Background: an optimization exercise with open tools, aiming at small area and a short achievable clock period. Do not read the settings as production practice.
Function was checked by simulation only, so behaviour that the tests miss may differ from the original.
Not every run is shown, and edits may drop behaviour that the tests do not exercise.

==> design.v <==
module flopr #(parameter N = 64)
              (input logic clk, reset,
		input logic [N-1:0] d,
		output logic [N-1:0] q);
	always_ff @(posedge clk, posedge reset)
		if (reset) q <= 'b0;
		else q <= d;
endmodule
module mux2 #(parameter N = 64)
				(input logic [N-1:0] d0, d1,
				input logic s,
				output logic [N-1:0] y);
	assign y = s ? d1 : d0;
endmodule
module adder #(parameter N = 64)
					(input logic [N-1:0] a, b,
					output logic [N-1:0] y);
	assign y = a + b;
endmodule
module sl2 #(parameter N = 64)
				(input logic [N-1:0] a,					
				output logic [N-1:0] y);
	assign y[0] = 1'b0;
	assign y[1] = 1'b0;
	assign y[63:2] = a[61:0];
endmodule
module signext (input logic [31:0] a,
					 output logic [63:0] y);
	always_comb
		casez(a[31:21])
		    11'b111_1100_00?0: y = {{55{a[20]}}, a[20:12]};
		    11'b101_1010_0???: y = {{45{a[23]}}, a[23:5]};
		    11'b110_1001_01??: y = {48'b0, a[20:5]};
		    default : y = '0;
		endcase
endmodule 
module alu (input logic [63:0] a, b,
			input logic [3:0] ALUControl,
			input logic [1:0] LSL,
			output logic [63:0] result,
			output logic zero);
	always_comb
		begin
			casez(ALUControl)
				4'b0000: result = a & b;
				4'b0001: result = a | b;
				4'b0010: result = a + b;
				4'b0110: result = a - b;
				4'b0111: result = b;
				4'b0100: result = b << (LSL * 16);
				default: result = '1;
			endcase
			zero = (result == '0) ? '1 : '0;
		end
endmodule
module regfile #(parameter N=64)
					(input logic clk, we3,
					 input logic [4:0] ra1, ra2, wa3,
					 input logic [N-1:0] wd3,
					 output logic [N-1:0] rd1, rd2);
		logic [N-1:0] registers [0:31];
		always_ff @(posedge clk)
			begin
				if(we3) begin
					registers[wa3] <= wd3;
				end
			end
	always_comb begin
		rd1 = (ra1 == 5'b11111) ? 64'b0 : ((we3 && (ra1 == wa3)) ? wd3 : registers[ra1]);
		rd2 = (ra2 == 5'b11111) ? 64'b0 : ((we3 && (ra2 == wa3)) ? wd3 : registers[ra2]);
	end
endmodule
module maindec (input logic [10:0] Op,
					 output logic Reg2Loc, ALUSrc, MemtoReg, RegWrite, MemRead, MemWrite, Branch,
					 output logic  [1:0] ALUOp);
		logic [0:8] results;
		always_comb
		casez(Op)
			11'b111_1100_0010 : results = 9'b011110000;
			11'b111_1100_0000 : results = 9'b110001000;
			11'b101_1010_0??? : results = 9'b100000101;
			11'b100_0101_1000 : results = 9'b000100010;
			11'b110_0101_1000 : results = 9'b000100010;
			11'b100_0101_0000 : results = 9'b000100010;
			11'b101_0101_0000 : results = 9'b000100010;
			11'b110_1001_01?? : results = 9'b010100011;  
			default : results = 9'b000000000;
		endcase 
		assign Reg2Loc = results[0];
		assign ALUSrc = results[1];
		assign MemtoReg = results[2];
		assign RegWrite = results[3];
		assign MemRead = results[4];
		assign MemWrite = results[5];
		assign Branch = results[6];
		assign ALUOp = results[7:8];
endmodule 
module aludec (input  logic [10:0] funct,  
					input  logic [1:0]  aluop,  
					output logic [3:0] alucontrol);  				
	always_comb
		if (aluop == 2'b00) alucontrol = 4'b0010;										 
		else if (aluop == 2'b01) alucontrol = 4'b0111; 									 
		else if((aluop == 2'b10)  & (funct == 11'b10001011000)) alucontrol = 4'b0010;	 
		else if((aluop == 2'b10)  & (funct == 11'b11001011000)) alucontrol = 4'b0110;	 
		else if((aluop == 2'b10)  & (funct == 11'b10001010000)) alucontrol = 4'b0000;	 
		else if((aluop == 2'b10)  & (funct == 11'b10101010000)) alucontrol = 4'b0001;	 
		else if(aluop == 2'b11)  alucontrol = 4'b0100; 									 
		else alucontrol = 4'b0000;
endmodule
module controller(input logic [10:0] instr,
						output logic [3:0] AluControl,						
						output logic reg2loc, regWrite, AluSrc, Branch,
											memtoReg, memRead, memWrite);
	logic [1:0] AluOp_s;
	maindec 	decPpal 	(.Op(instr), 
							.Reg2Loc(reg2loc), 
							.ALUSrc(AluSrc), 
							.MemtoReg(memtoReg), 
							.RegWrite(regWrite), 
							.MemRead(memRead), 
							.MemWrite(memWrite), 
							.Branch(Branch), 
							.ALUOp(AluOp_s));	
	aludec 	decAlu 	(.funct(instr), 
							.aluop(AluOp_s), 
							.alucontrol(AluControl));
endmodule
module fetch #(parameter N=64)
				 (input logic PCSrc_F, clk, reset,
				  input logic [N-1:0] PCBranch_F,
				  output logic [N-1:0] imem_addr_F);
		logic [N-1:0] adder_output, mux_output;
		mux2 Mux (adder_output, PCBranch_F, PCSrc_F, mux_output);
		flopr PC (clk, reset, mux_output, imem_addr_F);
		adder Add (imem_addr_F, 64'd4, adder_output);
endmodule 
module decode #(parameter N = 64)
					(input logic regWrite_D, reg2loc_D, clk,
					input logic [N-1:0] writeData3_D,
					input logic [31:0] instr_D,
					output logic [N-1:0] signImm_D, readData1_D, readData2_D, 
					input logic [4:0] wa3_D);  
	logic [4:0] ra2;			
	mux2 	#(5) 	ra2mux	(.d0(instr_D[20:16]), .d1(instr_D[4:0]), .s(reg2loc_D), .y(ra2));
	regfile 		registers(.clk(clk), .we3(regWrite_D), .ra1(instr_D[9:5]), .ra2(ra2), .wa3(wa3_D), 
								 .wd3(writeData3_D), .rd1(readData1_D), .rd2(readData2_D));
	signext 		ext		(.a(instr_D), .y(signImm_D));	
endmodule
module execute #(parameter N = 64)
					(input logic AluSrc,
					 input logic [3:0] AluControl,
					 input logic [1:0] LSL,
					 input logic [N-1:0] PC_E, signImm_E, readData1_E, readData2_E,
					 output logic [N-1:0] PCBranch_E, aluResult_E, writeData_E, 
					 output logic zero_E);
		logic [N-1:0] sl2_output, mux_output;
		sl2 SL2 (signImm_E, sl2_output);
		mux2 Mux (readData2_E, signImm_E, AluSrc, mux_output);
		alu ALU (readData1_E,  mux_output, AluControl, LSL, aluResult_E, zero_E);
		adder Add (PC_E, sl2_output, PCBranch_E);
		assign writeData_E = readData2_E;
endmodule 
module memory 	(input logic Branch_M, zero_M,					
					output logic PCSrc_M);
	assign PCSrc_M = Branch_M & zero_M;
endmodule
module writeback #(parameter N = 64)
					(input logic [N-1:0] aluResult_W, DM_readData_W,
					input logic memtoReg,
					output logic [N-1:0] writeData3_W);					
	mux2 #(64) MtoRmux (.d0(aluResult_W), .d1(DM_readData_W), .s(memtoReg), .y(writeData3_W));
endmodule
module datapath #(parameter N = 64)
					(input logic reset, clk,
					input logic reg2loc,									
					input logic AluSrc,
					input logic [3:0] AluControl,
					input logic	Branch,
					input logic memRead,
					input logic memWrite,
					input logic regWrite,	
					input logic memtoReg,									
					input logic [31:0] IM_readData,
					input logic [N-1:0] DM_readData,
					output logic [N-1:0] IM_addr, DM_addr, DM_writeData,
					output logic DM_writeEnable, DM_readEnable );					
	logic PCSrc;
	logic [N-1:0] PCBranch_E, aluResult_E, writeData_E, writeData3; 
	logic [N-1:0] signImm_D, readData1_D, readData2_D;
	logic zero_E;
	logic [95:0] qIF_ID;
	logic [270:0] qID_EX;
	logic [202:0] qEX_MEM;
	logic [134:0] qMEM_WB;
	fetch 	#(64) 	FETCH 	(.PCSrc_F(PCSrc),
										.clk(clk),
										.reset(reset),
										.PCBranch_F(qEX_MEM[197:134]),
										.imem_addr_F(IM_addr));								
	flopr 	#(96)		IF_ID 	(.clk(clk),
										.reset(reset), 
										.d({IM_addr, IM_readData}),
										.q(qIF_ID));
	decode 	#(64) 	DECODE 	(.regWrite_D(qMEM_WB[134]),
										.reg2loc_D(reg2loc), 
										.clk(clk),
										.writeData3_D(writeData3),
										.instr_D(qIF_ID[31:0]), 
										.signImm_D(signImm_D), 
										.readData1_D(readData1_D),
										.readData2_D(readData2_D),
										.wa3_D(qMEM_WB[4:0]));				
	flopr 	#(271)	ID_EX 	(.clk(clk),
										.reset(reset), 
										.d({AluSrc, AluControl, Branch, memRead, memWrite, regWrite, memtoReg,	
											qIF_ID[95:32], signImm_D, readData1_D, readData2_D, qIF_ID[4:0]}),
										.q(qID_EX));
	logic [1:0] LSL_reg;
	always_ff @(posedge clk) begin
			LSL_reg <= qIF_ID[22:21];
		end
	execute 	#(64) 	EXECUTE 	(.AluSrc(qID_EX[270]),
										.AluControl(qID_EX[269:266]),
										.LSL(LSL_reg),
										.PC_E(qID_EX[260:197]), 
										.signImm_E(qID_EX[196:133]), 
										.readData1_E(qID_EX[132:69]), 
										.readData2_E(qID_EX[68:5]), 
										.PCBranch_E(PCBranch_E), 
										.aluResult_E(aluResult_E), 
										.writeData_E(writeData_E), 
										.zero_E(zero_E));											
	flopr 	#(203)	EX_MEM 	(.clk(clk),
										.reset(reset), 
										.d({qID_EX[265:261], PCBranch_E, zero_E, aluResult_E, writeData_E, qID_EX[4:0]}),
										.q(qEX_MEM));	
	memory				MEMORY	(.Branch_M(qEX_MEM[202]), 
										.zero_M(qEX_MEM[133]), 
										.PCSrc_M(PCSrc));
	assign DM_writeData = qEX_MEM[68:5];
	assign DM_addr = qEX_MEM[132:69];
	assign DM_writeEnable = qEX_MEM[200];
	assign DM_readEnable = qEX_MEM[201];
	flopr 	#(135)	MEM_WB 	(.clk(clk),
										.reset(reset), 
										.d({qEX_MEM[199:198], qEX_MEM[132:69],	DM_readData, qEX_MEM[4:0]}),
										.q(qMEM_WB));
	writeback #(64) 	WRITEBACK (.aluResult_W(qMEM_WB[132:69]), 
										.DM_readData_W(qMEM_WB[68:5]), 
										.memtoReg(qMEM_WB[133]), 
										.writeData3_W(writeData3));		
endmodule
module processor_arm #(parameter N = 64)
							(input logic CLOCK_50, reset,
							output logic [N-1:0] IM_addr,
							input  logic [31:0] IM_readData,
							output logic [N-1:0] DM_writeData, DM_addr,
							output logic DM_writeEnable, DM_readEnable,
							input  logic [N-1:0] DM_readData);
	logic [3:0] AluControl;
	logic reg2loc, regWrite, AluSrc, Branch, memtoReg, memRead, memWrite;
	logic [10:0] instr;
	controller 		c 			(.instr(instr), 
									.AluControl(AluControl), 
									.reg2loc(reg2loc), 
									.regWrite(regWrite), 
									.AluSrc(AluSrc), 
									.Branch(Branch),
									.memtoReg(memtoReg), 
									.memRead(memRead), 
									.memWrite(memWrite));
	datapath #(64) dp 		(.reset(reset), 
									.clk(CLOCK_50), 
									.reg2loc(reg2loc), 
									.AluSrc(AluSrc), 
									.AluControl(AluControl), 
									.Branch(Branch), 
									.memRead(memRead),
									.memWrite(memWrite), 
									.regWrite(regWrite), 
									.memtoReg(memtoReg), 
									.IM_readData(IM_readData), 
									.DM_readData(DM_readData), 
									.IM_addr(IM_addr), 
									.DM_addr(DM_addr), 
									.DM_writeData(DM_writeData), 
									.DM_writeEnable(DM_writeEnable), 
									.DM_readEnable(DM_readEnable));				
	flopr #(11)		IF_ID_TOP(.clk(CLOCK_50),
									.reset(reset), 
									.d(IM_readData[31:21]), 
									.q(instr));
endmodule
==> run.sh <==
#!/bin/bash
# synth_recipe.tcl (not shown) runs the flow's synth.tcl, then flattens the netlist and writes it again
# the make line also repeats each setting of config.mk as NAME=value (left out here)
make -C /OpenROAD-flow-scripts/flow DESIGN_CONFIG=/design/flow/config.mk WORK_HOME=/design/flow/orfs CLKGATE_MAP_FILE= SYNTH_SCRIPT=/design/flow/synth_recipe.tcl finish
==> config.mk <==
export PLATFORM = sky130hd
export DESIGN_NAME = processor_arm
export DESIGN_NICKNAME = processor_arm
export VERILOG_FILES = /design/flow/design.v
export SDC_FILE = /design/flow/constraint.sdc
export NUM_CORES = 4
export LEC_CHECK = 0
export CAP_MARGIN = 20
export CORE_MARGIN = 2
export CORE_UTILIZATION = 45
export PLACE_DENSITY = 0.6
export SLEW_MARGIN = 20
==> constraint.sdc <==
create_clock -name core_clock -period 9.0 [get_ports {CLOCK_50}]
set_input_delay 1.8000 -clock core_clock [delete_from_list [all_inputs] [get_ports {CLOCK_50}]]
set_output_delay 1.8000 -clock core_clock [all_outputs]
set_load 0.01 [all_outputs]
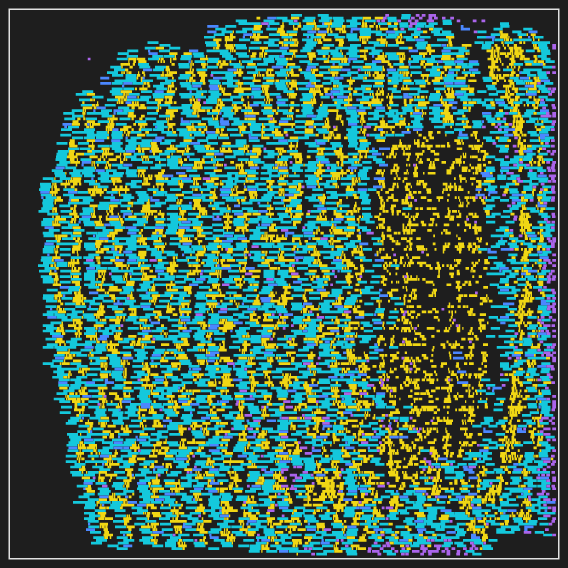
run_1/class_map.png
Drawn at 1 px/µm.
legend:
  remaining logic cells:
    colour: yellow
    cells: 6,922
  remaining buffers and delay cells:
    colour: purple
    cells: 511
  registers:
    colour: cyan
    cells: 2,771
  clock drivers and dummy loads:
    colour: blue
    cells: 544
sequential cell area share: 0.533
post-layout util: 0.508

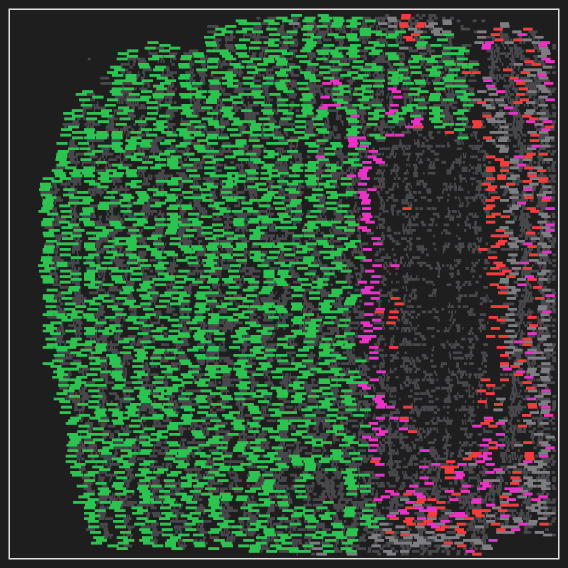
run_1/ff_map.png
Drawn at 1 px/µm. Other sequential cells in the stronger grey, the rest of the logic in the fainter grey.
legend:
  `dp.DECODE.registers.registers`:
    colour: green
    placed_flops: 2,048
  `dp.EX_MEM.q`:
    colour: red
    placed_flops: 202
    where: a column on the right
  `dp.ID_EX.q`:
    colour: magenta
    placed_flops: 224

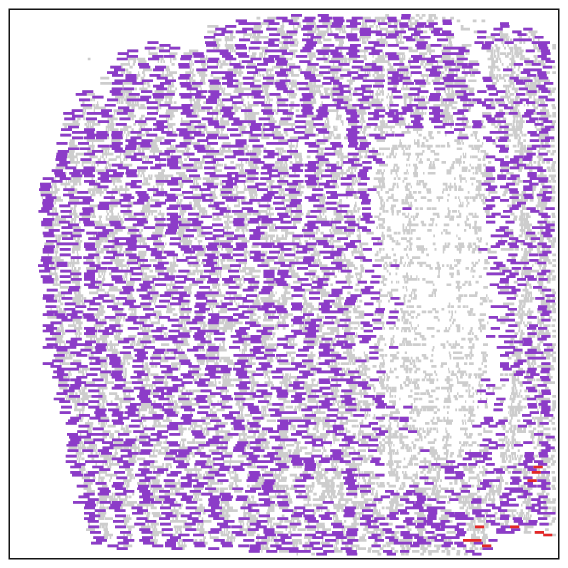
run_1/blocks.png
Drawn at 1 px/µm. Other cells in grey.
legend:
  `IF_ID_TOP`:
    colour: red
    placed_flops: 10
    where: south-east
  `dp`:
    colour: purple
    placed_flops: 2,761
    where: widely spread
die footprint: 300,000 µm²
Post-Layout Cell Count: 14,700

==> results.yml, run 1 <==
run_status:
  status: "finished clean"
global_route:
  grt_use_total: 0.317
  grt_max_degree: 168
  top_usage_layer: "met2"
  use_met2: 0.489
  met1_usage: 0.437
  overflow: 0
  grt_pass1_wl_um: 688000
routing:
  ant_nets: 0
  vias: 96000
  wl_met2_um: 221000
  wl_met1_um: 191000
  drt_iter0_drc: 13800
  drt_pre_antenna_iters: 9
  route.detailed.wl_per_inst_um: 33.2
  route.met3.wl_um: 55400
synthesis:
  yosysWarnings: 12
  synthFlopType: "edfxtp_1"
  ys_seq_area_frac: 0.597
  synth_nets: 10800
  syn_area_um2: 133000
  synth_top_area_cell: "edfxtp_1"
  ys_types: 104
  synth.avg_cell_area_um2: 12.5
  netlist_instances: 10600
  postSynth.asyncResetShare: 0.260
  yosysMostFrequentCell: "nand2_1"
  synth-edff-count: 2048
  synth_seq_cells: 2771
  synthTopCellsByArea: "edfxtp_1 (46%), dfrtp_1 (14%), mux4_2 (11%)"
clock_tree:
  post_cts_resized: 0
  clock_latency_ns: 0.95
  numCtsBuffers: 298
  cts_setup_buffers: 0
  max-clock-path-buffers: 4
  htreeDepth: 5
  clk_pin_slew_ns: 0.06
hold_path:
  min-delay-path-class: "reg -> reg"
  min_path_cells: 0
  worst_hold_path.endpoint: "dp.ID_EX.q[246]"
critical_path:
  worstSetupStartpoint: "dp.ID_EX.q[270]"
  critPathSlowestCell: "nor4_1"
  slowest_delay_ns: 0.62
  timing.rr.end: "dp.EX_MEM.q[133]"
  worstSetupPathType: "reg -> reg"
  crit_chain: "mux2i_1 -> ha_1 -> o211ai_1 -> nor3_1 -> nand3_1 -> or3b_2 -> or3_1 -> o21ai_2 -> nand2_1 -> xor2_1 -> ha_1 -> nand4_1 -> nor4_1 -> nand3_1 -> o211ai_1 -> nor3_2 -> a31oi_1 -> xor2_1 -> a211o_1 -> or4b_1 -> or4_1 -> or4_1 -> nor4_2"
  critPathCapture: "dp.EX_MEM.q[133]"
  cp_num_buf_inv: 0
  cp.arrival_ns: 9.39
  endpoint_kind: "register"
  r2r_start: "dp.ID_EX.q[270]"
layout:
  filler_cell_count: 24800
  n_all_inverters: 101
  top_regs: "dp.DECODE.registers.registers x2048, dp.ID_EX.q x224, dp.EX_MEM.q x202"
  regMostFlops: "dp.DECODE.registers.registers"
  multi_input_area_um2: 49600
  buffers: 511
  regArea_um2: 79600
  largest_cell_class: "sequential cells"
  seq_cells: 2771
  diodes: 8
  buffer_area_frac: 0.0346
  multi_input_area_share: 0.332
  drive_gt1_frac: 0.140
  fin_area_um2: 149000
  num-nets-final: 10700
floorplanning:
  ioPinCount: 292
  core_area_um2: 294000
  die_h_um: 548
  rows: 199
  start_util: 0.453
sta:
  hold_viol: 0
  worstMarginPinSlew_ns: 1.27
  maxSlewHeadroom: 0.150
  finalSetupViolCount: 0
  fin_skew_ns: 0.0406
  rsz0062_at_grt: "false"
placed_design:
  gp_congestion: 1.02
  dp_cells: 14100
  dpl_cell_area_um2: 140000
  place_ws_ns: 0.392
## run 1: cells by family after synthesis
group / share of synthesized area
AND/OR/NAND/NOR: 0.128
flip-flops: 0.597
AO/OA/AOI/OAI: 0.0901
buffers and inverters: 0.0342
multiplexers: 0.123
XOR/XNOR: 0.0154
adder cells (fa/ha/maj): 0.0123
## run 1: cell usage in the layout (no fill, tap or decap), types with 289 or more instances in the layout
cell | netlist | layout
nand3_1 | 610 | 609
edfxtp_1 | 2048 | 2048
a311oi_1 | 363 | 363
nand2_1 | 2333 | 2333
clkbuf_16 | 0 | 304
mux4_2 | 644 | 644
dfrtp_1 | 721 | 712
clkdlybuf4s50_1 | 0 | 291
a21oi_1 | 367 | 367
nor2_1 | 325 | 289
run_1/clock_nets.png
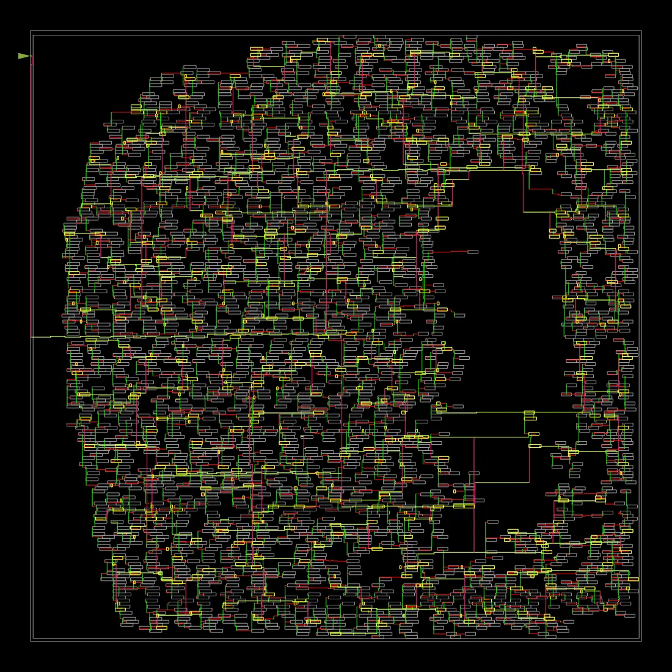

## Run 2: files that changed since run 1, shown whole
==> design.v <==
module regfile #(parameter N=64)
					(input  logic clk, we,
					 input  logic [4:0] wa,
					 input  logic [N-1:0] wd,
					 input  logic [4:0] ra1, ra2,
					 input  logic byp1, byp2,
					 output logic [N-1:0] rd1, rd2);
	logic [N-1:0] registers [0:30];
	genvar k;
	generate
		for (k = 0; k < 31; k++) begin : g_reg
			always_ff @(posedge clk)
				if (we && wa == k) registers[k] <= wd;
		end
	endgenerate
	always_comb begin
		rd1 = {N{byp1}} & wd;
		rd2 = {N{byp2}} & wd;
		for (int i = 0; i < 31; i++) begin
			rd1 = rd1 | ({N{ra1 == i}} & registers[i]);
			rd2 = rd2 | ({N{ra2 == i}} & registers[i]);
		end
	end
endmodule
module processor_arm #(parameter N = 64)
							(input logic CLOCK_50, reset,
							output logic [N-1:0] IM_addr,
							input  logic [31:0] IM_readData,
							output logic [N-1:0] DM_writeData, DM_addr,
							output logic DM_writeEnable, DM_readEnable,
							input  logic [N-1:0] DM_readData);
	logic clk;
	assign clk = CLOCK_50;
	logic [63:0] pc_q;
	logic        d_ldur, d_stur, d_cbz, d_add, d_sub, d_and, d_orr, d_movz;
	logic [4:0]  d_ra1, d_ra2;
	logic        d_byp1, d_byp2;
	logic [23:0] d_ins;       
	logic [63:0] d_pc;
	logic        e_memRead, e_memWrite, e_branch, e_regWrite, e_memtoReg;
	logic        e_and, e_orr, e_cin;
	logic [63:0] e_a, e_b, e_s;
	logic [4:0]  e_rd;
	logic        m_memRead, m_memWrite, m_branch, m_regWrite, m_memtoReg;
	logic        m_zero;
	logic [63:0] m_res, m_s;
	logic [4:0]  m_rd;
	logic        w_regWrite;
	logic [4:0]  w_rd;
	logic [63:0] w_wd;
	logic        pcsrc;
	logic [63:0] pc_next;
	assign pcsrc   = m_branch & m_zero;
	assign pc_next = pcsrc ? m_res : pc_q + 64'd4;
	always_ff @(posedge clk, posedge reset)
		if (reset) pc_q <= '0;
		else       pc_q <= pc_next;
	assign IM_addr = pc_q;
	logic [10:0] op;
	logic f_ldur, f_stur, f_cbz, f_add, f_sub, f_and, f_orr, f_movz;
	assign op     = IM_readData[31:21];
	assign f_ldur = (op == 11'b111_1100_0010);
	assign f_stur = (op == 11'b111_1100_0000);
	assign f_cbz  = (op[10:3] == 8'b101_1010_0);
	assign f_add  = (op == 11'b100_0101_1000);
	assign f_sub  = (op == 11'b110_0101_1000);
	assign f_and  = (op == 11'b100_0101_0000);
	assign f_orr  = (op == 11'b101_0101_0000);
	assign f_movz = (op[10:2] == 9'b110_1001_01);
	logic [4:0] f_rn, f_rm2;
	logic       f_hit1, f_hit2, f_noa;
	assign f_rn   = IM_readData[9:5];
	assign f_rm2  = IM_readData[28] ? IM_readData[4:0] : IM_readData[20:16];
	assign f_hit1 = m_regWrite & (f_rn  == m_rd) & (f_rn  != 5'd31);
	assign f_hit2 = m_regWrite & (f_rm2 == m_rd) & (f_rm2 != 5'd31);
	assign f_noa  = f_cbz | f_movz;
	always_ff @(posedge clk, posedge reset)
		if (reset) begin
			d_ldur <= 1'b0; d_stur <= 1'b0; d_cbz <= 1'b0; d_add <= 1'b0;
			d_sub  <= 1'b0; d_and  <= 1'b0; d_orr <= 1'b0; d_movz <= 1'b0;
		end else begin
			d_ldur <= f_ldur; d_stur <= f_stur; d_cbz <= f_cbz; d_add <= f_add;
			d_sub  <= f_sub;  d_and  <= f_and;  d_orr <= f_orr; d_movz <= f_movz;
		end
	always_ff @(posedge clk) begin
		d_ra1  <= (f_noa | f_hit1) ? 5'd31 : f_rn;
		d_byp1 <= f_hit1 & ~f_noa;
		d_ra2  <= f_hit2 ? 5'd31 : f_rm2;
		d_byp2 <= f_hit2;
		d_ins  <= IM_readData[23:0];
		d_pc   <= pc_q;
	end
	logic [63:0] rd1, rd2;
	logic [63:0] target;
	logic        d_we;
	regfile RF (.clk(clk), .we(w_regWrite), .wa(w_rd), .wd(w_wd),
	            .ra1(d_ra1), .byp1(d_byp1), .ra2(d_ra2), .byp2(d_byp2),
	            .rd1(rd1), .rd2(rd2));
	assign target = d_pc + {{43{d_ins[23]}}, d_ins[23:5], 2'b00};
	logic [63:0] imm9, immz, a_d, b_d;
	assign imm9 = {{55{d_ins[20]}}, d_ins[20:12]};
	assign immz = {48'b0, d_ins[20:5]} << {d_ins[22:21], 4'b0000};
	assign a_d = rd1 | ({64{d_cbz}} & target);
	assign b_d = ({64{d_add | d_and | d_orr}} & rd2) |
	             ({64{d_sub}} & ~rd2) |
	             ({64{d_ldur | d_stur}} & imm9) |
	             ({64{d_movz}} & immz);
	assign d_we = d_ldur | d_add | d_sub | d_and | d_orr | d_movz;
	always_ff @(posedge clk, posedge reset)
		if (reset) begin
			e_memRead <= 1'b0; e_memWrite <= 1'b0; e_branch <= 1'b0;
			e_regWrite <= 1'b0; e_memtoReg <= 1'b0;
		end else begin
			e_memRead <= d_ldur; e_memWrite <= d_stur; e_branch <= d_cbz;
			e_regWrite <= d_we; e_memtoReg <= d_ldur;
		end
	always_ff @(posedge clk) begin
		e_and <= d_and;
		e_orr <= d_orr;
		e_cin <= d_sub;
		e_a   <= a_d;
		e_b   <= b_d;
		e_s   <= rd2;
		e_rd  <= d_ins[4:0];
	end
	logic [64:0] sum;
	logic [63:0] res;
	assign sum = {e_a, 1'b1} + {e_b, e_cin};
	always_comb
		if (e_and)      res = e_a & e_b;
		else if (e_orr) res = e_a | e_b;
		else            res = sum[64:1];
	always_ff @(posedge clk, posedge reset)
		if (reset) begin
			m_memRead <= 1'b0; m_memWrite <= 1'b0; m_branch <= 1'b0;
			m_regWrite <= 1'b0; m_memtoReg <= 1'b0;
		end else begin
			m_memRead <= e_memRead; m_memWrite <= e_memWrite; m_branch <= e_branch;
			m_regWrite <= e_regWrite; m_memtoReg <= e_memtoReg;
		end
	always_ff @(posedge clk) begin
		m_zero <= (e_s == 64'd0);
		m_res  <= res;
		m_s    <= e_s;
		m_rd   <= e_rd;
	end
	assign DM_addr        = m_res;
	assign DM_writeData   = m_s;
	assign DM_writeEnable = m_memWrite;
	assign DM_readEnable  = m_memRead;
	always_ff @(posedge clk, posedge reset)
		if (reset) w_regWrite <= 1'b0;
		else       w_regWrite <= m_regWrite;
	always_ff @(posedge clk) begin
		w_rd <= m_rd;
		w_wd <= m_memtoReg ? DM_readData : m_res;
	end
endmodule
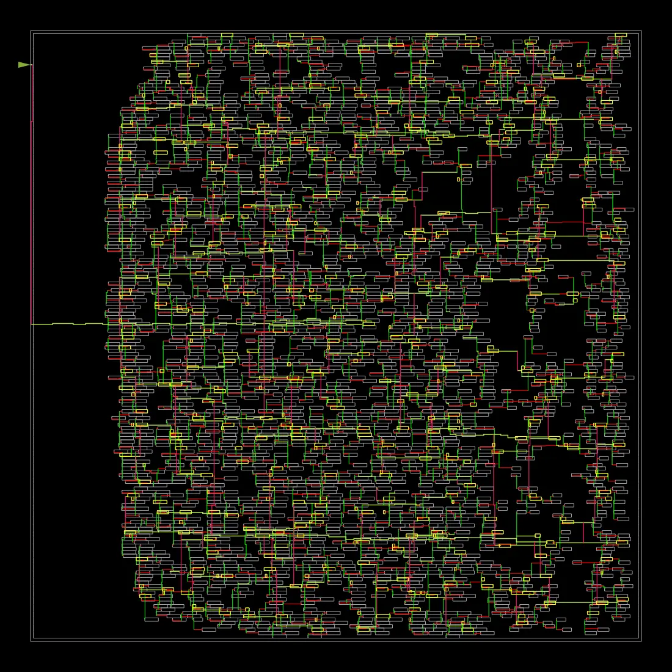
run_2/clock_nets.png
Sink Count: 2,568
Clock buffer cells: 359

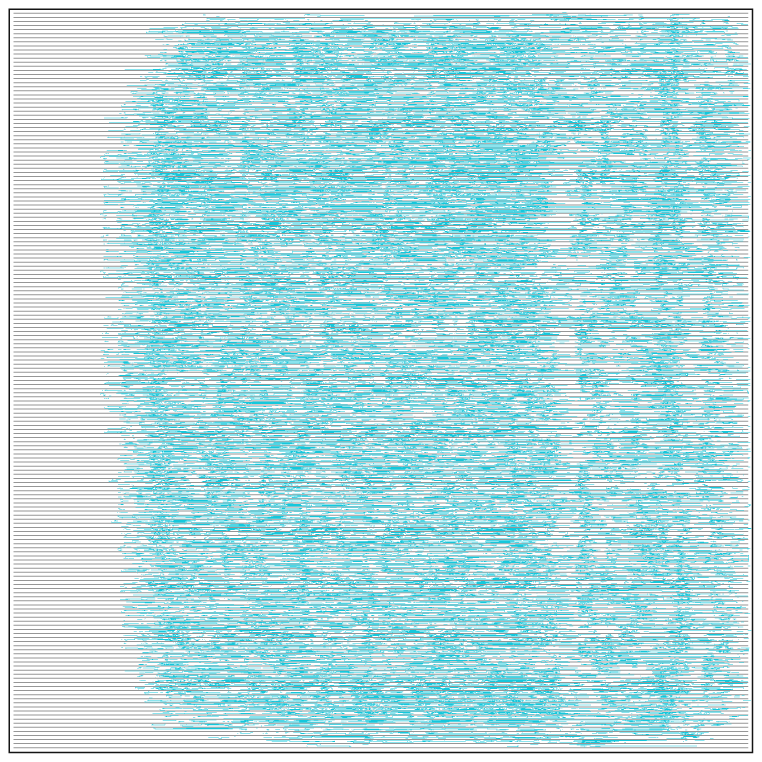
run_2/m1.png
Drawn at 1.5 px/µm. Supply wires on this layer in grey.
main direction: horizontal
nets with wire on the layer: 8,125
wire length on this layer: 175 mm
longest straight run: 167 µm

==> results.yml, run 2 <==
layout:
  regMostFlops: "RF.registers"
  fin_area_um2: 126000
  layout_commonest_cell: "edfxtp_1"
  filler_cell_count: 19800
  instances_no_fill: 11800
  num-nets-final: 8622
routing:
  drt_iter0_drc: 18800
  route.met3.wl_um: 105000
  drt_pre_antenna_iters: 10
  route.detailed.wl_per_inst_um: 46.0
  ant_nets: 0
  vias: 90800
  wl_met2_um: 212000
clock_tree:
  numCtsBuffers: 279
  max-clock-path-buffers: 4
  htreeDepth: 5
  clock_latency_ns: 0.99
  cts_setup_buffers: 0
  post_cts_resized: 0
synthesis:
  synthFlopType: "edfxtp_1"
  synth_top_family_by_area: "compound AO/OA/AOI/OAI gates"
  postSynth.asyncResetShare: 0.0315
  synth_seq_cells: 2568
  yosysMostFrequentCell: "edfxtp_1"
  yosysWarnings: 3
  synth_top_area_cell: "edfxtp_1"
  synth_nets: 8329
  synth_compound_area_frac: 0.192
  netlist_instances: 8039
  synth.avg_cell_area_um2: 13.5
  synthXorXnorAreaFrac: 0.0140
  synth-edff-count: 1984
  ys_seq_area_frac: 0.662
  syn_area_um2: 108000
  synthMuxAreaShare: 0.0145
  synthTopCellsByArea: "edfxtp_1 (55%), dfxtp_1 (9.3%), a22oi_1 (7.4%)"
placed_design:
  dpl_cell_area_um2: 116000
  gp_congestion: 0.998
  place_ws_ns: 4.23
critical_path:
  worstSetupPathType: "reg -> reg"
  critPathCapture: "e_a[62]"
  cp.arrival_ns: 5.66
  worstSetupStartpoint: "d_ins[5]"
sta:
  fin_skew_ns: 0.0579
  worstMarginPinSlew_ns: 1.39
  maxSlewHeadroom: 0.0747
floorplanning:
  die_h_um: 495
  core_area_um2: 240000
  start_util: 0.451
  die-area_um2: 245000
  ioPinCount: 292
  rows: 180
global_route:
  overflow: 0
  grt_pass1_wl_um: 719000
  grt_max_degree: 75
  met1_usage: 0.509
  top_usage_layer: "met2"
  grt_use_total: 0.430
  use_met2: 0.592
hold_path:
  min-delay-path-class: "reg -> reg"
  worst_hold_path.endpoint: "m_rd[1]"
  min_path_cells: 0
run_status:
  status: "finished clean"
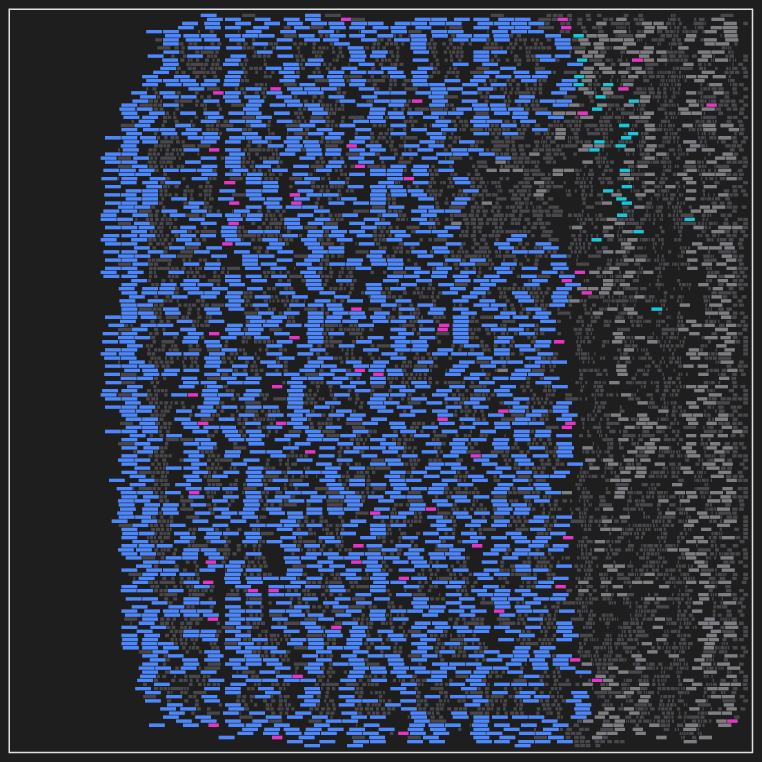
run_2/ff_map.png
Drawn at 1.5 px/µm. Other sequential cells in the stronger grey, the rest of the logic in the fainter grey.
legend:
  `d_ins`:
    colour: cyan
    placed_flops: 24
    where: north-east
  `RF.registers`:
    colour: blue
    placed_flops: 1,984
  `w_wd`:
    colour: magenta
    placed_flops: 64
not coloured: 496
sequential cell area: 71,700 µm²
sequential cell area share: 0.571
post-layout util: 0.524

run 2: changes by cell type after synthesis, moves of 140 or more:
cell / previous run / this run
nand2_1: 2333 / 325
a22oi_1: 9 / 1061
mux4_2: 644 / 0
dfrtp_1: 721 / 81
dfxtp_1: 2 / 503
a221oi_1: 14 / 500
a22o_1: 10 / 494
a311oi_1: 363 / 5
and3_1: 274 / 27
a21oi_1: 367 / 189
nand3_1: 610 / 468
nand4_1: 45 / 187
a31oi_1: 153 / 13
run 2: worst max-delay path: stages, from the launching register on:
cell and delay, ns:
dfxtp_1 0.34, ha_1 0.25, fa_1 0.43, a211oi_1 0.40
o21ai_0 0.29, a211oi_1 0.65, o211ai_1 0.38, o2111ai_1 0.63
a31oi_1 0.27, a31oi_1 0.51, o21bai_1 0.21, a31oi_1 0.19
o21ai_0 0.11
run 2: final cells by class:
type	count	area [µm²]	share of cell area
tap	3185	3990	0.0317
clock inverter	122	1420	0.0113
inverter	176	664	0.00529
timing repair buffer	546	5180	0.0412
clock buffer	359	7690	0.0612
multi-input combinational	4761	34800	0.277
sequential	2568	71700	0.571
antenna	78	195	0.00155
run_2/class_map.png
Drawn at 1 px/µm.
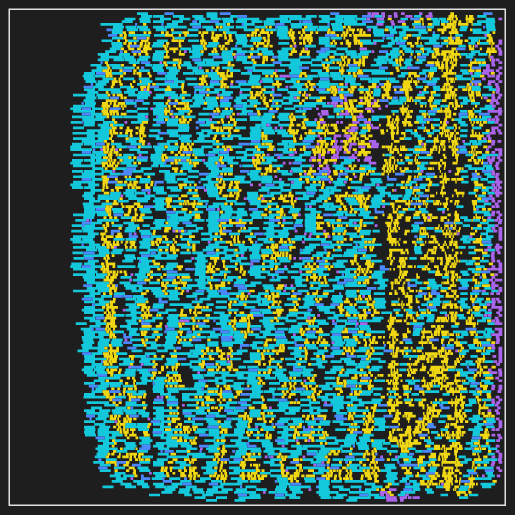

==> run 3, diff against run 2 <==
--- a/design.v
+++ b/design.v
@@ -2,7 +2,7 @@
 					(input  logic clk, we,
 					 input  logic [4:0] wa,
 					 input  logic [N-1:0] wd,
-					 input  logic [4:0] ra1, ra2,
+					 input  logic [30:0] sel1, sel2,
 					 input  logic byp1, byp2,
 					 output logic [N-1:0] rd1, rd2);
 	logic [N-1:0] registers [0:30];
@@ -17,8 +17,8 @@
 		rd1 = {N{byp1}} & wd;
 		rd2 = {N{byp2}} & wd;
 		for (int i = 0; i < 31; i++) begin
-			rd1 = rd1 | ({N{ra1 == i}} & registers[i]);
-			rd2 = rd2 | ({N{ra2 == i}} & registers[i]);
+			rd1 = rd1 | ({N{sel1[i]}} & registers[i]);
+			rd2 = rd2 | ({N{sel2[i]}} & registers[i]);
 		end
 	end
 endmodule
@@ -33,7 +33,7 @@
 	assign clk = CLOCK_50;
 	logic [63:0] pc_q;
 	logic        d_ldur, d_stur, d_cbz, d_add, d_sub, d_and, d_orr, d_movz;
-	logic [4:0]  d_ra1, d_ra2;
+	logic [30:0] d_sel1, d_sel2;
 	logic        d_byp1, d_byp2;
 	logic [23:0] d_ins;       
 	logic [63:0] d_pc;
@@ -82,29 +82,34 @@
 			d_ldur <= f_ldur; d_stur <= f_stur; d_cbz <= f_cbz; d_add <= f_add;
 			d_sub  <= f_sub;  d_and  <= f_and;  d_orr <= f_orr; d_movz <= f_movz;
 		end
+	logic [30:0] f_sel1, f_sel2;
+	always_comb
+		for (int k = 0; k < 31; k++) begin
+			f_sel1[k] = (f_rn  == k) & ~f_hit1 & ~f_noa;
+			f_sel2[k] = (f_rm2 == k) & ~f_hit2;
+		end
 	always_ff @(posedge clk) begin
-		d_ra1  <= (f_noa | f_hit1) ? 5'd31 : f_rn;
+		d_sel1 <= f_sel1;
 		d_byp1 <= f_hit1 & ~f_noa;
-		d_ra2  <= f_hit2 ? 5'd31 : f_rm2;
+		d_sel2 <= f_sel2;
 		d_byp2 <= f_hit2;
 		d_ins  <= IM_readData[23:0];
 		d_pc   <= pc_q;
 	end
 	logic [63:0] rd1, rd2;
-	logic [63:0] target;
 	logic        d_we;
 	regfile RF (.clk(clk), .we(w_regWrite), .wa(w_rd), .wd(w_wd),
-	            .ra1(d_ra1), .byp1(d_byp1), .ra2(d_ra2), .byp2(d_byp2),
+	            .sel1(d_sel1), .byp1(d_byp1), .sel2(d_sel2), .byp2(d_byp2),
 	            .rd1(rd1), .rd2(rd2));
-	assign target = d_pc + {{43{d_ins[23]}}, d_ins[23:5], 2'b00};
-	logic [63:0] imm9, immz, a_d, b_d;
-	assign imm9 = {{55{d_ins[20]}}, d_ins[20:12]};
-	assign immz = {48'b0, d_ins[20:5]} << {d_ins[22:21], 4'b0000};
-	assign a_d = rd1 | ({64{d_cbz}} & target);
-	assign b_d = ({64{d_add | d_and | d_orr}} & rd2) |
-	             ({64{d_sub}} & ~rd2) |
-	             ({64{d_ldur | d_stur}} & imm9) |
-	             ({64{d_movz}} & immz);
+	logic [63:0] imm9, imm19, immz, immb, a_d, b_d;
+	assign imm9  = {{55{d_ins[20]}}, d_ins[20:12]};
+	assign imm19 = {{43{d_ins[23]}}, d_ins[23:5], 2'b00};
+	assign immz  = {48'b0, d_ins[20:5]} << {d_ins[22:21], 4'b0000};
+	assign immb  = ({64{d_ldur | d_stur}} & imm9) |
+	               ({64{d_cbz}} & imm19) |
+	               ({64{d_movz}} & immz);
+	assign a_d = rd1 | ({64{d_cbz}} & d_pc);
+	assign b_d = ((rd2 ^ {64{d_sub}}) & {64{d_add | d_sub | d_and | d_orr}}) | immb;
 	assign d_we = d_ldur | d_add | d_sub | d_and | d_orr | d_movz;
 	always_ff @(posedge clk, posedge reset)
 		if (reset) begin
--- a/config.mk
+++ b/config.mk
@@ -9,4 +9,5 @@
 export CORE_MARGIN = 2
 export CORE_UTILIZATION = 45
 export PLACE_DENSITY = 0.6
+export SETUP_SLACK_MARGIN = 5
 export SLEW_MARGIN = 20
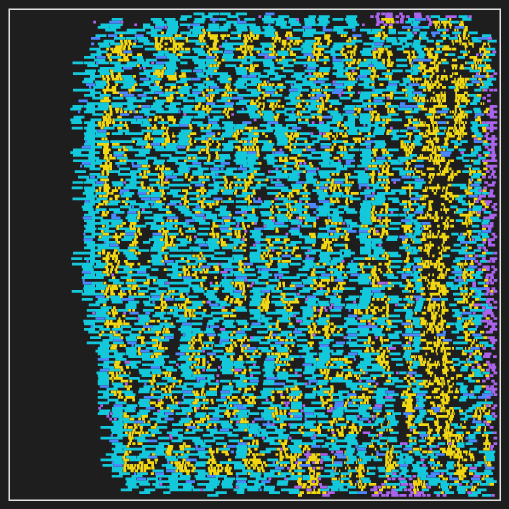
run_3/class_map.png
Drawn at 1 px/µm.
legend:
  registers:
    colour: cyan
    cells: 2,620
  remaining logic cells:
    colour: yellow
    cells: 4,390
  clock drivers and dummy loads:
    colour: blue
    cells: 479
  remaining buffers and delay cells:
    colour: purple
    cells: 509

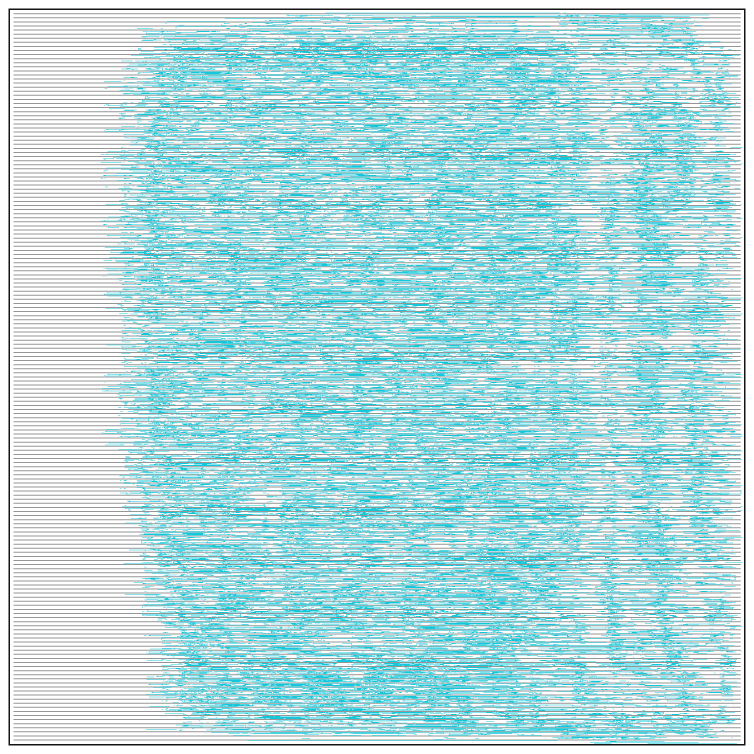
run_3/m1.png
Drawn at 1.5 px/µm. Supply wires on this layer in grey.
vias post-DR: 87,900
final wirelength: 541,000 µm
met1 Use GR: 0.511

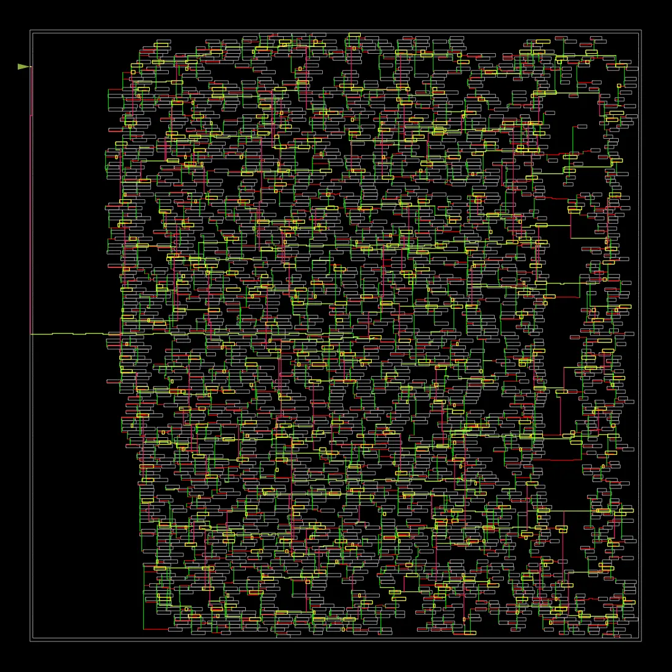
run_3/clock_nets.png
total CTS buffers: 279
Worst Skew: 0.0522 ns
Clock buffer cells: 352
Sink Count: 2,620

==> results.yml, run 3 <==
layout:
  largest_cell_class: "sequential cells"
  regMostFlops: "RF.registers"
  seq_cells: 2620
  area_growth_pct: 15.1
  buffer_area_frac: 0.0391
  clkCellAreaFrac: 0.0715
  instances_no_fill: 11200
  regArea_um2: 73000
  sh_seq_area: 0.598
  multi_input_area_share: 0.253
  buffers: 509
  drive_gt1_frac: 0.107
  n_all_inverters: 157
  final_util: 0.520
  multi_input_area_um2: 30900
  layout_commonest_cell: "edfxtp_1"
  filler_cell_count: 19400
  multi_input_cells: 4233
  diodes: 57
  layout_common_cells: "edfxtp_1 (1,984), a22oi_1 (1,218), dfxtp_1 (486), a221oi_1 (396), a22o_1 (384)"
  num-nets-final: 8028
  fin_area_um2: 122000
critical_path:
  cp_num_buf_inv: 2
  critPathSlowestCell: "nor2_4"
  cp.arrival_ns: 4.57
  slowest_delay_ns: 0.94
  worstSetupPathType: "reg -> reg"
  cp_max_fo: 26
  crit_chain: "nor2b_1 -> nand2_1 -> nor2_4 -> buf_4 -> buf_4"
  endpoint_kind: "register"
  crit_family: "simple AND/OR/NAND/NOR gates"
  required_ns: 9.60
  ff2ff_path_depth: 5
  crit_cells: 5
  critPathLaunchType: "register"
  cpMostUsedCell: "buf_4"
placed_design:
  place_ws_ns: 4.76
  gp_congestion: 0.991
  port_buffers: 291
  dpl_cell_area_um2: 113000
synthesis:
  yosysMostFrequentCell: "edfxtp_1"
  synth_nets: 7797
  synth_seq_cells: 2620
  syn_area_um2: 106000
  postSynth.asyncResetShare: 0.0309
  netlist_instances: 7569
  synth.avg_cell_area_um2: 14.0
  ys_top_cells_by_count: "edfxtp_1 (1,984), a22oi_1 (1,218), dfxtp_1 (555)"
  synthFlopType: "edfxtp_1"
  synth_top_area_cell: "edfxtp_1"
  synth-edff-count: 1984
  ys_seq_area_frac: 0.686
  yosysTopAreaCellShare: 0.562
  ys_types: 75
  synthTopCellsByArea: "edfxtp_1 (56%), dfxtp_1 (10%), a22oi_1 (8.6%)"
  yosysWarnings: 3
floorplanning:
  rows: 178
  taps: 3150
  ioPinCount: 292
  core_area_um2: 235000
  die_w_um: 489
  die_h_um: 489
  die-area_um2: 239000
  start_util: 0.452
sta:
  finalSetupViolCount: 0
  rsz0062_at_grt: "false"
  min_period_over_period: 0.441
  fmax_ghz: 0.252
  setup_tns_ns: 0
  postLayoutSetupSlackWorst_ns: 5.04
  holdWs_ns: 0.321
  worstMarginPinSlew_ns: 1.37
  maxSlewHeadroom: 0.0876
clock_tree:
  clock_latency_ns: 0.99
  max-clock-path-buffers: 4
  clock-root-buffer: "clkbuf_16"
  htreeDepth: 5
  clk_pin_slew_ns: 0.06
  cts_tree: "yes"
  holdBufCountCts: 0
routing:
  drt_iter0_drc: 19800
  route.met3.wl_um: 111000
  wl_met1_um: 171000
  wl_met2_um: 209000
  remaining_drc_errors: 0
  drt_pre_antenna_iters: 15
  viasPerCell: 7.85
  ant_nets: 0
  route.detailed.wl_per_inst_um: 48.3
global_route:
  use_met2: 0.596
  grt_max_degree: 83
  grt_pass1_vias: 80300
  top_usage_layer: "met2"
  grt_use_total: 0.437
  overflow: 0
  grt_pass1_wl_um: 706000
  use_met3: 0.270
  antenna_found_initial: 65
hold_path:
  min-delay-path-class: "reg -> reg"
  min_path_cells: 0
run_status:
  status: "finished clean"
-- run 3: kinds of logic after synthesis --
kind of cell	Yosys count	synth area share
flip-flops	2620	0.686
AO/OA/AOI/OAI	2539	0.184
AND/OR/NAND/NOR	1246	0.0605
buffers and inverters	716	0.0255
XOR/XNOR	187	0.0154
multiplexers	131	0.0136
adder cells (fa/ha/maj)	130	0.0154
-- run 3: timing repair --
| action | in CTS | in global routing |
|---|---|---|
| resized for setup | 4 | 6 |
| setup buffers | 1 | 2 |
| pin swaps | 0 | 0 |
| setup endpoints to repair | 5 | 8 |
-- run 3: path summary, 6_finish.rpt --
| check | endpoint | from |
|---|---|---|
| worst max-delay path | RF.registers[5][52] | w_regWrite |
| worst min-delay path | e_rd[3] | d_ins[3] |
| worst max register to register | RF.registers[5][52] | w_regWrite |
| worst min register to register | e_rd[3] | d_ins[3] |
| max in group asynchronous | d_cbz | reset |
| min in group asynchronous | pc_q[30] | reset |
run_3/sizing.png
Drawn at 1.5 px/µm.
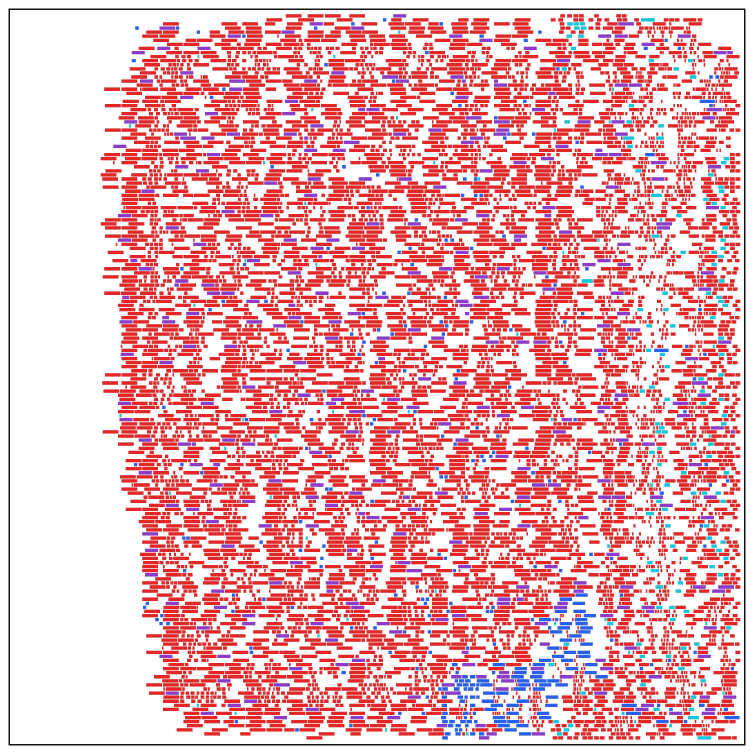

==> run 4, diff against run 3 <==
--- a/design.v
+++ b/design.v
@@ -1,3 +1,34 @@
+module add64 (input  logic [63:0] a, b,
+              input  logic cin,
+              output logic [63:0] y);
+	logic [63:0] x;
+	logic [63:0] g0, p0, g1, p1, g2, p2, g3, p3, g4, p4, g5, p5, g6, p6;
+	add_pg  PG (.a(a), .b(b), .cin(cin), .g(g0), .p(p0), .x(x));
+	add_lvl #(1)  L1 (.gi(g0), .pi(p0), .go(g1), .po(p1));
+	add_lvl #(2)  L2 (.gi(g1), .pi(p1), .go(g2), .po(p2));
+	add_lvl #(4)  L3 (.gi(g2), .pi(p2), .go(g3), .po(p3));
+	add_lvl #(8)  L4 (.gi(g3), .pi(p3), .go(g4), .po(p4));
+	add_lvl #(16) L5 (.gi(g4), .pi(p4), .go(g5), .po(p5));
+	add_lvl #(32) L6 (.gi(g5), .pi(p5), .go(g6), .po(p6));
+	add_sum SUM (.x(x), .c({g6[62:0], cin}), .y(y));
+endmodule
+module add_pg (input  logic [63:0] a, b,
+               input  logic cin,
+               output logic [63:0] g, p, x);
+	assign x = a ^ b;
+	assign p = a | b;
+	assign g = {a[63:1] & b[63:1], (a[0] & b[0]) | ((a[0] | b[0]) & cin)};
+endmodule
+module add_lvl #(parameter D = 1)
+               (input  logic [63:0] gi, pi,
+                output logic [63:0] go, po);
+	assign go = {gi[63:D] | (pi[63:D] & gi[63-D:0]), gi[D-1:0]};
+	assign po = {pi[63:D] & pi[63-D:0], pi[D-1:0]};
+endmodule
+module add_sum (input  logic [63:0] x, c,
+                output logic [63:0] y);
+	assign y = x ^ c;
+endmodule
 module regfile #(parameter N=64)
 					(input  logic clk, we,
 					 input  logic [4:0] wa,
@@ -38,7 +69,7 @@
 	logic [23:0] d_ins;       
 	logic [63:0] d_pc;
 	logic        e_memRead, e_memWrite, e_branch, e_regWrite, e_memtoReg;
-	logic        e_and, e_orr, e_cin;
+	logic        e_cin;
 	logic [63:0] e_a, e_b, e_s;
 	logic [4:0]  e_rd;
 	logic        m_memRead, m_memWrite, m_branch, m_regWrite, m_memtoReg;
@@ -108,8 +139,10 @@
 	assign immb  = ({64{d_ldur | d_stur}} & imm9) |
 	               ({64{d_cbz}} & imm19) |
 	               ({64{d_movz}} & immz);
-	assign a_d = rd1 | ({64{d_cbz}} & d_pc);
-	assign b_d = ((rd2 ^ {64{d_sub}}) & {64{d_add | d_sub | d_and | d_orr}}) | immb;
+	assign a_d = ({64{~(d_and | d_orr)}} & rd1) | ({64{d_cbz}} & d_pc);
+	assign b_d = ((rd2 ^ {64{d_sub}}) & {64{d_add | d_sub}}) |
+	             ({64{d_and}} & rd1 & rd2) |
+	             ({64{d_orr}} & (rd1 | rd2)) | immb;
 	assign d_we = d_ldur | d_add | d_sub | d_and | d_orr | d_movz;
 	always_ff @(posedge clk, posedge reset)
 		if (reset) begin
@@ -120,21 +153,14 @@
 			e_regWrite <= d_we; e_memtoReg <= d_ldur;
 		end
 	always_ff @(posedge clk) begin
-		e_and <= d_and;
-		e_orr <= d_orr;
 		e_cin <= d_sub;
 		e_a   <= a_d;
 		e_b   <= b_d;
 		e_s   <= rd2;
 		e_rd  <= d_ins[4:0];
 	end
-	logic [64:0] sum;
 	logic [63:0] res;
-	assign sum = {e_a, 1'b1} + {e_b, e_cin};
-	always_comb
-		if (e_and)      res = e_a & e_b;
-		else if (e_orr) res = e_a | e_b;
-		else            res = sum[64:1];
+	add64 ALU (.a(e_a), .b(e_b), .cin(e_cin), .y(res));
 	always_ff @(posedge clk, posedge reset)
 		if (reset) begin
 			m_memRead <= 1'b0; m_memWrite <= 1'b0; m_branch <= 1'b0;
==> flow/run.sh (new file) <==
#!/bin/bash
# Layout flow: the standard flow (standard.sh, unchanged synthesis), with
# setup repair aimed below the clock period so that the layout's achieved
# period is as short as the design allows. make's full output goes to
# flow_make.log; ORFS keeps each step's log under orfs/logs/.
set -euo pipefail
bash standard.sh SETUP_SLACK_MARGIN=5.8 finish > flow_make.log 2>&1
==> standard.sh (new file) <==
#!/bin/bash
# synth_recipe.tcl (not shown) runs the flow's synth.tcl, then flattens the netlist and writes it again
# the make line also repeats each setting of config.mk as NAME=value (left out here)
make -C /OpenROAD-flow-scripts/flow DESIGN_CONFIG=/design/flow/config.mk WORK_HOME=/design/flow/orfs CLKGATE_MAP_FILE= SYNTH_SCRIPT=/design/flow/synth_recipe.tcl "${@:-finish}"
--- a/config.mk
+++ b/config.mk
@@ -8,6 +8,8 @@
 export CAP_MARGIN = 20
 export CORE_MARGIN = 2
 export CORE_UTILIZATION = 45
+export CTS_CLUSTER_DIAMETER = 100
+export CTS_CLUSTER_SIZE = 25
 export PLACE_DENSITY = 0.6
-export SETUP_SLACK_MARGIN = 5
 export SLEW_MARGIN = 20
+export SYNTH_HIERARCHICAL = 1
removed: run.sh
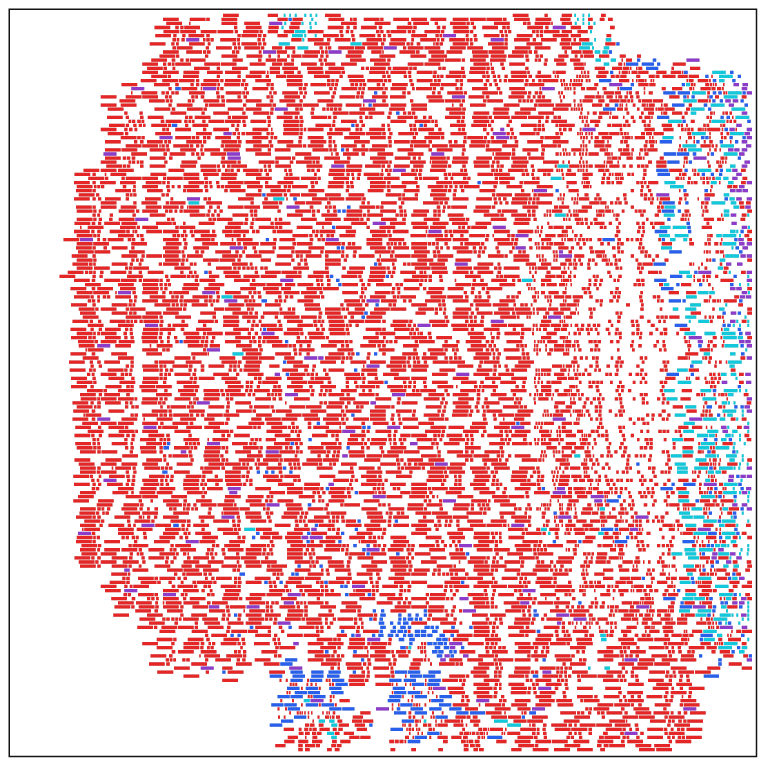
run_4/sizing.png
Drawn at 1.5 px/µm.
legend:
  x3 and x4:
    colour: blue
    cells: 429
  x6 and larger:
    colour: purple
    cells: 237
  x1 and smaller:
    colour: red
    cells: 7,190
  x2:
    colour: cyan
    cells: 319
PnR worst setup slack: 5.61 ns
design area: 119,000 µm²

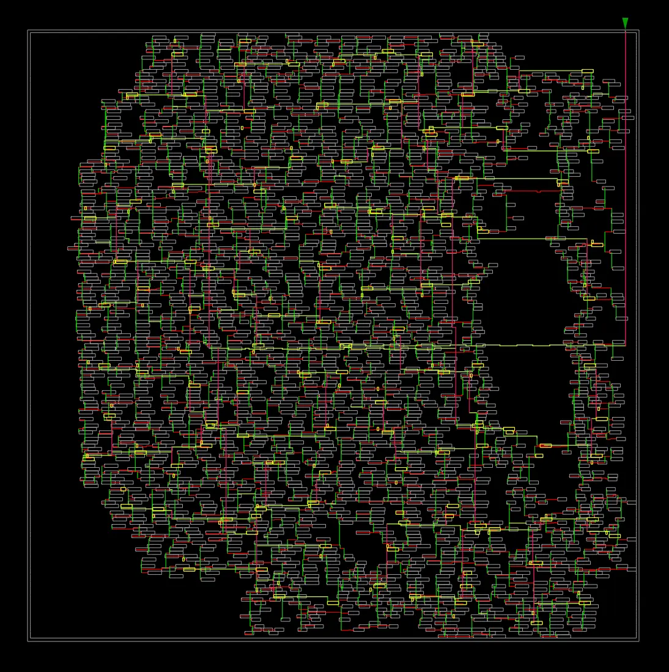
run_4/clock_nets.png
total CTS buffers: 116
Clock buffer cells: 204
Sink Count: 2,618
Worst Skew: 0.0592 ns

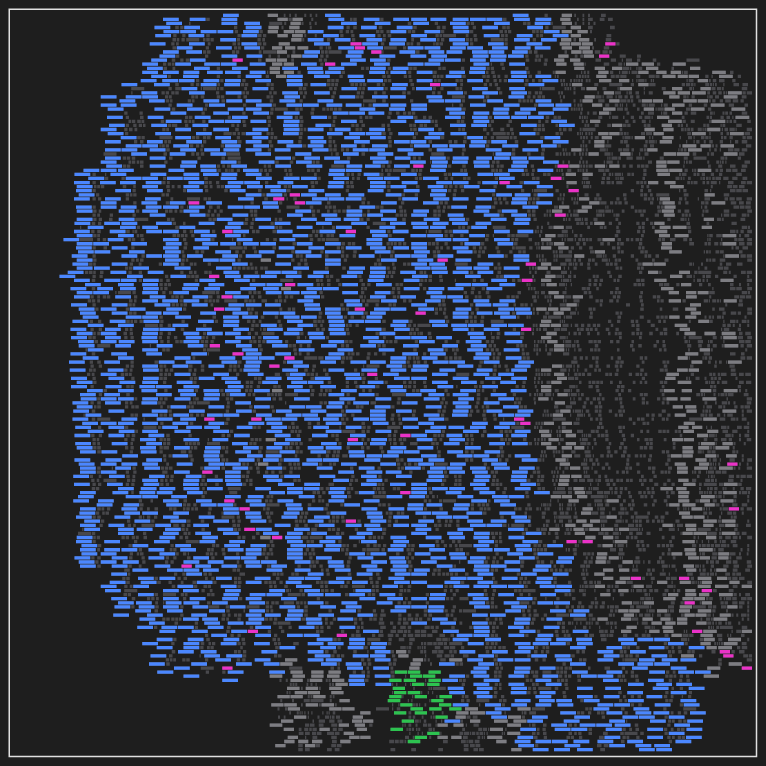
run_4/ff_map.png
Drawn at 1.5 px/µm. Other sequential cells in the stronger grey, the rest of the logic in the fainter grey.
legend:
  `RF.registers`:
    colour: blue
    placed_flops: 1,984
  `d_sel1`:
    colour: green
    placed_flops: 31
    where: south
  `w_wd`:
    colour: magenta
    placed_flops: 64
    where: widely spread
sequential cell area share: 0.615

==> results.yml, run 4 <==
critical_path:
  cp_num_buf_inv: 1
  crit_family: "simple AND/OR/NAND/NOR gates"
  slowest_delay_ns: 0.87
  ff2ff_path_depth: 7
  cp.arrival_ns: 4.13
  critPathSlowestCell: "dfxtp_4"
  r2r_start: "d_sel2[11]"
  cp_max_fo: 37
hold_path:
  worst_hold_path.endpoint: "m_rd[3]"
  min-delay-path-class: "reg -> reg"
  min_path_cells: 0
layout:
  layout_commonest_cell: "a22oi_1"
  filler_cell_count: 20900
  num-nets-final: 8299
  area_growth_pct: 8.72
  layout_common_cells: "a22oi_1 (2,058), edfxtp_1 (1,984), nand4_1 (552), dfxtp_1 (378), a21o_1 (335)"
  multi_input_area_um2: 32600
sta:
  holdWs_ns: 0.336
  fmax_ghz: 0.295
  rsz0062_at_grt: "true"
  min_period_over_period: 0.377
  setup_tns_ns: 0
  maxSlewHeadroom: 0.178
  finalSetupViolCount: 0
clock_tree:
  max-clock-path-buffers: 3
  cts_tree: "yes"
  cts_setup_buffers: 114
  htreeDepth: 3
  clk_pin_slew_ns: 0.10
  post_cts_resized: 1097
synthesis:
  netlist_instances: 7971
  yosysWarnings: 9
  syn_area_um2: 109000
  synth.avg_cell_area_um2: 13.7
  synth_nets: 8197
routing:
  wirelength_um: 467000
  viasPerCell: 7.16
  vias: 81900
  ant_nets: 0
placed_design:
  port_buffers: 291
  gp_congestion: 1.02
  dpl_cell_area_um2: 114000
  place_ws_ns: 4.01
floorplanning:
  die_w_um: 497
  core_area_um2: 243000
  die_h_um: 497
  rows: 181
global_route:
  grt_pass1_vias: 78400
  antenna_found_initial: 57
  grt_use_total: 0.365
run_status:
  status: "finished clean"
-- run 4: how the worst max path moves through the flow --
stage | from | to | slack (ns) | cells after the start
final | d_sel2[11] | e_b[60] | 5.61 | 7
after global routing | m_memtoReg | DM_readEnable | 5.68 | 1
after CTS | m_memtoReg | DM_readEnable | 5.64 | 1
after detailed placement | IM_readData[28] | d_sel2[8] | 4.01 | 6
after global placement | IM_readData[28] | d_sel2[12] | 4.01 | 6
after floorplan | w_regWrite | RF.registers[11][0] | 5.04 | 3
-- run 4: cell type report --
type | instances | share of cell area
Inverter | 200 | 0.00634
Tap cell | 3202 | 0.0337
Multi-Input combinational cell | 4551 | 0.274
Antenna cell | 57 | 0.00120
Clock inverter | 16 | 0.00185
Clock buffer | 204 | 0.0273
Sequential cell | 2618 | 0.615
Timing Repair Buffer | 586 | 0.0403
-- run 4: routing by layer --
metal / track usage / vias up / part of all wire
li1: - / 32400 / -
met2: 0.550 / 6800 / 0.43
met1: 0.445 / 40800 / 0.35
met5: 0 / - / 0.0014
met3: 0.128 / 1832 / 0.14
met4: 0.237 / 60 / 0.077
run_4/class_map.png
Drawn at 1 px/µm.
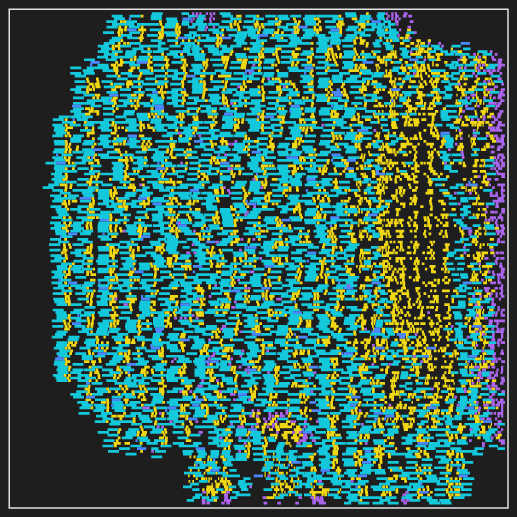

--- run 5 (changed files replaced; the others as in run 4) ---
==> design.v <==
module add64 (input  logic [63:0] a, b,
              input  logic cin,
              output logic [63:0] y);
	logic [63:0] x, g0;
	logic [6:0][63:0] G, P;    
	logic [63:0] c;
	add_pg PG (.a(a), .b(b), .cin(cin), .g(g0), .x(x));
	genvar l, i;
	generate
		for (i = 0; i < 64; i++) begin : g_l1
			if (i % 2 == 1) begin : g_odd
				if (i >= 3) begin : g_gp
					add_gp C (.g(g0[i]), .p(x[i]), .gl(g0[i-1]), .pl(x[i-1]), .go(G[1][i]), .po(P[1][i]));
				end else begin : g_g
					add_g  C (.g(g0[i]), .p(x[i]), .gl(g0[i-1]), .go(G[1][i]));
					assign P[1][i] = 1'b0;
				end
			end else begin : g_even
				assign G[1][i] = 1'b0;
				assign P[1][i] = 1'b0;
			end
		end
		for (l = 2; l <= 6; l++) begin : g_lvl
			for (i = 0; i < 64; i++) begin : g_bit
				if (i % 2 == 1 && i >= (1 << (l-1))) begin : g_op
					if (i - (1 << l) + 1 > 0) begin : g_gp
						add_gp C (.g(G[l-1][i]), .p(P[l-1][i]), .gl(G[l-1][i-(1 << (l-1))]),
						          .pl(P[l-1][i-(1 << (l-1))]), .go(G[l][i]), .po(P[l][i]));
					end else begin : g_g
						add_g  C (.g(G[l-1][i]), .p(P[l-1][i]), .gl(G[l-1][i-(1 << (l-1))]), .go(G[l][i]));
						assign P[l][i] = 1'b0;
					end
				end else begin : g_pass
					assign G[l][i] = G[l-1][i];
					assign P[l][i] = P[l-1][i];
				end
			end
		end
		assign c[0] = cin;
		assign c[1] = g0[0];
		for (i = 1; i < 63; i++) begin : g_l7
			if (i % 2 == 0) begin : g_even
				add_g C (.g(g0[i]), .p(x[i]), .gl(G[6][i-1]), .go(c[i+1]));
			end else begin : g_odd
				assign c[i+1] = G[6][i];
			end
		end
	endgenerate
	add_sum SUM (.x(x), .c(c), .y(y));
endmodule
module add_pg (input  logic [63:0] a, b,
               input  logic cin,
               output logic [63:0] g, x);
	assign x = a ^ b;
	assign g = {a[63:1] & b[63:1], (a[0] & b[0]) | ((a[0] ^ b[0]) & cin)};
endmodule
module add_gp (input logic g, p, gl, pl, output logic go, po);
	assign go = g | (p & gl);
	assign po = p & pl;
endmodule
module add_g (input logic g, p, gl, output logic go);
	assign go = g | (p & gl);
endmodule
module add_sum (input  logic [63:0] x, c,
                output logic [63:0] y);
	assign y = x ^ c;
endmodule
module regfile #(parameter N=64)
					(input  logic clk,
					 input  logic [30:0] we,
					 input  logic [N-1:0] wd,
					 input  logic [30:0] sel1, sel2,
					 input  logic byp1, byp2,
					 output logic [N-1:0] rd1, rd2);
	logic [N-1:0] registers [0:30];
	logic [63:0]  sq [0:1];        
	rf_selreg SA (.clk(clk), .d({byp2, sel2, byp1, sel1}), .q(sq[0]));
	rf_selreg SB (.clk(clk), .d({byp2, sel2, byp1, sel1}), .q(sq[1]));
	genvar k, b;
	generate
		for (k = 0; k < 31; k++) begin : g_reg
			logic          wen;
			logic [N-1:0]  d;
			assign wen = ~we[k];
			for (b = 0; b < N; b++) begin : g_bit
				rf_hold H (.we(we[k]), .wen(wen), .wd(wd[b]), .q(registers[k][b]), .d(d[b]));
			end
			always_ff @(posedge clk)
				registers[k] <= d;
		end
		for (b = 0; b < N; b++) begin : g_bit
			logic [31:0] d;
			for (k = 0; k < 31; k++) begin : g_d
				assign d[k] = registers[k][b];
			end
			assign d[31] = wd[b];
			rf_read P1 (.s(sq[b / 32][31:0]),  .d(d), .y(rd1[b]));
			rf_read P2 (.s(sq[b / 32][63:32]), .d(d), .y(rd2[b]));
		end
	endgenerate
endmodule
module rf_read (input  logic [31:0] s, d,
                output logic y);
	logic [10:0] t;
	genvar j;
	generate
		for (j = 0; j < 10; j++) begin : g_t
			rf_aoi222 A (.a1(s[3*j]),   .a2(d[3*j]),
			             .b1(s[3*j+1]), .b2(d[3*j+1]),
			             .c1(s[3*j+2]), .c2(d[3*j+2]), .y(t[j]));
		end
	endgenerate
	assign t[10] = ~((s[30] & d[30]) | (s[31] & d[31]));
	assign y = ~&t;
endmodule
module rf_selreg (input logic clk, input logic [63:0] d, output logic [63:0] q);
	always_ff @(posedge clk)
		q <= d;
endmodule
module rf_hold (input logic we, wen, wd, q, output logic d);
	assign d = (we & wd) | (wen & q);
endmodule
module rf_aoi222 (input logic a1, a2, b1, b2, c1, c2, output logic y);
	assign y = ~((a1 & a2) | (b1 & b2) | (c1 & c2));
endmodule
module processor_arm #(parameter N = 64)
							(input logic CLOCK_50, reset,
							output logic [N-1:0] IM_addr,
							input  logic [31:0] IM_readData,
							output logic [N-1:0] DM_writeData, DM_addr,
							output logic DM_writeEnable, DM_readEnable,
							input  logic [N-1:0] DM_readData);
	logic clk;
	assign clk = CLOCK_50;
	logic [63:0] pc_q;
	logic        d_ldur, d_stur, d_cbz, d_add, d_sub, d_and, d_orr, d_movz;
	logic [23:0] d_ins;       
	logic [63:0] d_pc;
	logic        e_memRead, e_memWrite, e_branch, e_regWrite;
	logic        e_cin;
	logic [63:0] e_a, e_b, e_s;
	logic [4:0]  e_rd;
	logic        m_memRead, m_memWrite, m_branch, m_regWrite;
	logic        m_zero;
	logic [63:0] m_res, m_s;
	logic [4:0]  m_rd;
	logic [30:0] w_we;        
	logic [63:0] w_wd;
	logic        pcsrc;
	logic [63:0] pc_next;
	assign pcsrc   = m_branch & m_zero;
	assign pc_next = pcsrc ? m_res : pc_q + 64'd4;
	always_ff @(posedge clk, posedge reset)
		if (reset) pc_q <= '0;
		else       pc_q <= pc_next;
	assign IM_addr = pc_q;
	logic [10:0] op;
	logic f_ldur, f_stur, f_cbz, f_add, f_sub, f_and, f_orr, f_movz;
	assign op     = IM_readData[31:21];
	assign f_ldur = (op == 11'b111_1100_0010);
	assign f_stur = (op == 11'b111_1100_0000);
	assign f_cbz  = (op[10:3] == 8'b101_1010_0);
	assign f_add  = (op == 11'b100_0101_1000);
	assign f_sub  = (op == 11'b110_0101_1000);
	assign f_and  = (op == 11'b100_0101_0000);
	assign f_orr  = (op == 11'b101_0101_0000);
	assign f_movz = (op[10:2] == 9'b110_1001_01);
	logic [4:0] f_rn, f_rm2;
	logic       f_hit1, f_hit2, f_noa;
	assign f_rn   = IM_readData[9:5];
	assign f_rm2  = IM_readData[28] ? IM_readData[4:0] : IM_readData[20:16];
	assign f_hit1 = m_regWrite & (f_rn  == m_rd) & (f_rn  != 5'd31);
	assign f_hit2 = m_regWrite & (f_rm2 == m_rd) & (f_rm2 != 5'd31);
	assign f_noa  = f_cbz | f_movz;
	always_ff @(posedge clk, posedge reset)
		if (reset) begin
			d_ldur <= 1'b0; d_stur <= 1'b0; d_cbz <= 1'b0; d_add <= 1'b0;
			d_sub  <= 1'b0; d_and  <= 1'b0; d_orr <= 1'b0; d_movz <= 1'b0;
		end else begin
			d_ldur <= f_ldur; d_stur <= f_stur; d_cbz <= f_cbz; d_add <= f_add;
			d_sub  <= f_sub;  d_and  <= f_and;  d_orr <= f_orr; d_movz <= f_movz;
		end
	logic [30:0] f_sel1, f_sel2;
	always_comb
		for (int k = 0; k < 31; k++) begin
			f_sel1[k] = (f_rn  == k) & ~f_hit1 & ~f_noa;
			f_sel2[k] = (f_rm2 == k) & ~f_hit2;
		end
	always_ff @(posedge clk) begin
		d_ins  <= IM_readData[23:0];
		d_pc   <= pc_q;
	end
	logic [63:0] rd1, rd2;
	logic        d_we;
	regfile RF (.clk(clk), .we(w_we), .wd(w_wd),
	            .sel1(f_sel1), .byp1(f_hit1 & ~f_noa), .sel2(f_sel2), .byp2(f_hit2),
	            .rd1(rd1), .rd2(rd2));
	logic [63:0] imm9, imm19, immz, immb, a_d, b_d;
	assign imm9  = {{55{d_ins[20]}}, d_ins[20:12]};
	assign imm19 = {{43{d_ins[23]}}, d_ins[23:5], 2'b00};
	assign immz  = {48'b0, d_ins[20:5]} << {d_ins[22:21], 4'b0000};
	assign immb  = ({64{d_ldur | d_stur}} & imm9) |
	               ({64{d_cbz}} & imm19) |
	               ({64{d_movz}} & immz);
	assign a_d = ({64{~(d_and | d_orr)}} & rd1) | ({64{d_cbz}} & d_pc);
	assign b_d = ((rd2 ^ {64{d_sub}}) & {64{d_add | d_sub}}) |
	             ({64{d_and}} & rd1 & rd2) |
	             ({64{d_orr}} & (rd1 | rd2)) | immb;
	assign d_we = d_ldur | d_add | d_sub | d_and | d_orr | d_movz;
	always_ff @(posedge clk, posedge reset)
		if (reset) begin
			e_memRead <= 1'b0; e_memWrite <= 1'b0; e_branch <= 1'b0;
			e_regWrite <= 1'b0;
		end else begin
			e_memRead <= d_ldur; e_memWrite <= d_stur; e_branch <= d_cbz;
			e_regWrite <= d_we;
		end
	always_ff @(posedge clk) begin
		e_cin <= d_sub;
		e_a   <= a_d;
		e_b   <= b_d;
		e_s   <= rd2;
		e_rd  <= d_ins[4:0];
	end
	logic [63:0] res;
	add64 ALU (.a(e_a), .b(e_b), .cin(e_cin), .y(res));
	always_ff @(posedge clk, posedge reset)
		if (reset) begin
			m_memRead <= 1'b0; m_memWrite <= 1'b0; m_branch <= 1'b0;
			m_regWrite <= 1'b0;
		end else begin
			m_memRead <= e_memRead; m_memWrite <= e_memWrite; m_branch <= e_branch;
			m_regWrite <= e_regWrite;
		end
	always_ff @(posedge clk) begin
		m_zero <= (e_s == 64'd0);
		m_res  <= res;
		m_s    <= e_s;
		m_rd   <= e_rd;
	end
	assign DM_addr        = m_res;
	assign DM_writeData   = m_s;
	assign DM_writeEnable = m_memWrite;
	assign DM_readEnable  = m_memRead;
	logic [30:0] m_we;
	always_comb
		for (int k = 0; k < 31; k++)
			m_we[k] = m_regWrite & (m_rd == k);
	always_ff @(posedge clk, posedge reset)
		if (reset) w_we <= '0;
		else       w_we <= m_we;
	logic e_ld, m_ld;
	always_ff @(posedge clk) begin
		e_ld <= d_ldur;
		m_ld <= e_ld;
	end
	always_ff @(posedge clk)
		w_wd <= m_ld ? DM_readData : m_res;
endmodule
==> flow/run.sh <==
#!/bin/bash
# Layout flow: the standard flow (standard.sh, unchanged synthesis) with
#  - setup repair aimed below the clock period, so that the layout's achieved
#    period is as short as the design allows;
#  - every input and output port buffered by a buf_2 (resized later as
#    timing needs) instead of the default port buffer.
# make's full output goes to flow_make.log; ORFS keeps each step's log under
# orfs/logs/.
set -euo pipefail
bash standard.sh SETUP_SLACK_MARGIN=5.8 \
	"BUFFER_PORTS_ARGS=-buffer_cell sky130_fd_sc_hd__buf_2" \
	finish > flow_make.log 2>&1
==> config.mk <==
export PLATFORM = sky130hd
export DESIGN_NAME = processor_arm
export DESIGN_NICKNAME = processor_arm
export VERILOG_FILES = /design/flow/design.v
export SDC_FILE = /design/flow/constraint.sdc
export NUM_CORES = 4
export LEC_CHECK = 0
export CAP_MARGIN = 20
export CORE_MARGIN = 2
export CORE_UTILIZATION = 60
export CTS_CLUSTER_DIAMETER = 100
export CTS_CLUSTER_SIZE = 25
export PLACE_DENSITY = 0.7
export SLEW_MARGIN = 20
export SYNTH_HIERARCHICAL = 1
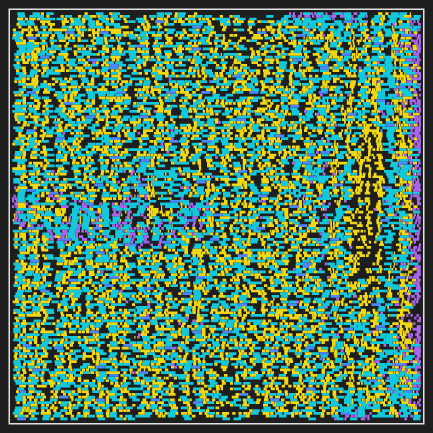
run_5/class_map.png
Drawn at 1 px/µm.
legend:
  clock drivers and dummy loads:
    colour: blue
    cells: 140
  remaining buffers and delay cells:
    colour: purple
    cells: 639
  remaining logic cells:
    colour: yellow
    cells: 5,478
  registers:
    colour: cyan
    cells: 2,709
post-layout util: 0.664
Core ar.: 167,000 µm²

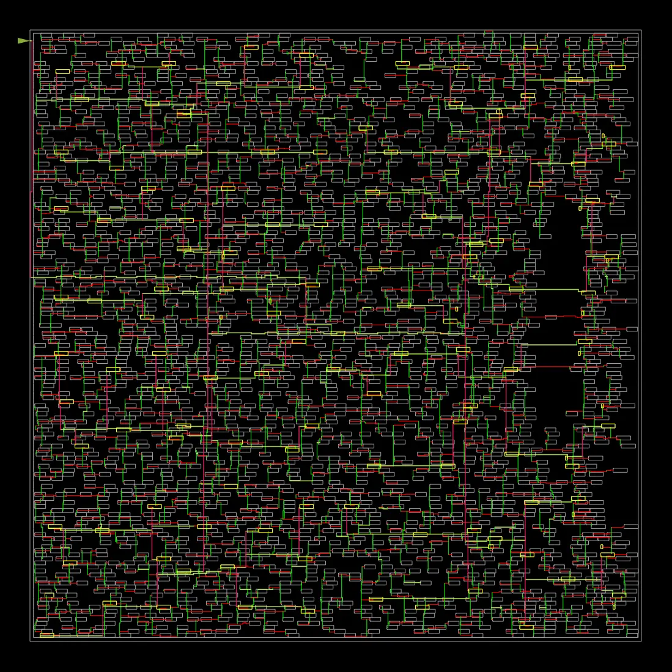
run_5/clock_nets.png
FF+latch count: 2,709
Worst Skew: 0.0351 ns
Sink Count: 2,709
clock insertion delay at the later pin of the skew report: 0.85 ns
total CTS buffers: 118

==> results.yml, run 5 <==
run_status:
  status: "finished clean"
sta:
  fmax_ghz: 0.304
  finalSetupViolCount: 0
  setup_tns_ns: 0
  min_period_over_period: 0.366
placed_design:
  port_buffers: 291
  gp_congestion: 1.01
clock_tree:
  htreeDepth: 3
  post_cts_resized: 154
  cts_tree: "yes"
  cts_setup_buffers: 70
  max-clock-path-buffers: 3
routing:
  viasPerCell: 8.49
  wl_met2_um: 178000
  wl_met1_um: 158000
  wirelength_um: 457000
  ant_nets: 0
  top_layer: "met5"
  route.met3.wl_um: 87400
global_route:
  use_met3: 0.283
  grt_use_total: 0.508
  top_usage_layer: "met2"
  met1_usage: 0.622
  grt_pass1_vias: 89800
synthesis:
  netlist_instances: 8283
  synth_nets: 8446
  syn_area_um2: 100000
hold_path:
  min_path_cells: 0
  worst_hold_path.endpoint: "m_rd[1]"
  min-delay-path-class: "reg -> reg"
critical_path:
  cp_num_buf_inv: 1
  ff2ff_path_depth: 7
  cp.arrival_ns: 1.49
  r2r_start: "RF.SA.q[54]"
  cp_max_fo: 2
  slowest_delay_ns: 0.50
  critPathCapture: "IM_addr[58]"
  worstSetupStartpoint: "pc_q[58]"
  crit_cells: 1
floorplanning:
  rows: 150
layout:
  multi_input_area_um2: 45200
  layout_commonest_cell: "dfxtp_1"
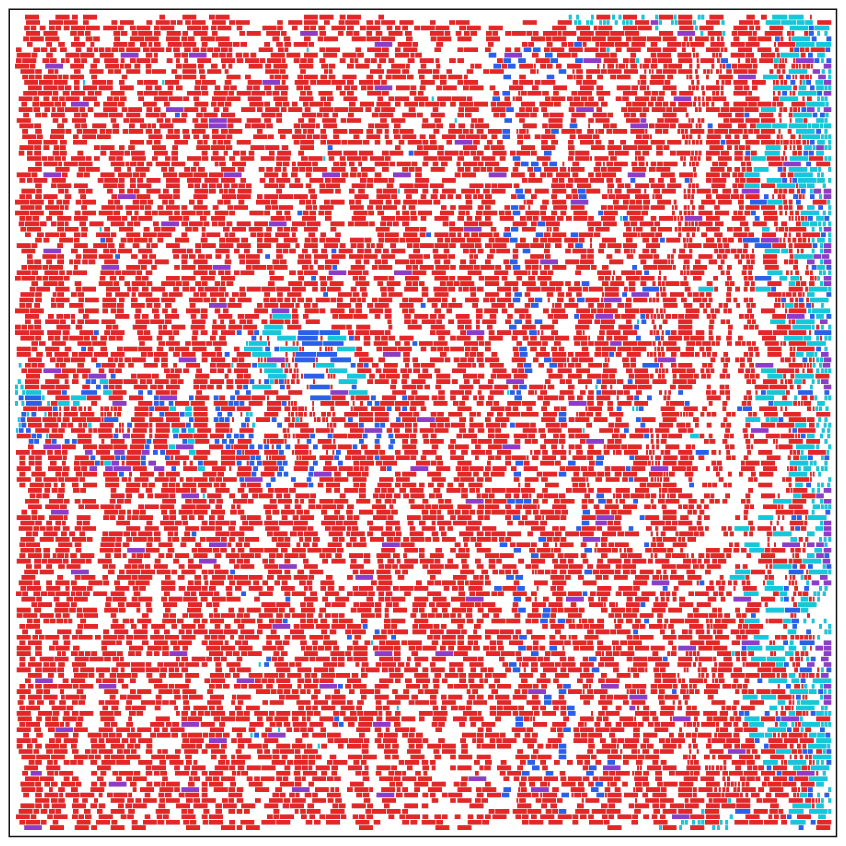
run_5/sizing.png
Drawn at 2 px/µm.
legend:
  x1 and smaller:
    colour: red
    cells: 7,787
  x2:
    colour: cyan
    cells: 489
  x6 and larger:
    colour: purple
    cells: 186
  x3 and x4:
    colour: blue
    cells: 504
PnR worst setup slack: 5.71 ns
Signal buffers: 639
synth-to-layout area growth: 10.3%
design area: 111,000 µm²

-- run 5: cell count changes in the layout (fill, tap and decap cells not counted), sizes merged, moves of 66 or more --
cell / change
inv: -159
nand4: -245
a22oi: -2050
dfxtp: +2045
a21o: -129
clkdlybuf4s50: -96
a22o: +2111
edfxtp: -1984
nand2: +127
clkbuf: -66
a222oi: +1280
buf: +147
and2: -136
-- run 5: final cells by class --
| type | instances | share of cell area |
|---|---|---|
| diodes | 11 | 0.000249 |
| clock buffers | 135 | 0.0274 |
| multi-input cells | 5433 | 0.408 |
| inverters | 45 | 0.00156 |
| flip-flops and latches | 2709 | 0.497 |
| well taps | 2204 | 0.0249 |
| repair buffers | 639 | 0.0403 |
| clock inverters | 5 | 0.000599 |
-- run 5: through the flow --
step                instances  setup WS (ns)  cell area, µm²   util  hold WS (ns)
finish                  11200           5.71          111000  0.664         0.331
global route            11200           5.70          111000  0.664         0.338
CTS                     11200           5.72          111000  0.663         0.328
detailed placement      11000           4.57          106000  0.639         0.312
global placement        11000           4.66          106000  0.639         0.311
floorplan                8283           5.74          100000      -         0.310
run_5/m1.png
Drawn at 1.5 px/µm. Supply wires on this layer in grey.
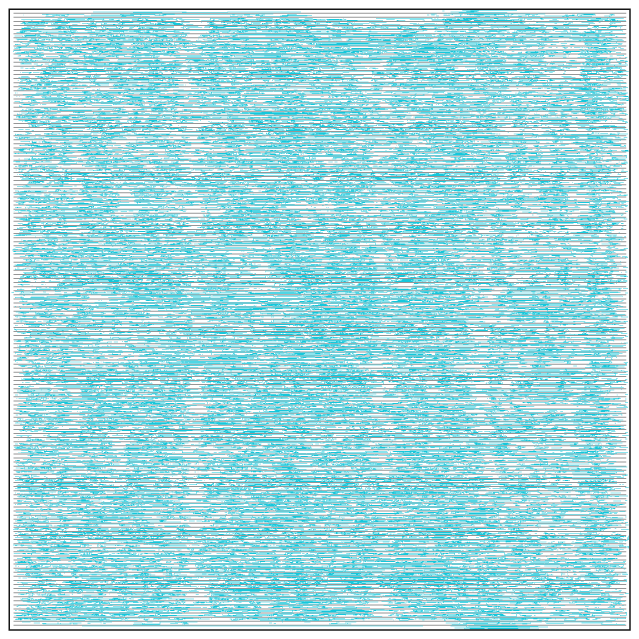

==> run 6, diff against run 5 <==
--- a/flow/run.sh
+++ b/flow/run.sh
@@ -7,6 +7,6 @@
 # make's full output goes to flow_make.log; ORFS keeps each step's log under
 # orfs/logs/.
 set -euo pipefail
-bash standard.sh SETUP_SLACK_MARGIN=5.8 \
+bash standard.sh SETUP_SLACK_MARGIN=6.0 \
 	"BUFFER_PORTS_ARGS=-buffer_cell sky130_fd_sc_hd__buf_2" \
 	finish > flow_make.log 2>&1
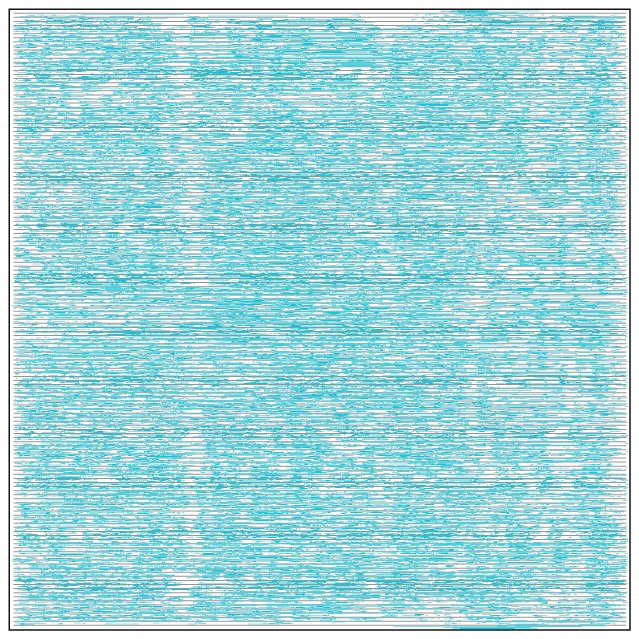
run_6/m1.png
Drawn at 1.5 px/µm. Supply wires on this layer in grey.
met1 Use GR: 0.627
final wirelength: 467,000 µm
vias post-DR: 96,300

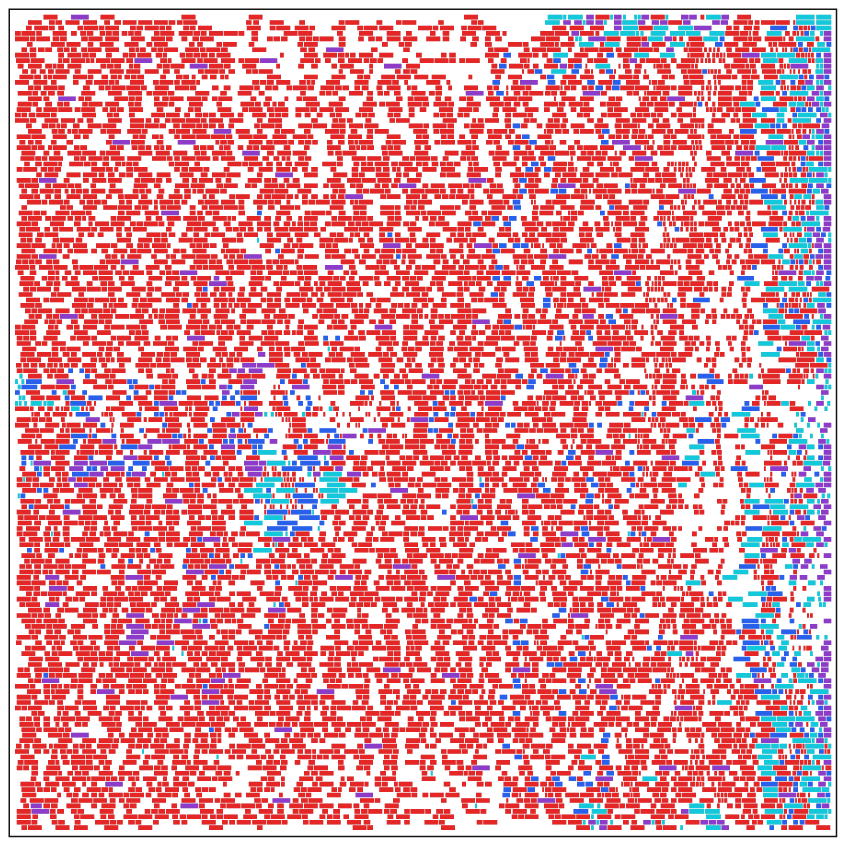
run_6/sizing.png
Drawn at 2 px/µm.
legend:
  x1 and smaller:
    colour: red
    cells: 7,728
  x2:
    colour: cyan
    cells: 399
  x6 and larger:
    colour: purple
    cells: 348
  x3 and x4:
    colour: blue
    cells: 572
synth-to-layout area growth: 12.4%
Signal buffers: 719
design area: 113,000 µm²
PnR worst setup slack: 5.73 ns

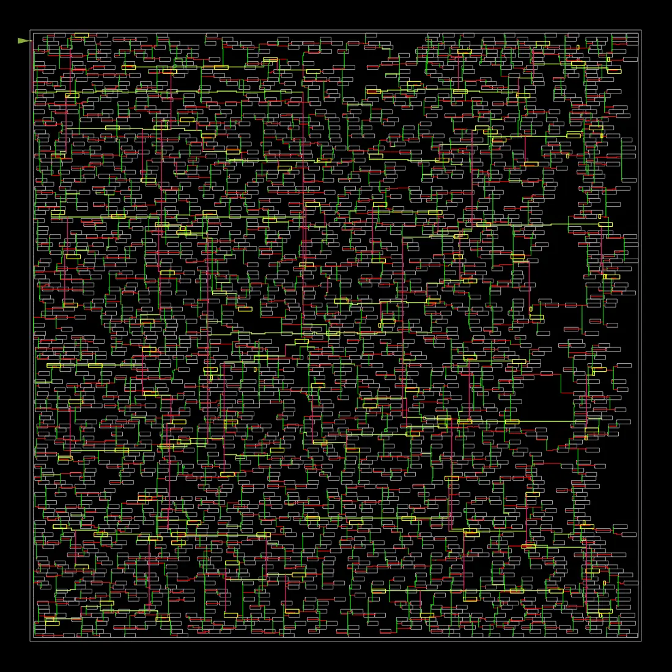
run_6/clock_nets.png
Worst Skew: 0.0288 ns
Clock buffer cells: 137
clock insertion delay at the later pin of the skew report: 0.83 ns

==> results.yml, run 6 <==
global_route:
  use_met3: 0.292
  grt_pass1_vias: 90700
  grt_use_total: 0.514
  grt_pass1_wl_um: 640000
  top_usage_layer: "met2"
  overflow: 0
  grt_max_degree: 87
layout:
  filler_cell_count: 12400
  buffer_area_frac: 0.0560
  n_all_inverters: 45
  regArea_um2: 55200
  drive_gt1_frac: 0.146
  sh_seq_area: 0.490
  seq_cells: 2709
  largest_cell_class: "sequential cells"
  multi_input_area_share: 0.400
  multi_input_cells: 5433
  layout_commonest_cell: "dfxtp_1"
  instances_no_fill: 11300
  layout_common_cells: "dfxtp_1 (2,469), a22o_1 (2,176), a222oi_1 (1,288), buf_4 (376), nand2_1 (307)"
  diodes: 15
  final_util: 0.676
  multi_input_area_um2: 45100
  clkCellAreaFrac: 0.0279
routing:
  ant_nets: 0
  viasPerCell: 8.55
  wl_met1_um: 158000
  wl_met2_um: 179000
  top_layer: "met5"
  route.met3.wl_um: 93300
  route.detailed.wl_per_inst_um: 41.4
floorplanning:
  rows: 150
  taps: 2204
  core_area_um2: 167000
  ioPinCount: 292
synthesis:
  netlist_instances: 8283
  ys_seq_area_frac: 0.546
  syn_area_um2: 100000
  yosys.area_share.simple: 0.0711
  synthMuxAreaShare: 0.00821
  synth_nets: 8446
  ys_top_cells_by_count: "dfxtp_1 (2,598), a22o_1 (2,176), a222oi_1 (1,288)"
  synth-edff-count: 0
clock_tree:
  clk_pin_slew_ns: 0.10
  numCtsBuffers: 118
  max-clock-path-buffers: 3
  cts_tree: "yes"
  cts_setup_buffers: 103
  post_cts_resized: 349
  htreeDepth: 3
  cts.sink_count: 2709
  clock-root-buffer: "clkbuf_16"
sta:
  hold_viol: 0
  holdWs_ns: 0.335
  setup_tns_ns: 0
  min_period_over_period: 0.363
  period_needed_ns: 3.27
  finalSetupViolCount: 0
  fmax_ghz: 0.306
  rsz0062_at_grt: "true"
critical_path:
  cp_num_buf_inv: 1
  cp_max_fo: 2
  critPathLaunchType: "register"
  cp.arrival_ns: 1.47
  slowest_delay_ns: 0.49
placed_design:
  gp_congestion: 1.02
  dpl_cell_area_um2: 106000
  port_buffers: 291
  place_ws_ns: 4.81
  dp_cells: 11000
  hpwl_um: 273000
run_status:
  status: "finished clean"
hold_path:
  min-delay-path-class: "reg -> reg"
flow_run:
  cap_violations: 0
run 6: cell counts after synthesis:
No cell type changed its count.
run 6: path summary, 6_finish.rpt:
kind / startpoint / endpoint / depth (start not counted)
setup / recovery: pc_q[55] / IM_addr[55] / 1
min in group asynchronous: reset / pc_q[51] / 3
setup reg to reg: RF.SA.q[45] / e_b[4] / 7
hold / removal: e_rd[4] / m_rd[4] / 0
max in group asynchronous: reset / w_we[24] / 4
hold reg to reg: e_rd[4] / m_rd[4] / 0
run 6: per-module statistics from Yosys, one instance, submodules excluded, excerpt:
| module | times used | area [µm²] | flip-flops and latches |
|---|---|---|---|
| rf_aoi222 | 1280 | 10.0 | 0 |
| regfile | 1 | 39800 | 1984 |
| rf_hold | 1984 | 8.76 | 0 |
| rf_selreg | 2 | 1280 | 64 |
| add_sum | 1 | 561 | 0 |
| rf_read | 128 | 36.3 | 0 |
| add_pg | 1 | 808 | 0 |
| add_gp | 124 | 13.8 | 0 |
| processor_arm | 1 | 19600 | 597 |
| add_g | 62 | 7.51 | 0 |
run_6/ff_map.png
Drawn at 1.5 px/µm. Other sequential cells in the stronger grey, the rest of the logic in the fainter grey.
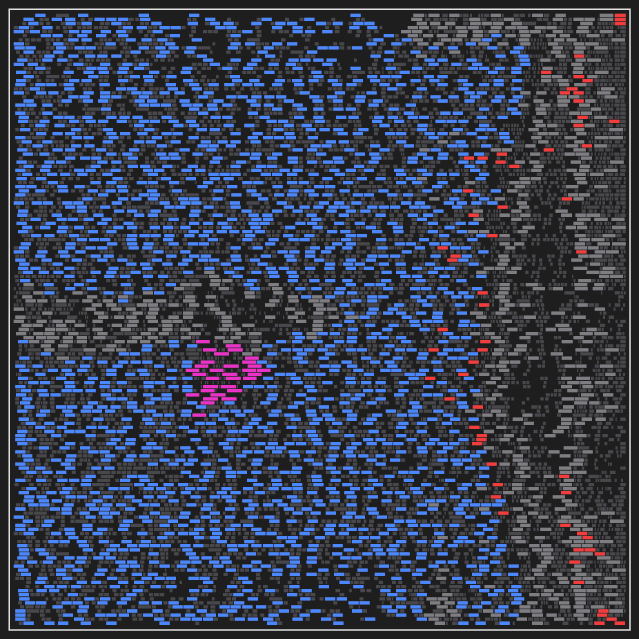

==> run 7, diff against run 6 <==
--- a/design.v
+++ b/design.v
@@ -144,6 +144,7 @@
 	logic        m_zero;
 	logic [63:0] m_res, m_s;
 	logic [4:0]  m_rd;
+	logic [30:0] m_we;        
 	logic [30:0] w_we;        
 	logic [63:0] w_wd;
 	logic        pcsrc;
@@ -165,13 +166,24 @@
 	assign f_and  = (op == 11'b100_0101_0000);
 	assign f_orr  = (op == 11'b101_0101_0000);
 	assign f_movz = (op[10:2] == 9'b110_1001_01);
-	logic [4:0] f_rn, f_rm2;
-	logic       f_hit1, f_hit2, f_noa;
-	assign f_rn   = IM_readData[9:5];
-	assign f_rm2  = IM_readData[28] ? IM_readData[4:0] : IM_readData[20:16];
-	assign f_hit1 = m_regWrite & (f_rn  == m_rd) & (f_rn  != 5'd31);
-	assign f_hit2 = m_regWrite & (f_rm2 == m_rd) & (f_rm2 != 5'd31);
+	logic [31:0] f_dn, f_dm, f_dt;
+	logic [30:0] f_sel1, f_sel2;
+	logic        f_hit1, f_hit2, f_noa;
+	always_comb
+		for (int k = 0; k < 32; k++) begin
+			f_dn[k] = (IM_readData[9:5]   == k);
+			f_dm[k] = (IM_readData[20:16] == k);
+			f_dt[k] = (IM_readData[4:0]   == k);
+		end
 	assign f_noa  = f_cbz | f_movz;
+	always_comb begin
+		for (int k = 0; k < 31; k++) begin
+			f_sel1[k] = f_dn[k] & ~m_we[k] & ~f_noa;
+			f_sel2[k] = (IM_readData[28] ? f_dt[k] : f_dm[k]) & ~m_we[k];
+		end
+		f_hit1 = |(f_dn[30:0] & m_we) & ~f_noa;
+		f_hit2 = |((IM_readData[28] ? f_dt[30:0] : f_dm[30:0]) & m_we);
+	end
 	always_ff @(posedge clk, posedge reset)
 		if (reset) begin
 			d_ldur <= 1'b0; d_stur <= 1'b0; d_cbz <= 1'b0; d_add <= 1'b0;
@@ -180,12 +192,6 @@
 			d_ldur <= f_ldur; d_stur <= f_stur; d_cbz <= f_cbz; d_add <= f_add;
 			d_sub  <= f_sub;  d_and  <= f_and;  d_orr <= f_orr; d_movz <= f_movz;
 		end
-	logic [30:0] f_sel1, f_sel2;
-	always_comb
-		for (int k = 0; k < 31; k++) begin
-			f_sel1[k] = (f_rn  == k) & ~f_hit1 & ~f_noa;
-			f_sel2[k] = (f_rm2 == k) & ~f_hit2;
-		end
 	always_ff @(posedge clk) begin
 		d_ins  <= IM_readData[23:0];
 		d_pc   <= pc_q;
@@ -193,7 +199,7 @@
 	logic [63:0] rd1, rd2;
 	logic        d_we;
 	regfile RF (.clk(clk), .we(w_we), .wd(w_wd),
-	            .sel1(f_sel1), .byp1(f_hit1 & ~f_noa), .sel2(f_sel2), .byp2(f_hit2),
+	            .sel1(f_sel1), .byp1(f_hit1), .sel2(f_sel2), .byp2(f_hit2),
 	            .rd1(rd1), .rd2(rd2));
 	logic [63:0] imm9, imm19, immz, immb, a_d, b_d;
 	assign imm9  = {{55{d_ins[20]}}, d_ins[20:12]};
@@ -242,7 +248,6 @@
 	assign DM_writeData   = m_s;
 	assign DM_writeEnable = m_memWrite;
 	assign DM_readEnable  = m_memRead;
-	logic [30:0] m_we;
 	always_comb
 		for (int k = 0; k < 31; k++)
 			m_we[k] = m_regWrite & (m_rd == k);
--- a/flow/run.sh
+++ b/flow/run.sh
@@ -7,6 +7,6 @@
 # make's full output goes to flow_make.log; ORFS keeps each step's log under
 # orfs/logs/.
 set -euo pipefail
-bash standard.sh SETUP_SLACK_MARGIN=6.0 \
+bash standard.sh SETUP_SLACK_MARGIN=5.8 \
 	"BUFFER_PORTS_ARGS=-buffer_cell sky130_fd_sc_hd__buf_2" \
 	finish > flow_make.log 2>&1
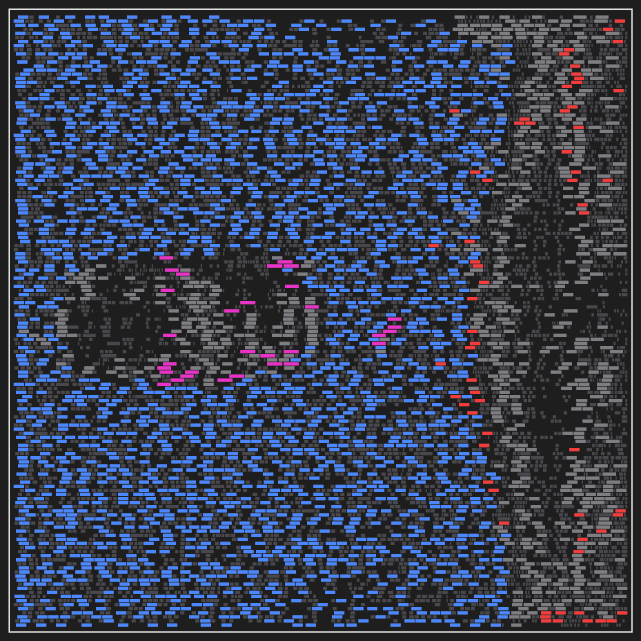
run_7/ff_map.png
Drawn at 1.5 px/µm. Other sequential cells in the stronger grey, the rest of the logic in the fainter grey.
legend:
  `RF.registers`:
    colour: blue
    placed_flops: 1,984
    where: widely spread
  `w_wd`:
    colour: red
    placed_flops: 64
    where: a column on the right
  `w_we`:
    colour: magenta
    placed_flops: 31

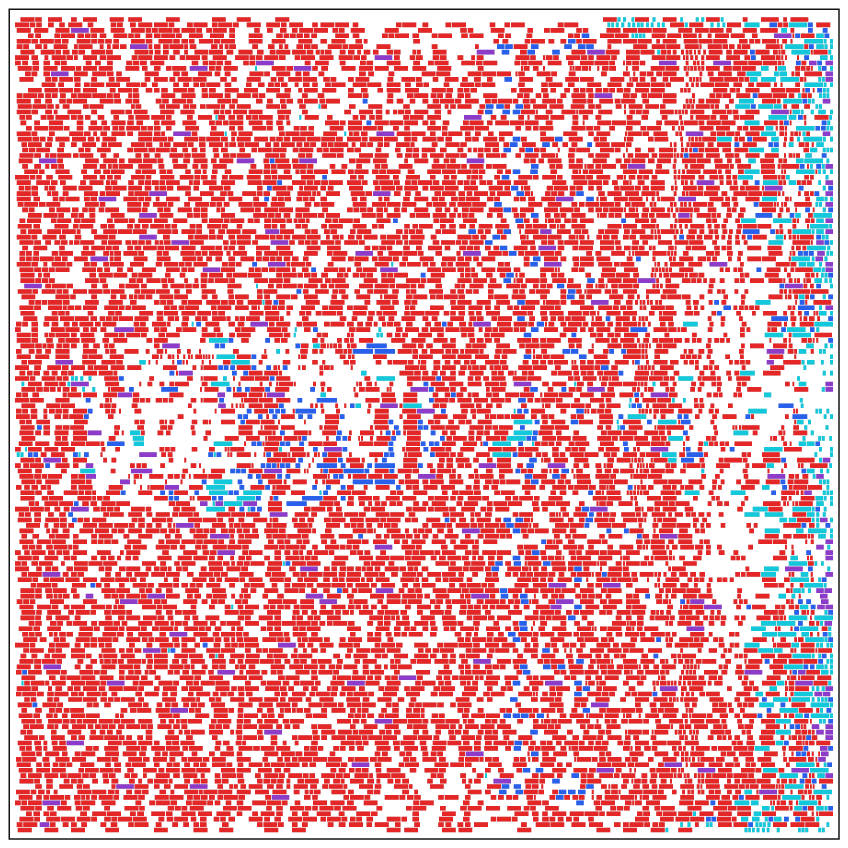
run_7/sizing.png
Drawn at 2 px/µm.
synth-to-layout area growth: 10.4%
Signal buffers: 643
PnR worst setup slack: 5.74 ns
design area: 111,000 µm²

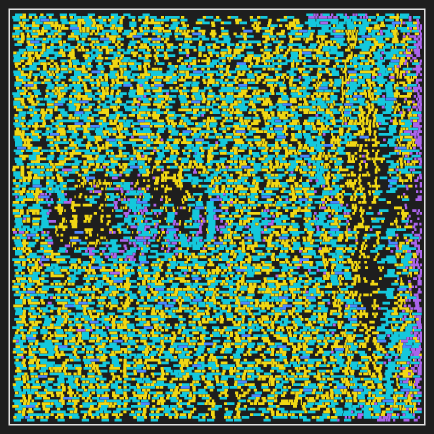
run_7/class_map.png
Drawn at 1 px/µm.
legend:
  clock drivers and dummy loads:
    colour: blue
    cells: 153
  remaining logic cells:
    colour: yellow
    cells: 5,539
  remaining buffers and delay cells:
    colour: purple
    cells: 643
  registers:
    colour: cyan
    cells: 2,709

==> results.yml, run 7 <==
run_status:
  status: "finished clean"
sta:
  rsz0062_at_grt: "true"
  finalSetupViolCount: 0
  fin_skew_ns: 0.0611
  period_needed_ns: 3.26
  setup_tns_ns: 0
  hold_viol: 0
  min_period_over_period: 0.363
  fmax_ghz: 0.306
  maxSlewHeadroom: 0.103
  holdWs_ns: 0.323
critical_path:
  critPathSlowestCell: "or4_4"
  required_ns: 9.70
  slowest_delay_ns: 0.78
  cp_num_buf_inv: 1
  crit_cells: 7
  crit_family: "simple AND/OR/NAND/NOR gates"
  timing.rr.end: "e_b[19]"
  crit_chain: "buf_6 -> a222oi_1 -> nand4_1 -> or4_4 -> a21o_1 -> a222oi_1 -> nand3_1"
  critPathLaunchType: "register"
  critPathCapture: "e_b[19]"
  r2r_start: "RF.SA.q[50]"
  cp.arrival_ns: 3.96
  ff2ff_path_depth: 7
  worstSetupStartpoint: "RF.SA.q[50]"
  endpoint_kind: "register"
  cp_max_fo: 24
hold_path:
  min_path_cells: 0
  min-delay-start: "e_ld"
  min-delay-path-class: "reg -> reg"
  worst_hold_path.endpoint: "m_ld"
placed_design:
  gp_congestion: 1.00
  dp_cells: 11000
  dpl_cell_area_um2: 107000
  place_ws_ns: 4.73
  hpwl_um: 277000
  port_buffers: 291
synthesis:
  yosys.area_share.simple: 0.0721
  synthTopCellsByArea: "dfxtp_1 (52%), a22o_1 (19%), a222oi_1 (13%)"
  synthXorXnorAreaFrac: 0.00868
  ys_top_cells_by_count: "dfxtp_1 (2,598), a22o_1 (2,176), a222oi_1 (1,288)"
  syn_area_um2: 101000
  netlist_instances: 8363
  synth.avg_cell_area_um2: 12.1
  yosysMostFrequentCell: "dfxtp_1"
  ys_seq_area_frac: 0.543
  postSynth.asyncResetShare: 0.0410
  synthMuxAreaShare: 0.00748
  synth_nets: 8526
  synth_compound_area_frac: 0.354
  synth-edff-count: 0
global_route:
  overflow: 0
  grt_use_total: 0.507
  grt_pass1_vias: 92100
  grt_max_degree: 84
  grt_pass1_wl_um: 646000
routing:
  drt_pre_antenna_iters: 15
  route.detailed.wl_per_inst_um: 41.2
  wirelength_um: 464000
  vias: 97300
  viasPerCell: 8.63
  ant_nets: 0
layout:
  layout_common_cells: "dfxtp_1 (2,548), a22o_1 (2,176), a222oi_1 (1,288), buf_4 (336), nand4_1 (294)"
  instances_no_fill: 11300
  num-nets-final: 9174
  final_util: 0.667
  largest_register_ffs: 1984
  drive_gt1_frac: 0.128
  layout_commonest_cell: "dfxtp_1"
clock_tree:
  clock_latency_ns: 0.86
  post_cts_resized: 123
  cts.sink_count: 2709
  cts_tree: "yes"
  holdBufCountCts: 0
  max-clock-path-buffers: 3
  numCtsBuffers: 118
  clock-root-buffer: "clkbuf_16"
  clk_pin_slew_ns: 0.11
  cts_setup_buffers: 64
  htreeDepth: 3
floorplanning:
  core_area_um2: 167000
  ioPinCount: 292
  rows: 150
flow_run:
  cap_violations: 0
==> run 7: cell types whose count changed in the layout (fill, tap and decap cells not counted), sizes merged, moves of 14 or more <==
cell | before | now
nand2 | 307 | 246
nand3 | 88 | 70
o32ai | 2 | 16
a21oi | 93 | 124
xor2 | 97 | 81
inv | 46 | 64
nor2 | 101 | 134
o21ai | 156 | 123
a22oi | 8 | 39
buf | 709 | 642
==> run 7: routing by layer <==
metal / vias up / GRT usage / part of all wire / wire (µm)
li1: 38100 / - / - / -
met1: 46700 / 0.626 / 0.34 / 159000
met2: 9880 / 0.688 / 0.39 / 179000
met3: 2590 / 0.293 / 0.20 / 92200
met4: 36 / 0.277 / 0.072 / 33400
met5: - / 0.0108 / 0.0010 / 481
==> run 7: worst reg2reg max path, cell delays in order, from the launching register on <==
cell and delay (ns):
dfxtp_2 0.42, buf_6 0.26, a222oi_1 0.41, nand4_1 0.60, or4_4 0.78, a21o_1 0.21, a222oi_1 0.31, nand3_1 0.11
==> run 7: area by class of cell <==
cell class,count,area (µm²)
fill,12800,55700
sequential,2709,55000
multi-input combinational,5477,45500
timing repair buffer,643,4560
clock buffer,146,3110
tap,2204,2760
inverter,62,236
clock inverter,7,130
antenna,20,50.0
run_7/m1.png
Drawn at 1.5 px/µm. Supply wires on this layer in grey.
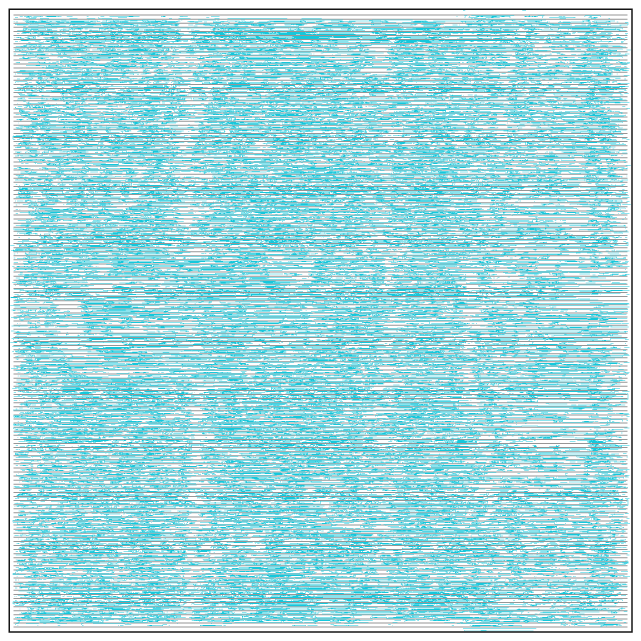

==> run 8, diff against run 7 <==
--- a/flow/run.sh
+++ b/flow/run.sh
@@ -7,6 +7,6 @@
 # make's full output goes to flow_make.log; ORFS keeps each step's log under
 # orfs/logs/.
 set -euo pipefail
-bash standard.sh SETUP_SLACK_MARGIN=5.8 \
+bash standard.sh SETUP_SLACK_MARGIN=6.0 \
 	"BUFFER_PORTS_ARGS=-buffer_cell sky130_fd_sc_hd__buf_2" \
 	finish > flow_make.log 2>&1
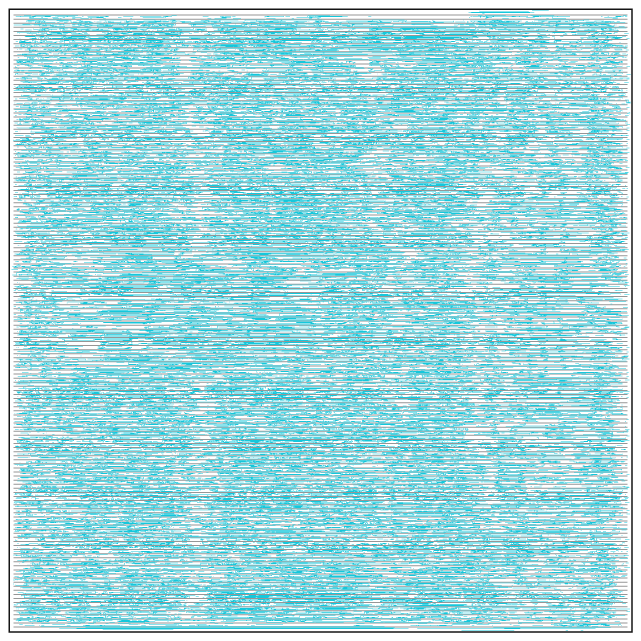
run_8/m1.png
Drawn at 1.5 px/µm. Supply wires on this layer in grey.
final wirelength: 467,000 µm
vias post-DR: 97,400
met1 Use GR: 0.632

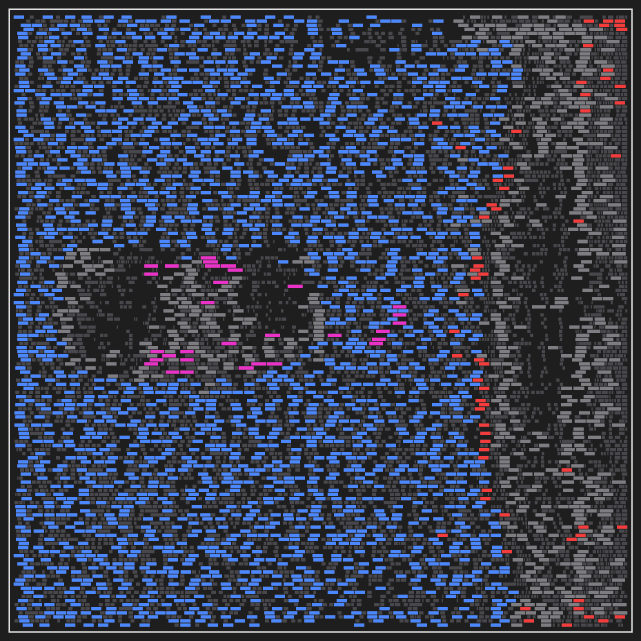
run_8/ff_map.png
Drawn at 1.5 px/µm. Other sequential cells in the stronger grey, the rest of the logic in the fainter grey.
sequential cell area share: 0.486
post-layout util: 0.680
sequential cell area: 55,200 µm²

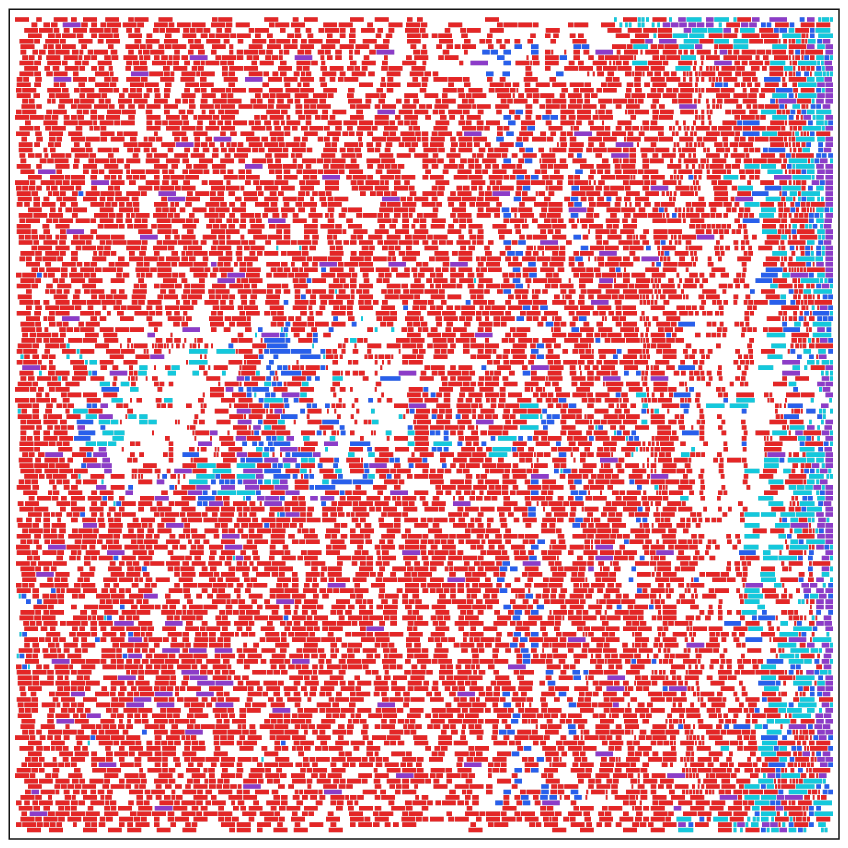
run_8/sizing.png
Drawn at 2 px/µm.
synth-to-layout area growth: 12.5%
design area: 114,000 µm²
Signal buffers: 724

==> results.yml, run 8 <==
critical_path:
  ff2ff_path_depth: 8
  cp_max_fo: 2
  worstSetupStartpoint: "pc_q[57]"
  cp.arrival_ns: 1.39
  endpoint_kind: "output port"
  critPathSlowestCell: "dfrtp_2"
  slowest_delay_ns: 0.45
  crit_chain: "buf_6"
  required_ns: 7.20
  critPathLaunchType: "register"
clock_tree:
  clk_pin_slew_ns: 0.10
  numCtsBuffers: 118
  max-clock-path-buffers: 3
  cts_tree: "yes"
  clock-root-buffer: "clkbuf_16"
  cts.sink_count: 2709
  cts_setup_buffers: 105
  post_cts_resized: 313
  htreeDepth: 3
global_route:
  use_met3: 0.278
  overflow: 0
  top_usage_layer: "met2"
floorplanning:
  core_area_um2: 167000
  ioPinCount: 292
synthesis:
  yosysMostFrequentCell: "dfxtp_1"
  synthTopCellsByArea: "dfxtp_1 (52%), a22o_1 (19%), a222oi_1 (13%)"
  netlist_instances: 8363
  ys_top_cells_by_count: "dfxtp_1 (2,598), a22o_1 (2,176), a222oi_1 (1,288)"
  synth_nets: 8526
  postSynth.asyncResetShare: 0.0410
layout:
  largest_register_ffs: 1984
  layout_common_cells: "dfxtp_1 (2,470), a22o_1 (2,176), a222oi_1 (1,288), buf_4 (366), nand4_1 (294)"
  num-nets-final: 9255
routing:
  ant_nets: 0
  wl_met2_um: 179000
  top_layer: "met5"
  route.met3.wl_um: 92100
hold_path:
  min-delay-path-class: "reg -> reg"
  min-delay-start: "e_rd[1]"
  min_path_cells: 0
  worst_hold_path.endpoint: "m_rd[1]"
sta:
  maxSlewHeadroom: 0.100
  postLayoutSetupSlackWorst_ns: 5.81
  fmax_ghz: 0.313
  period_needed_ns: 3.19
run_status:
  status: "finished clean"
placed_design:
  dpl_cell_area_um2: 107000
[run 8: how the worst max path moves through the flow]
stage,endpoint,depth (start not counted)
2_1_floorplan,d_add,1
5_1_grt,IM_addr[25],1
4_1_cts,IM_addr[25],1
3_5_place_dp,RF.SA.q[63],6
3_3_place_gp,RF.SA.q[63],6
6_report,IM_addr[57],1
[run 8: kinds of logic after synthesis]
kind of cell             count (synthesis)  synth area share
XOR/XNOR                               100           0.00868
adder cells (fa/ha/maj)                 65           0.00806
buffers and inverters                  177           0.00698
multiplexers                            67           0.00748
AND/OR/NAND/NOR                       1203            0.0721
flip-flops                            2709             0.543
AO/OA/AOI/OAI                         4042             0.354
[run 8: per-stage QoR]
stage	cells
after floorplan	8363
after global placement	11000
after detailed placement	11000
after CTS	11300
after global routing	11300
final	11300
[run 8: final cells by class]
cell class,count,share of cell area
diodes,8,0.000176
inverters,62,0.00208
clock buffers,144,0.0272
repair buffers,724,0.0566
flip-flops and latches,2709,0.486
clock inverters,5,0.000507
multi-input cells,5477,0.403
well taps,2204,0.0243

==> port drivers added, routing unchanged <==
In the flow no input, the clock included, has a driving cell. The finished layouts below were timed again as built, in two steps. Step 1: set_driving_cell puts a clkbuf_16 on CLOCK_50 and a buf_2 on each other input, an assumption about the parent block. Step 2 moves the port delays by t, midway between the first and last clock arrival at a register: inputs arrive t later, outputs are due t later. That takes back most of the time a late clock gives input paths. Slacks: no drivers / after step 1 / after step 2; pairs: no drivers / after step 1.
run	t (ns)	setup slack, ns	worst slew at a driven data input, ns	pins driven straight from the clock port
run 1	1.018	0.433 / 0.433 / 0.433	0.22	1
run 2	1.051	4.118 / 4.118 / 4.118	0.11	1
run 3	1.063	5.035 / 4.942 / 4.697	0.08	1
run 4	0.956	5.605 / 5.569 / 5.056	0.06	1
run 5	0.925	5.706 / 5.616 / 5.164	0.14	1
run 6	0.917	5.729 / 5.632 / 5.243	0.17	1
run 7	0.930	5.737 / 5.688 / 5.002	0.20	1
run 8	0.911	5.810 / 5.718 / 5.073	0.19	1
After both steps every run listed still meets setup and hold. For run 8, which loses most, drivers alone change the setup slack by -0.092 ns; drivers and shift together by -0.737 ns.
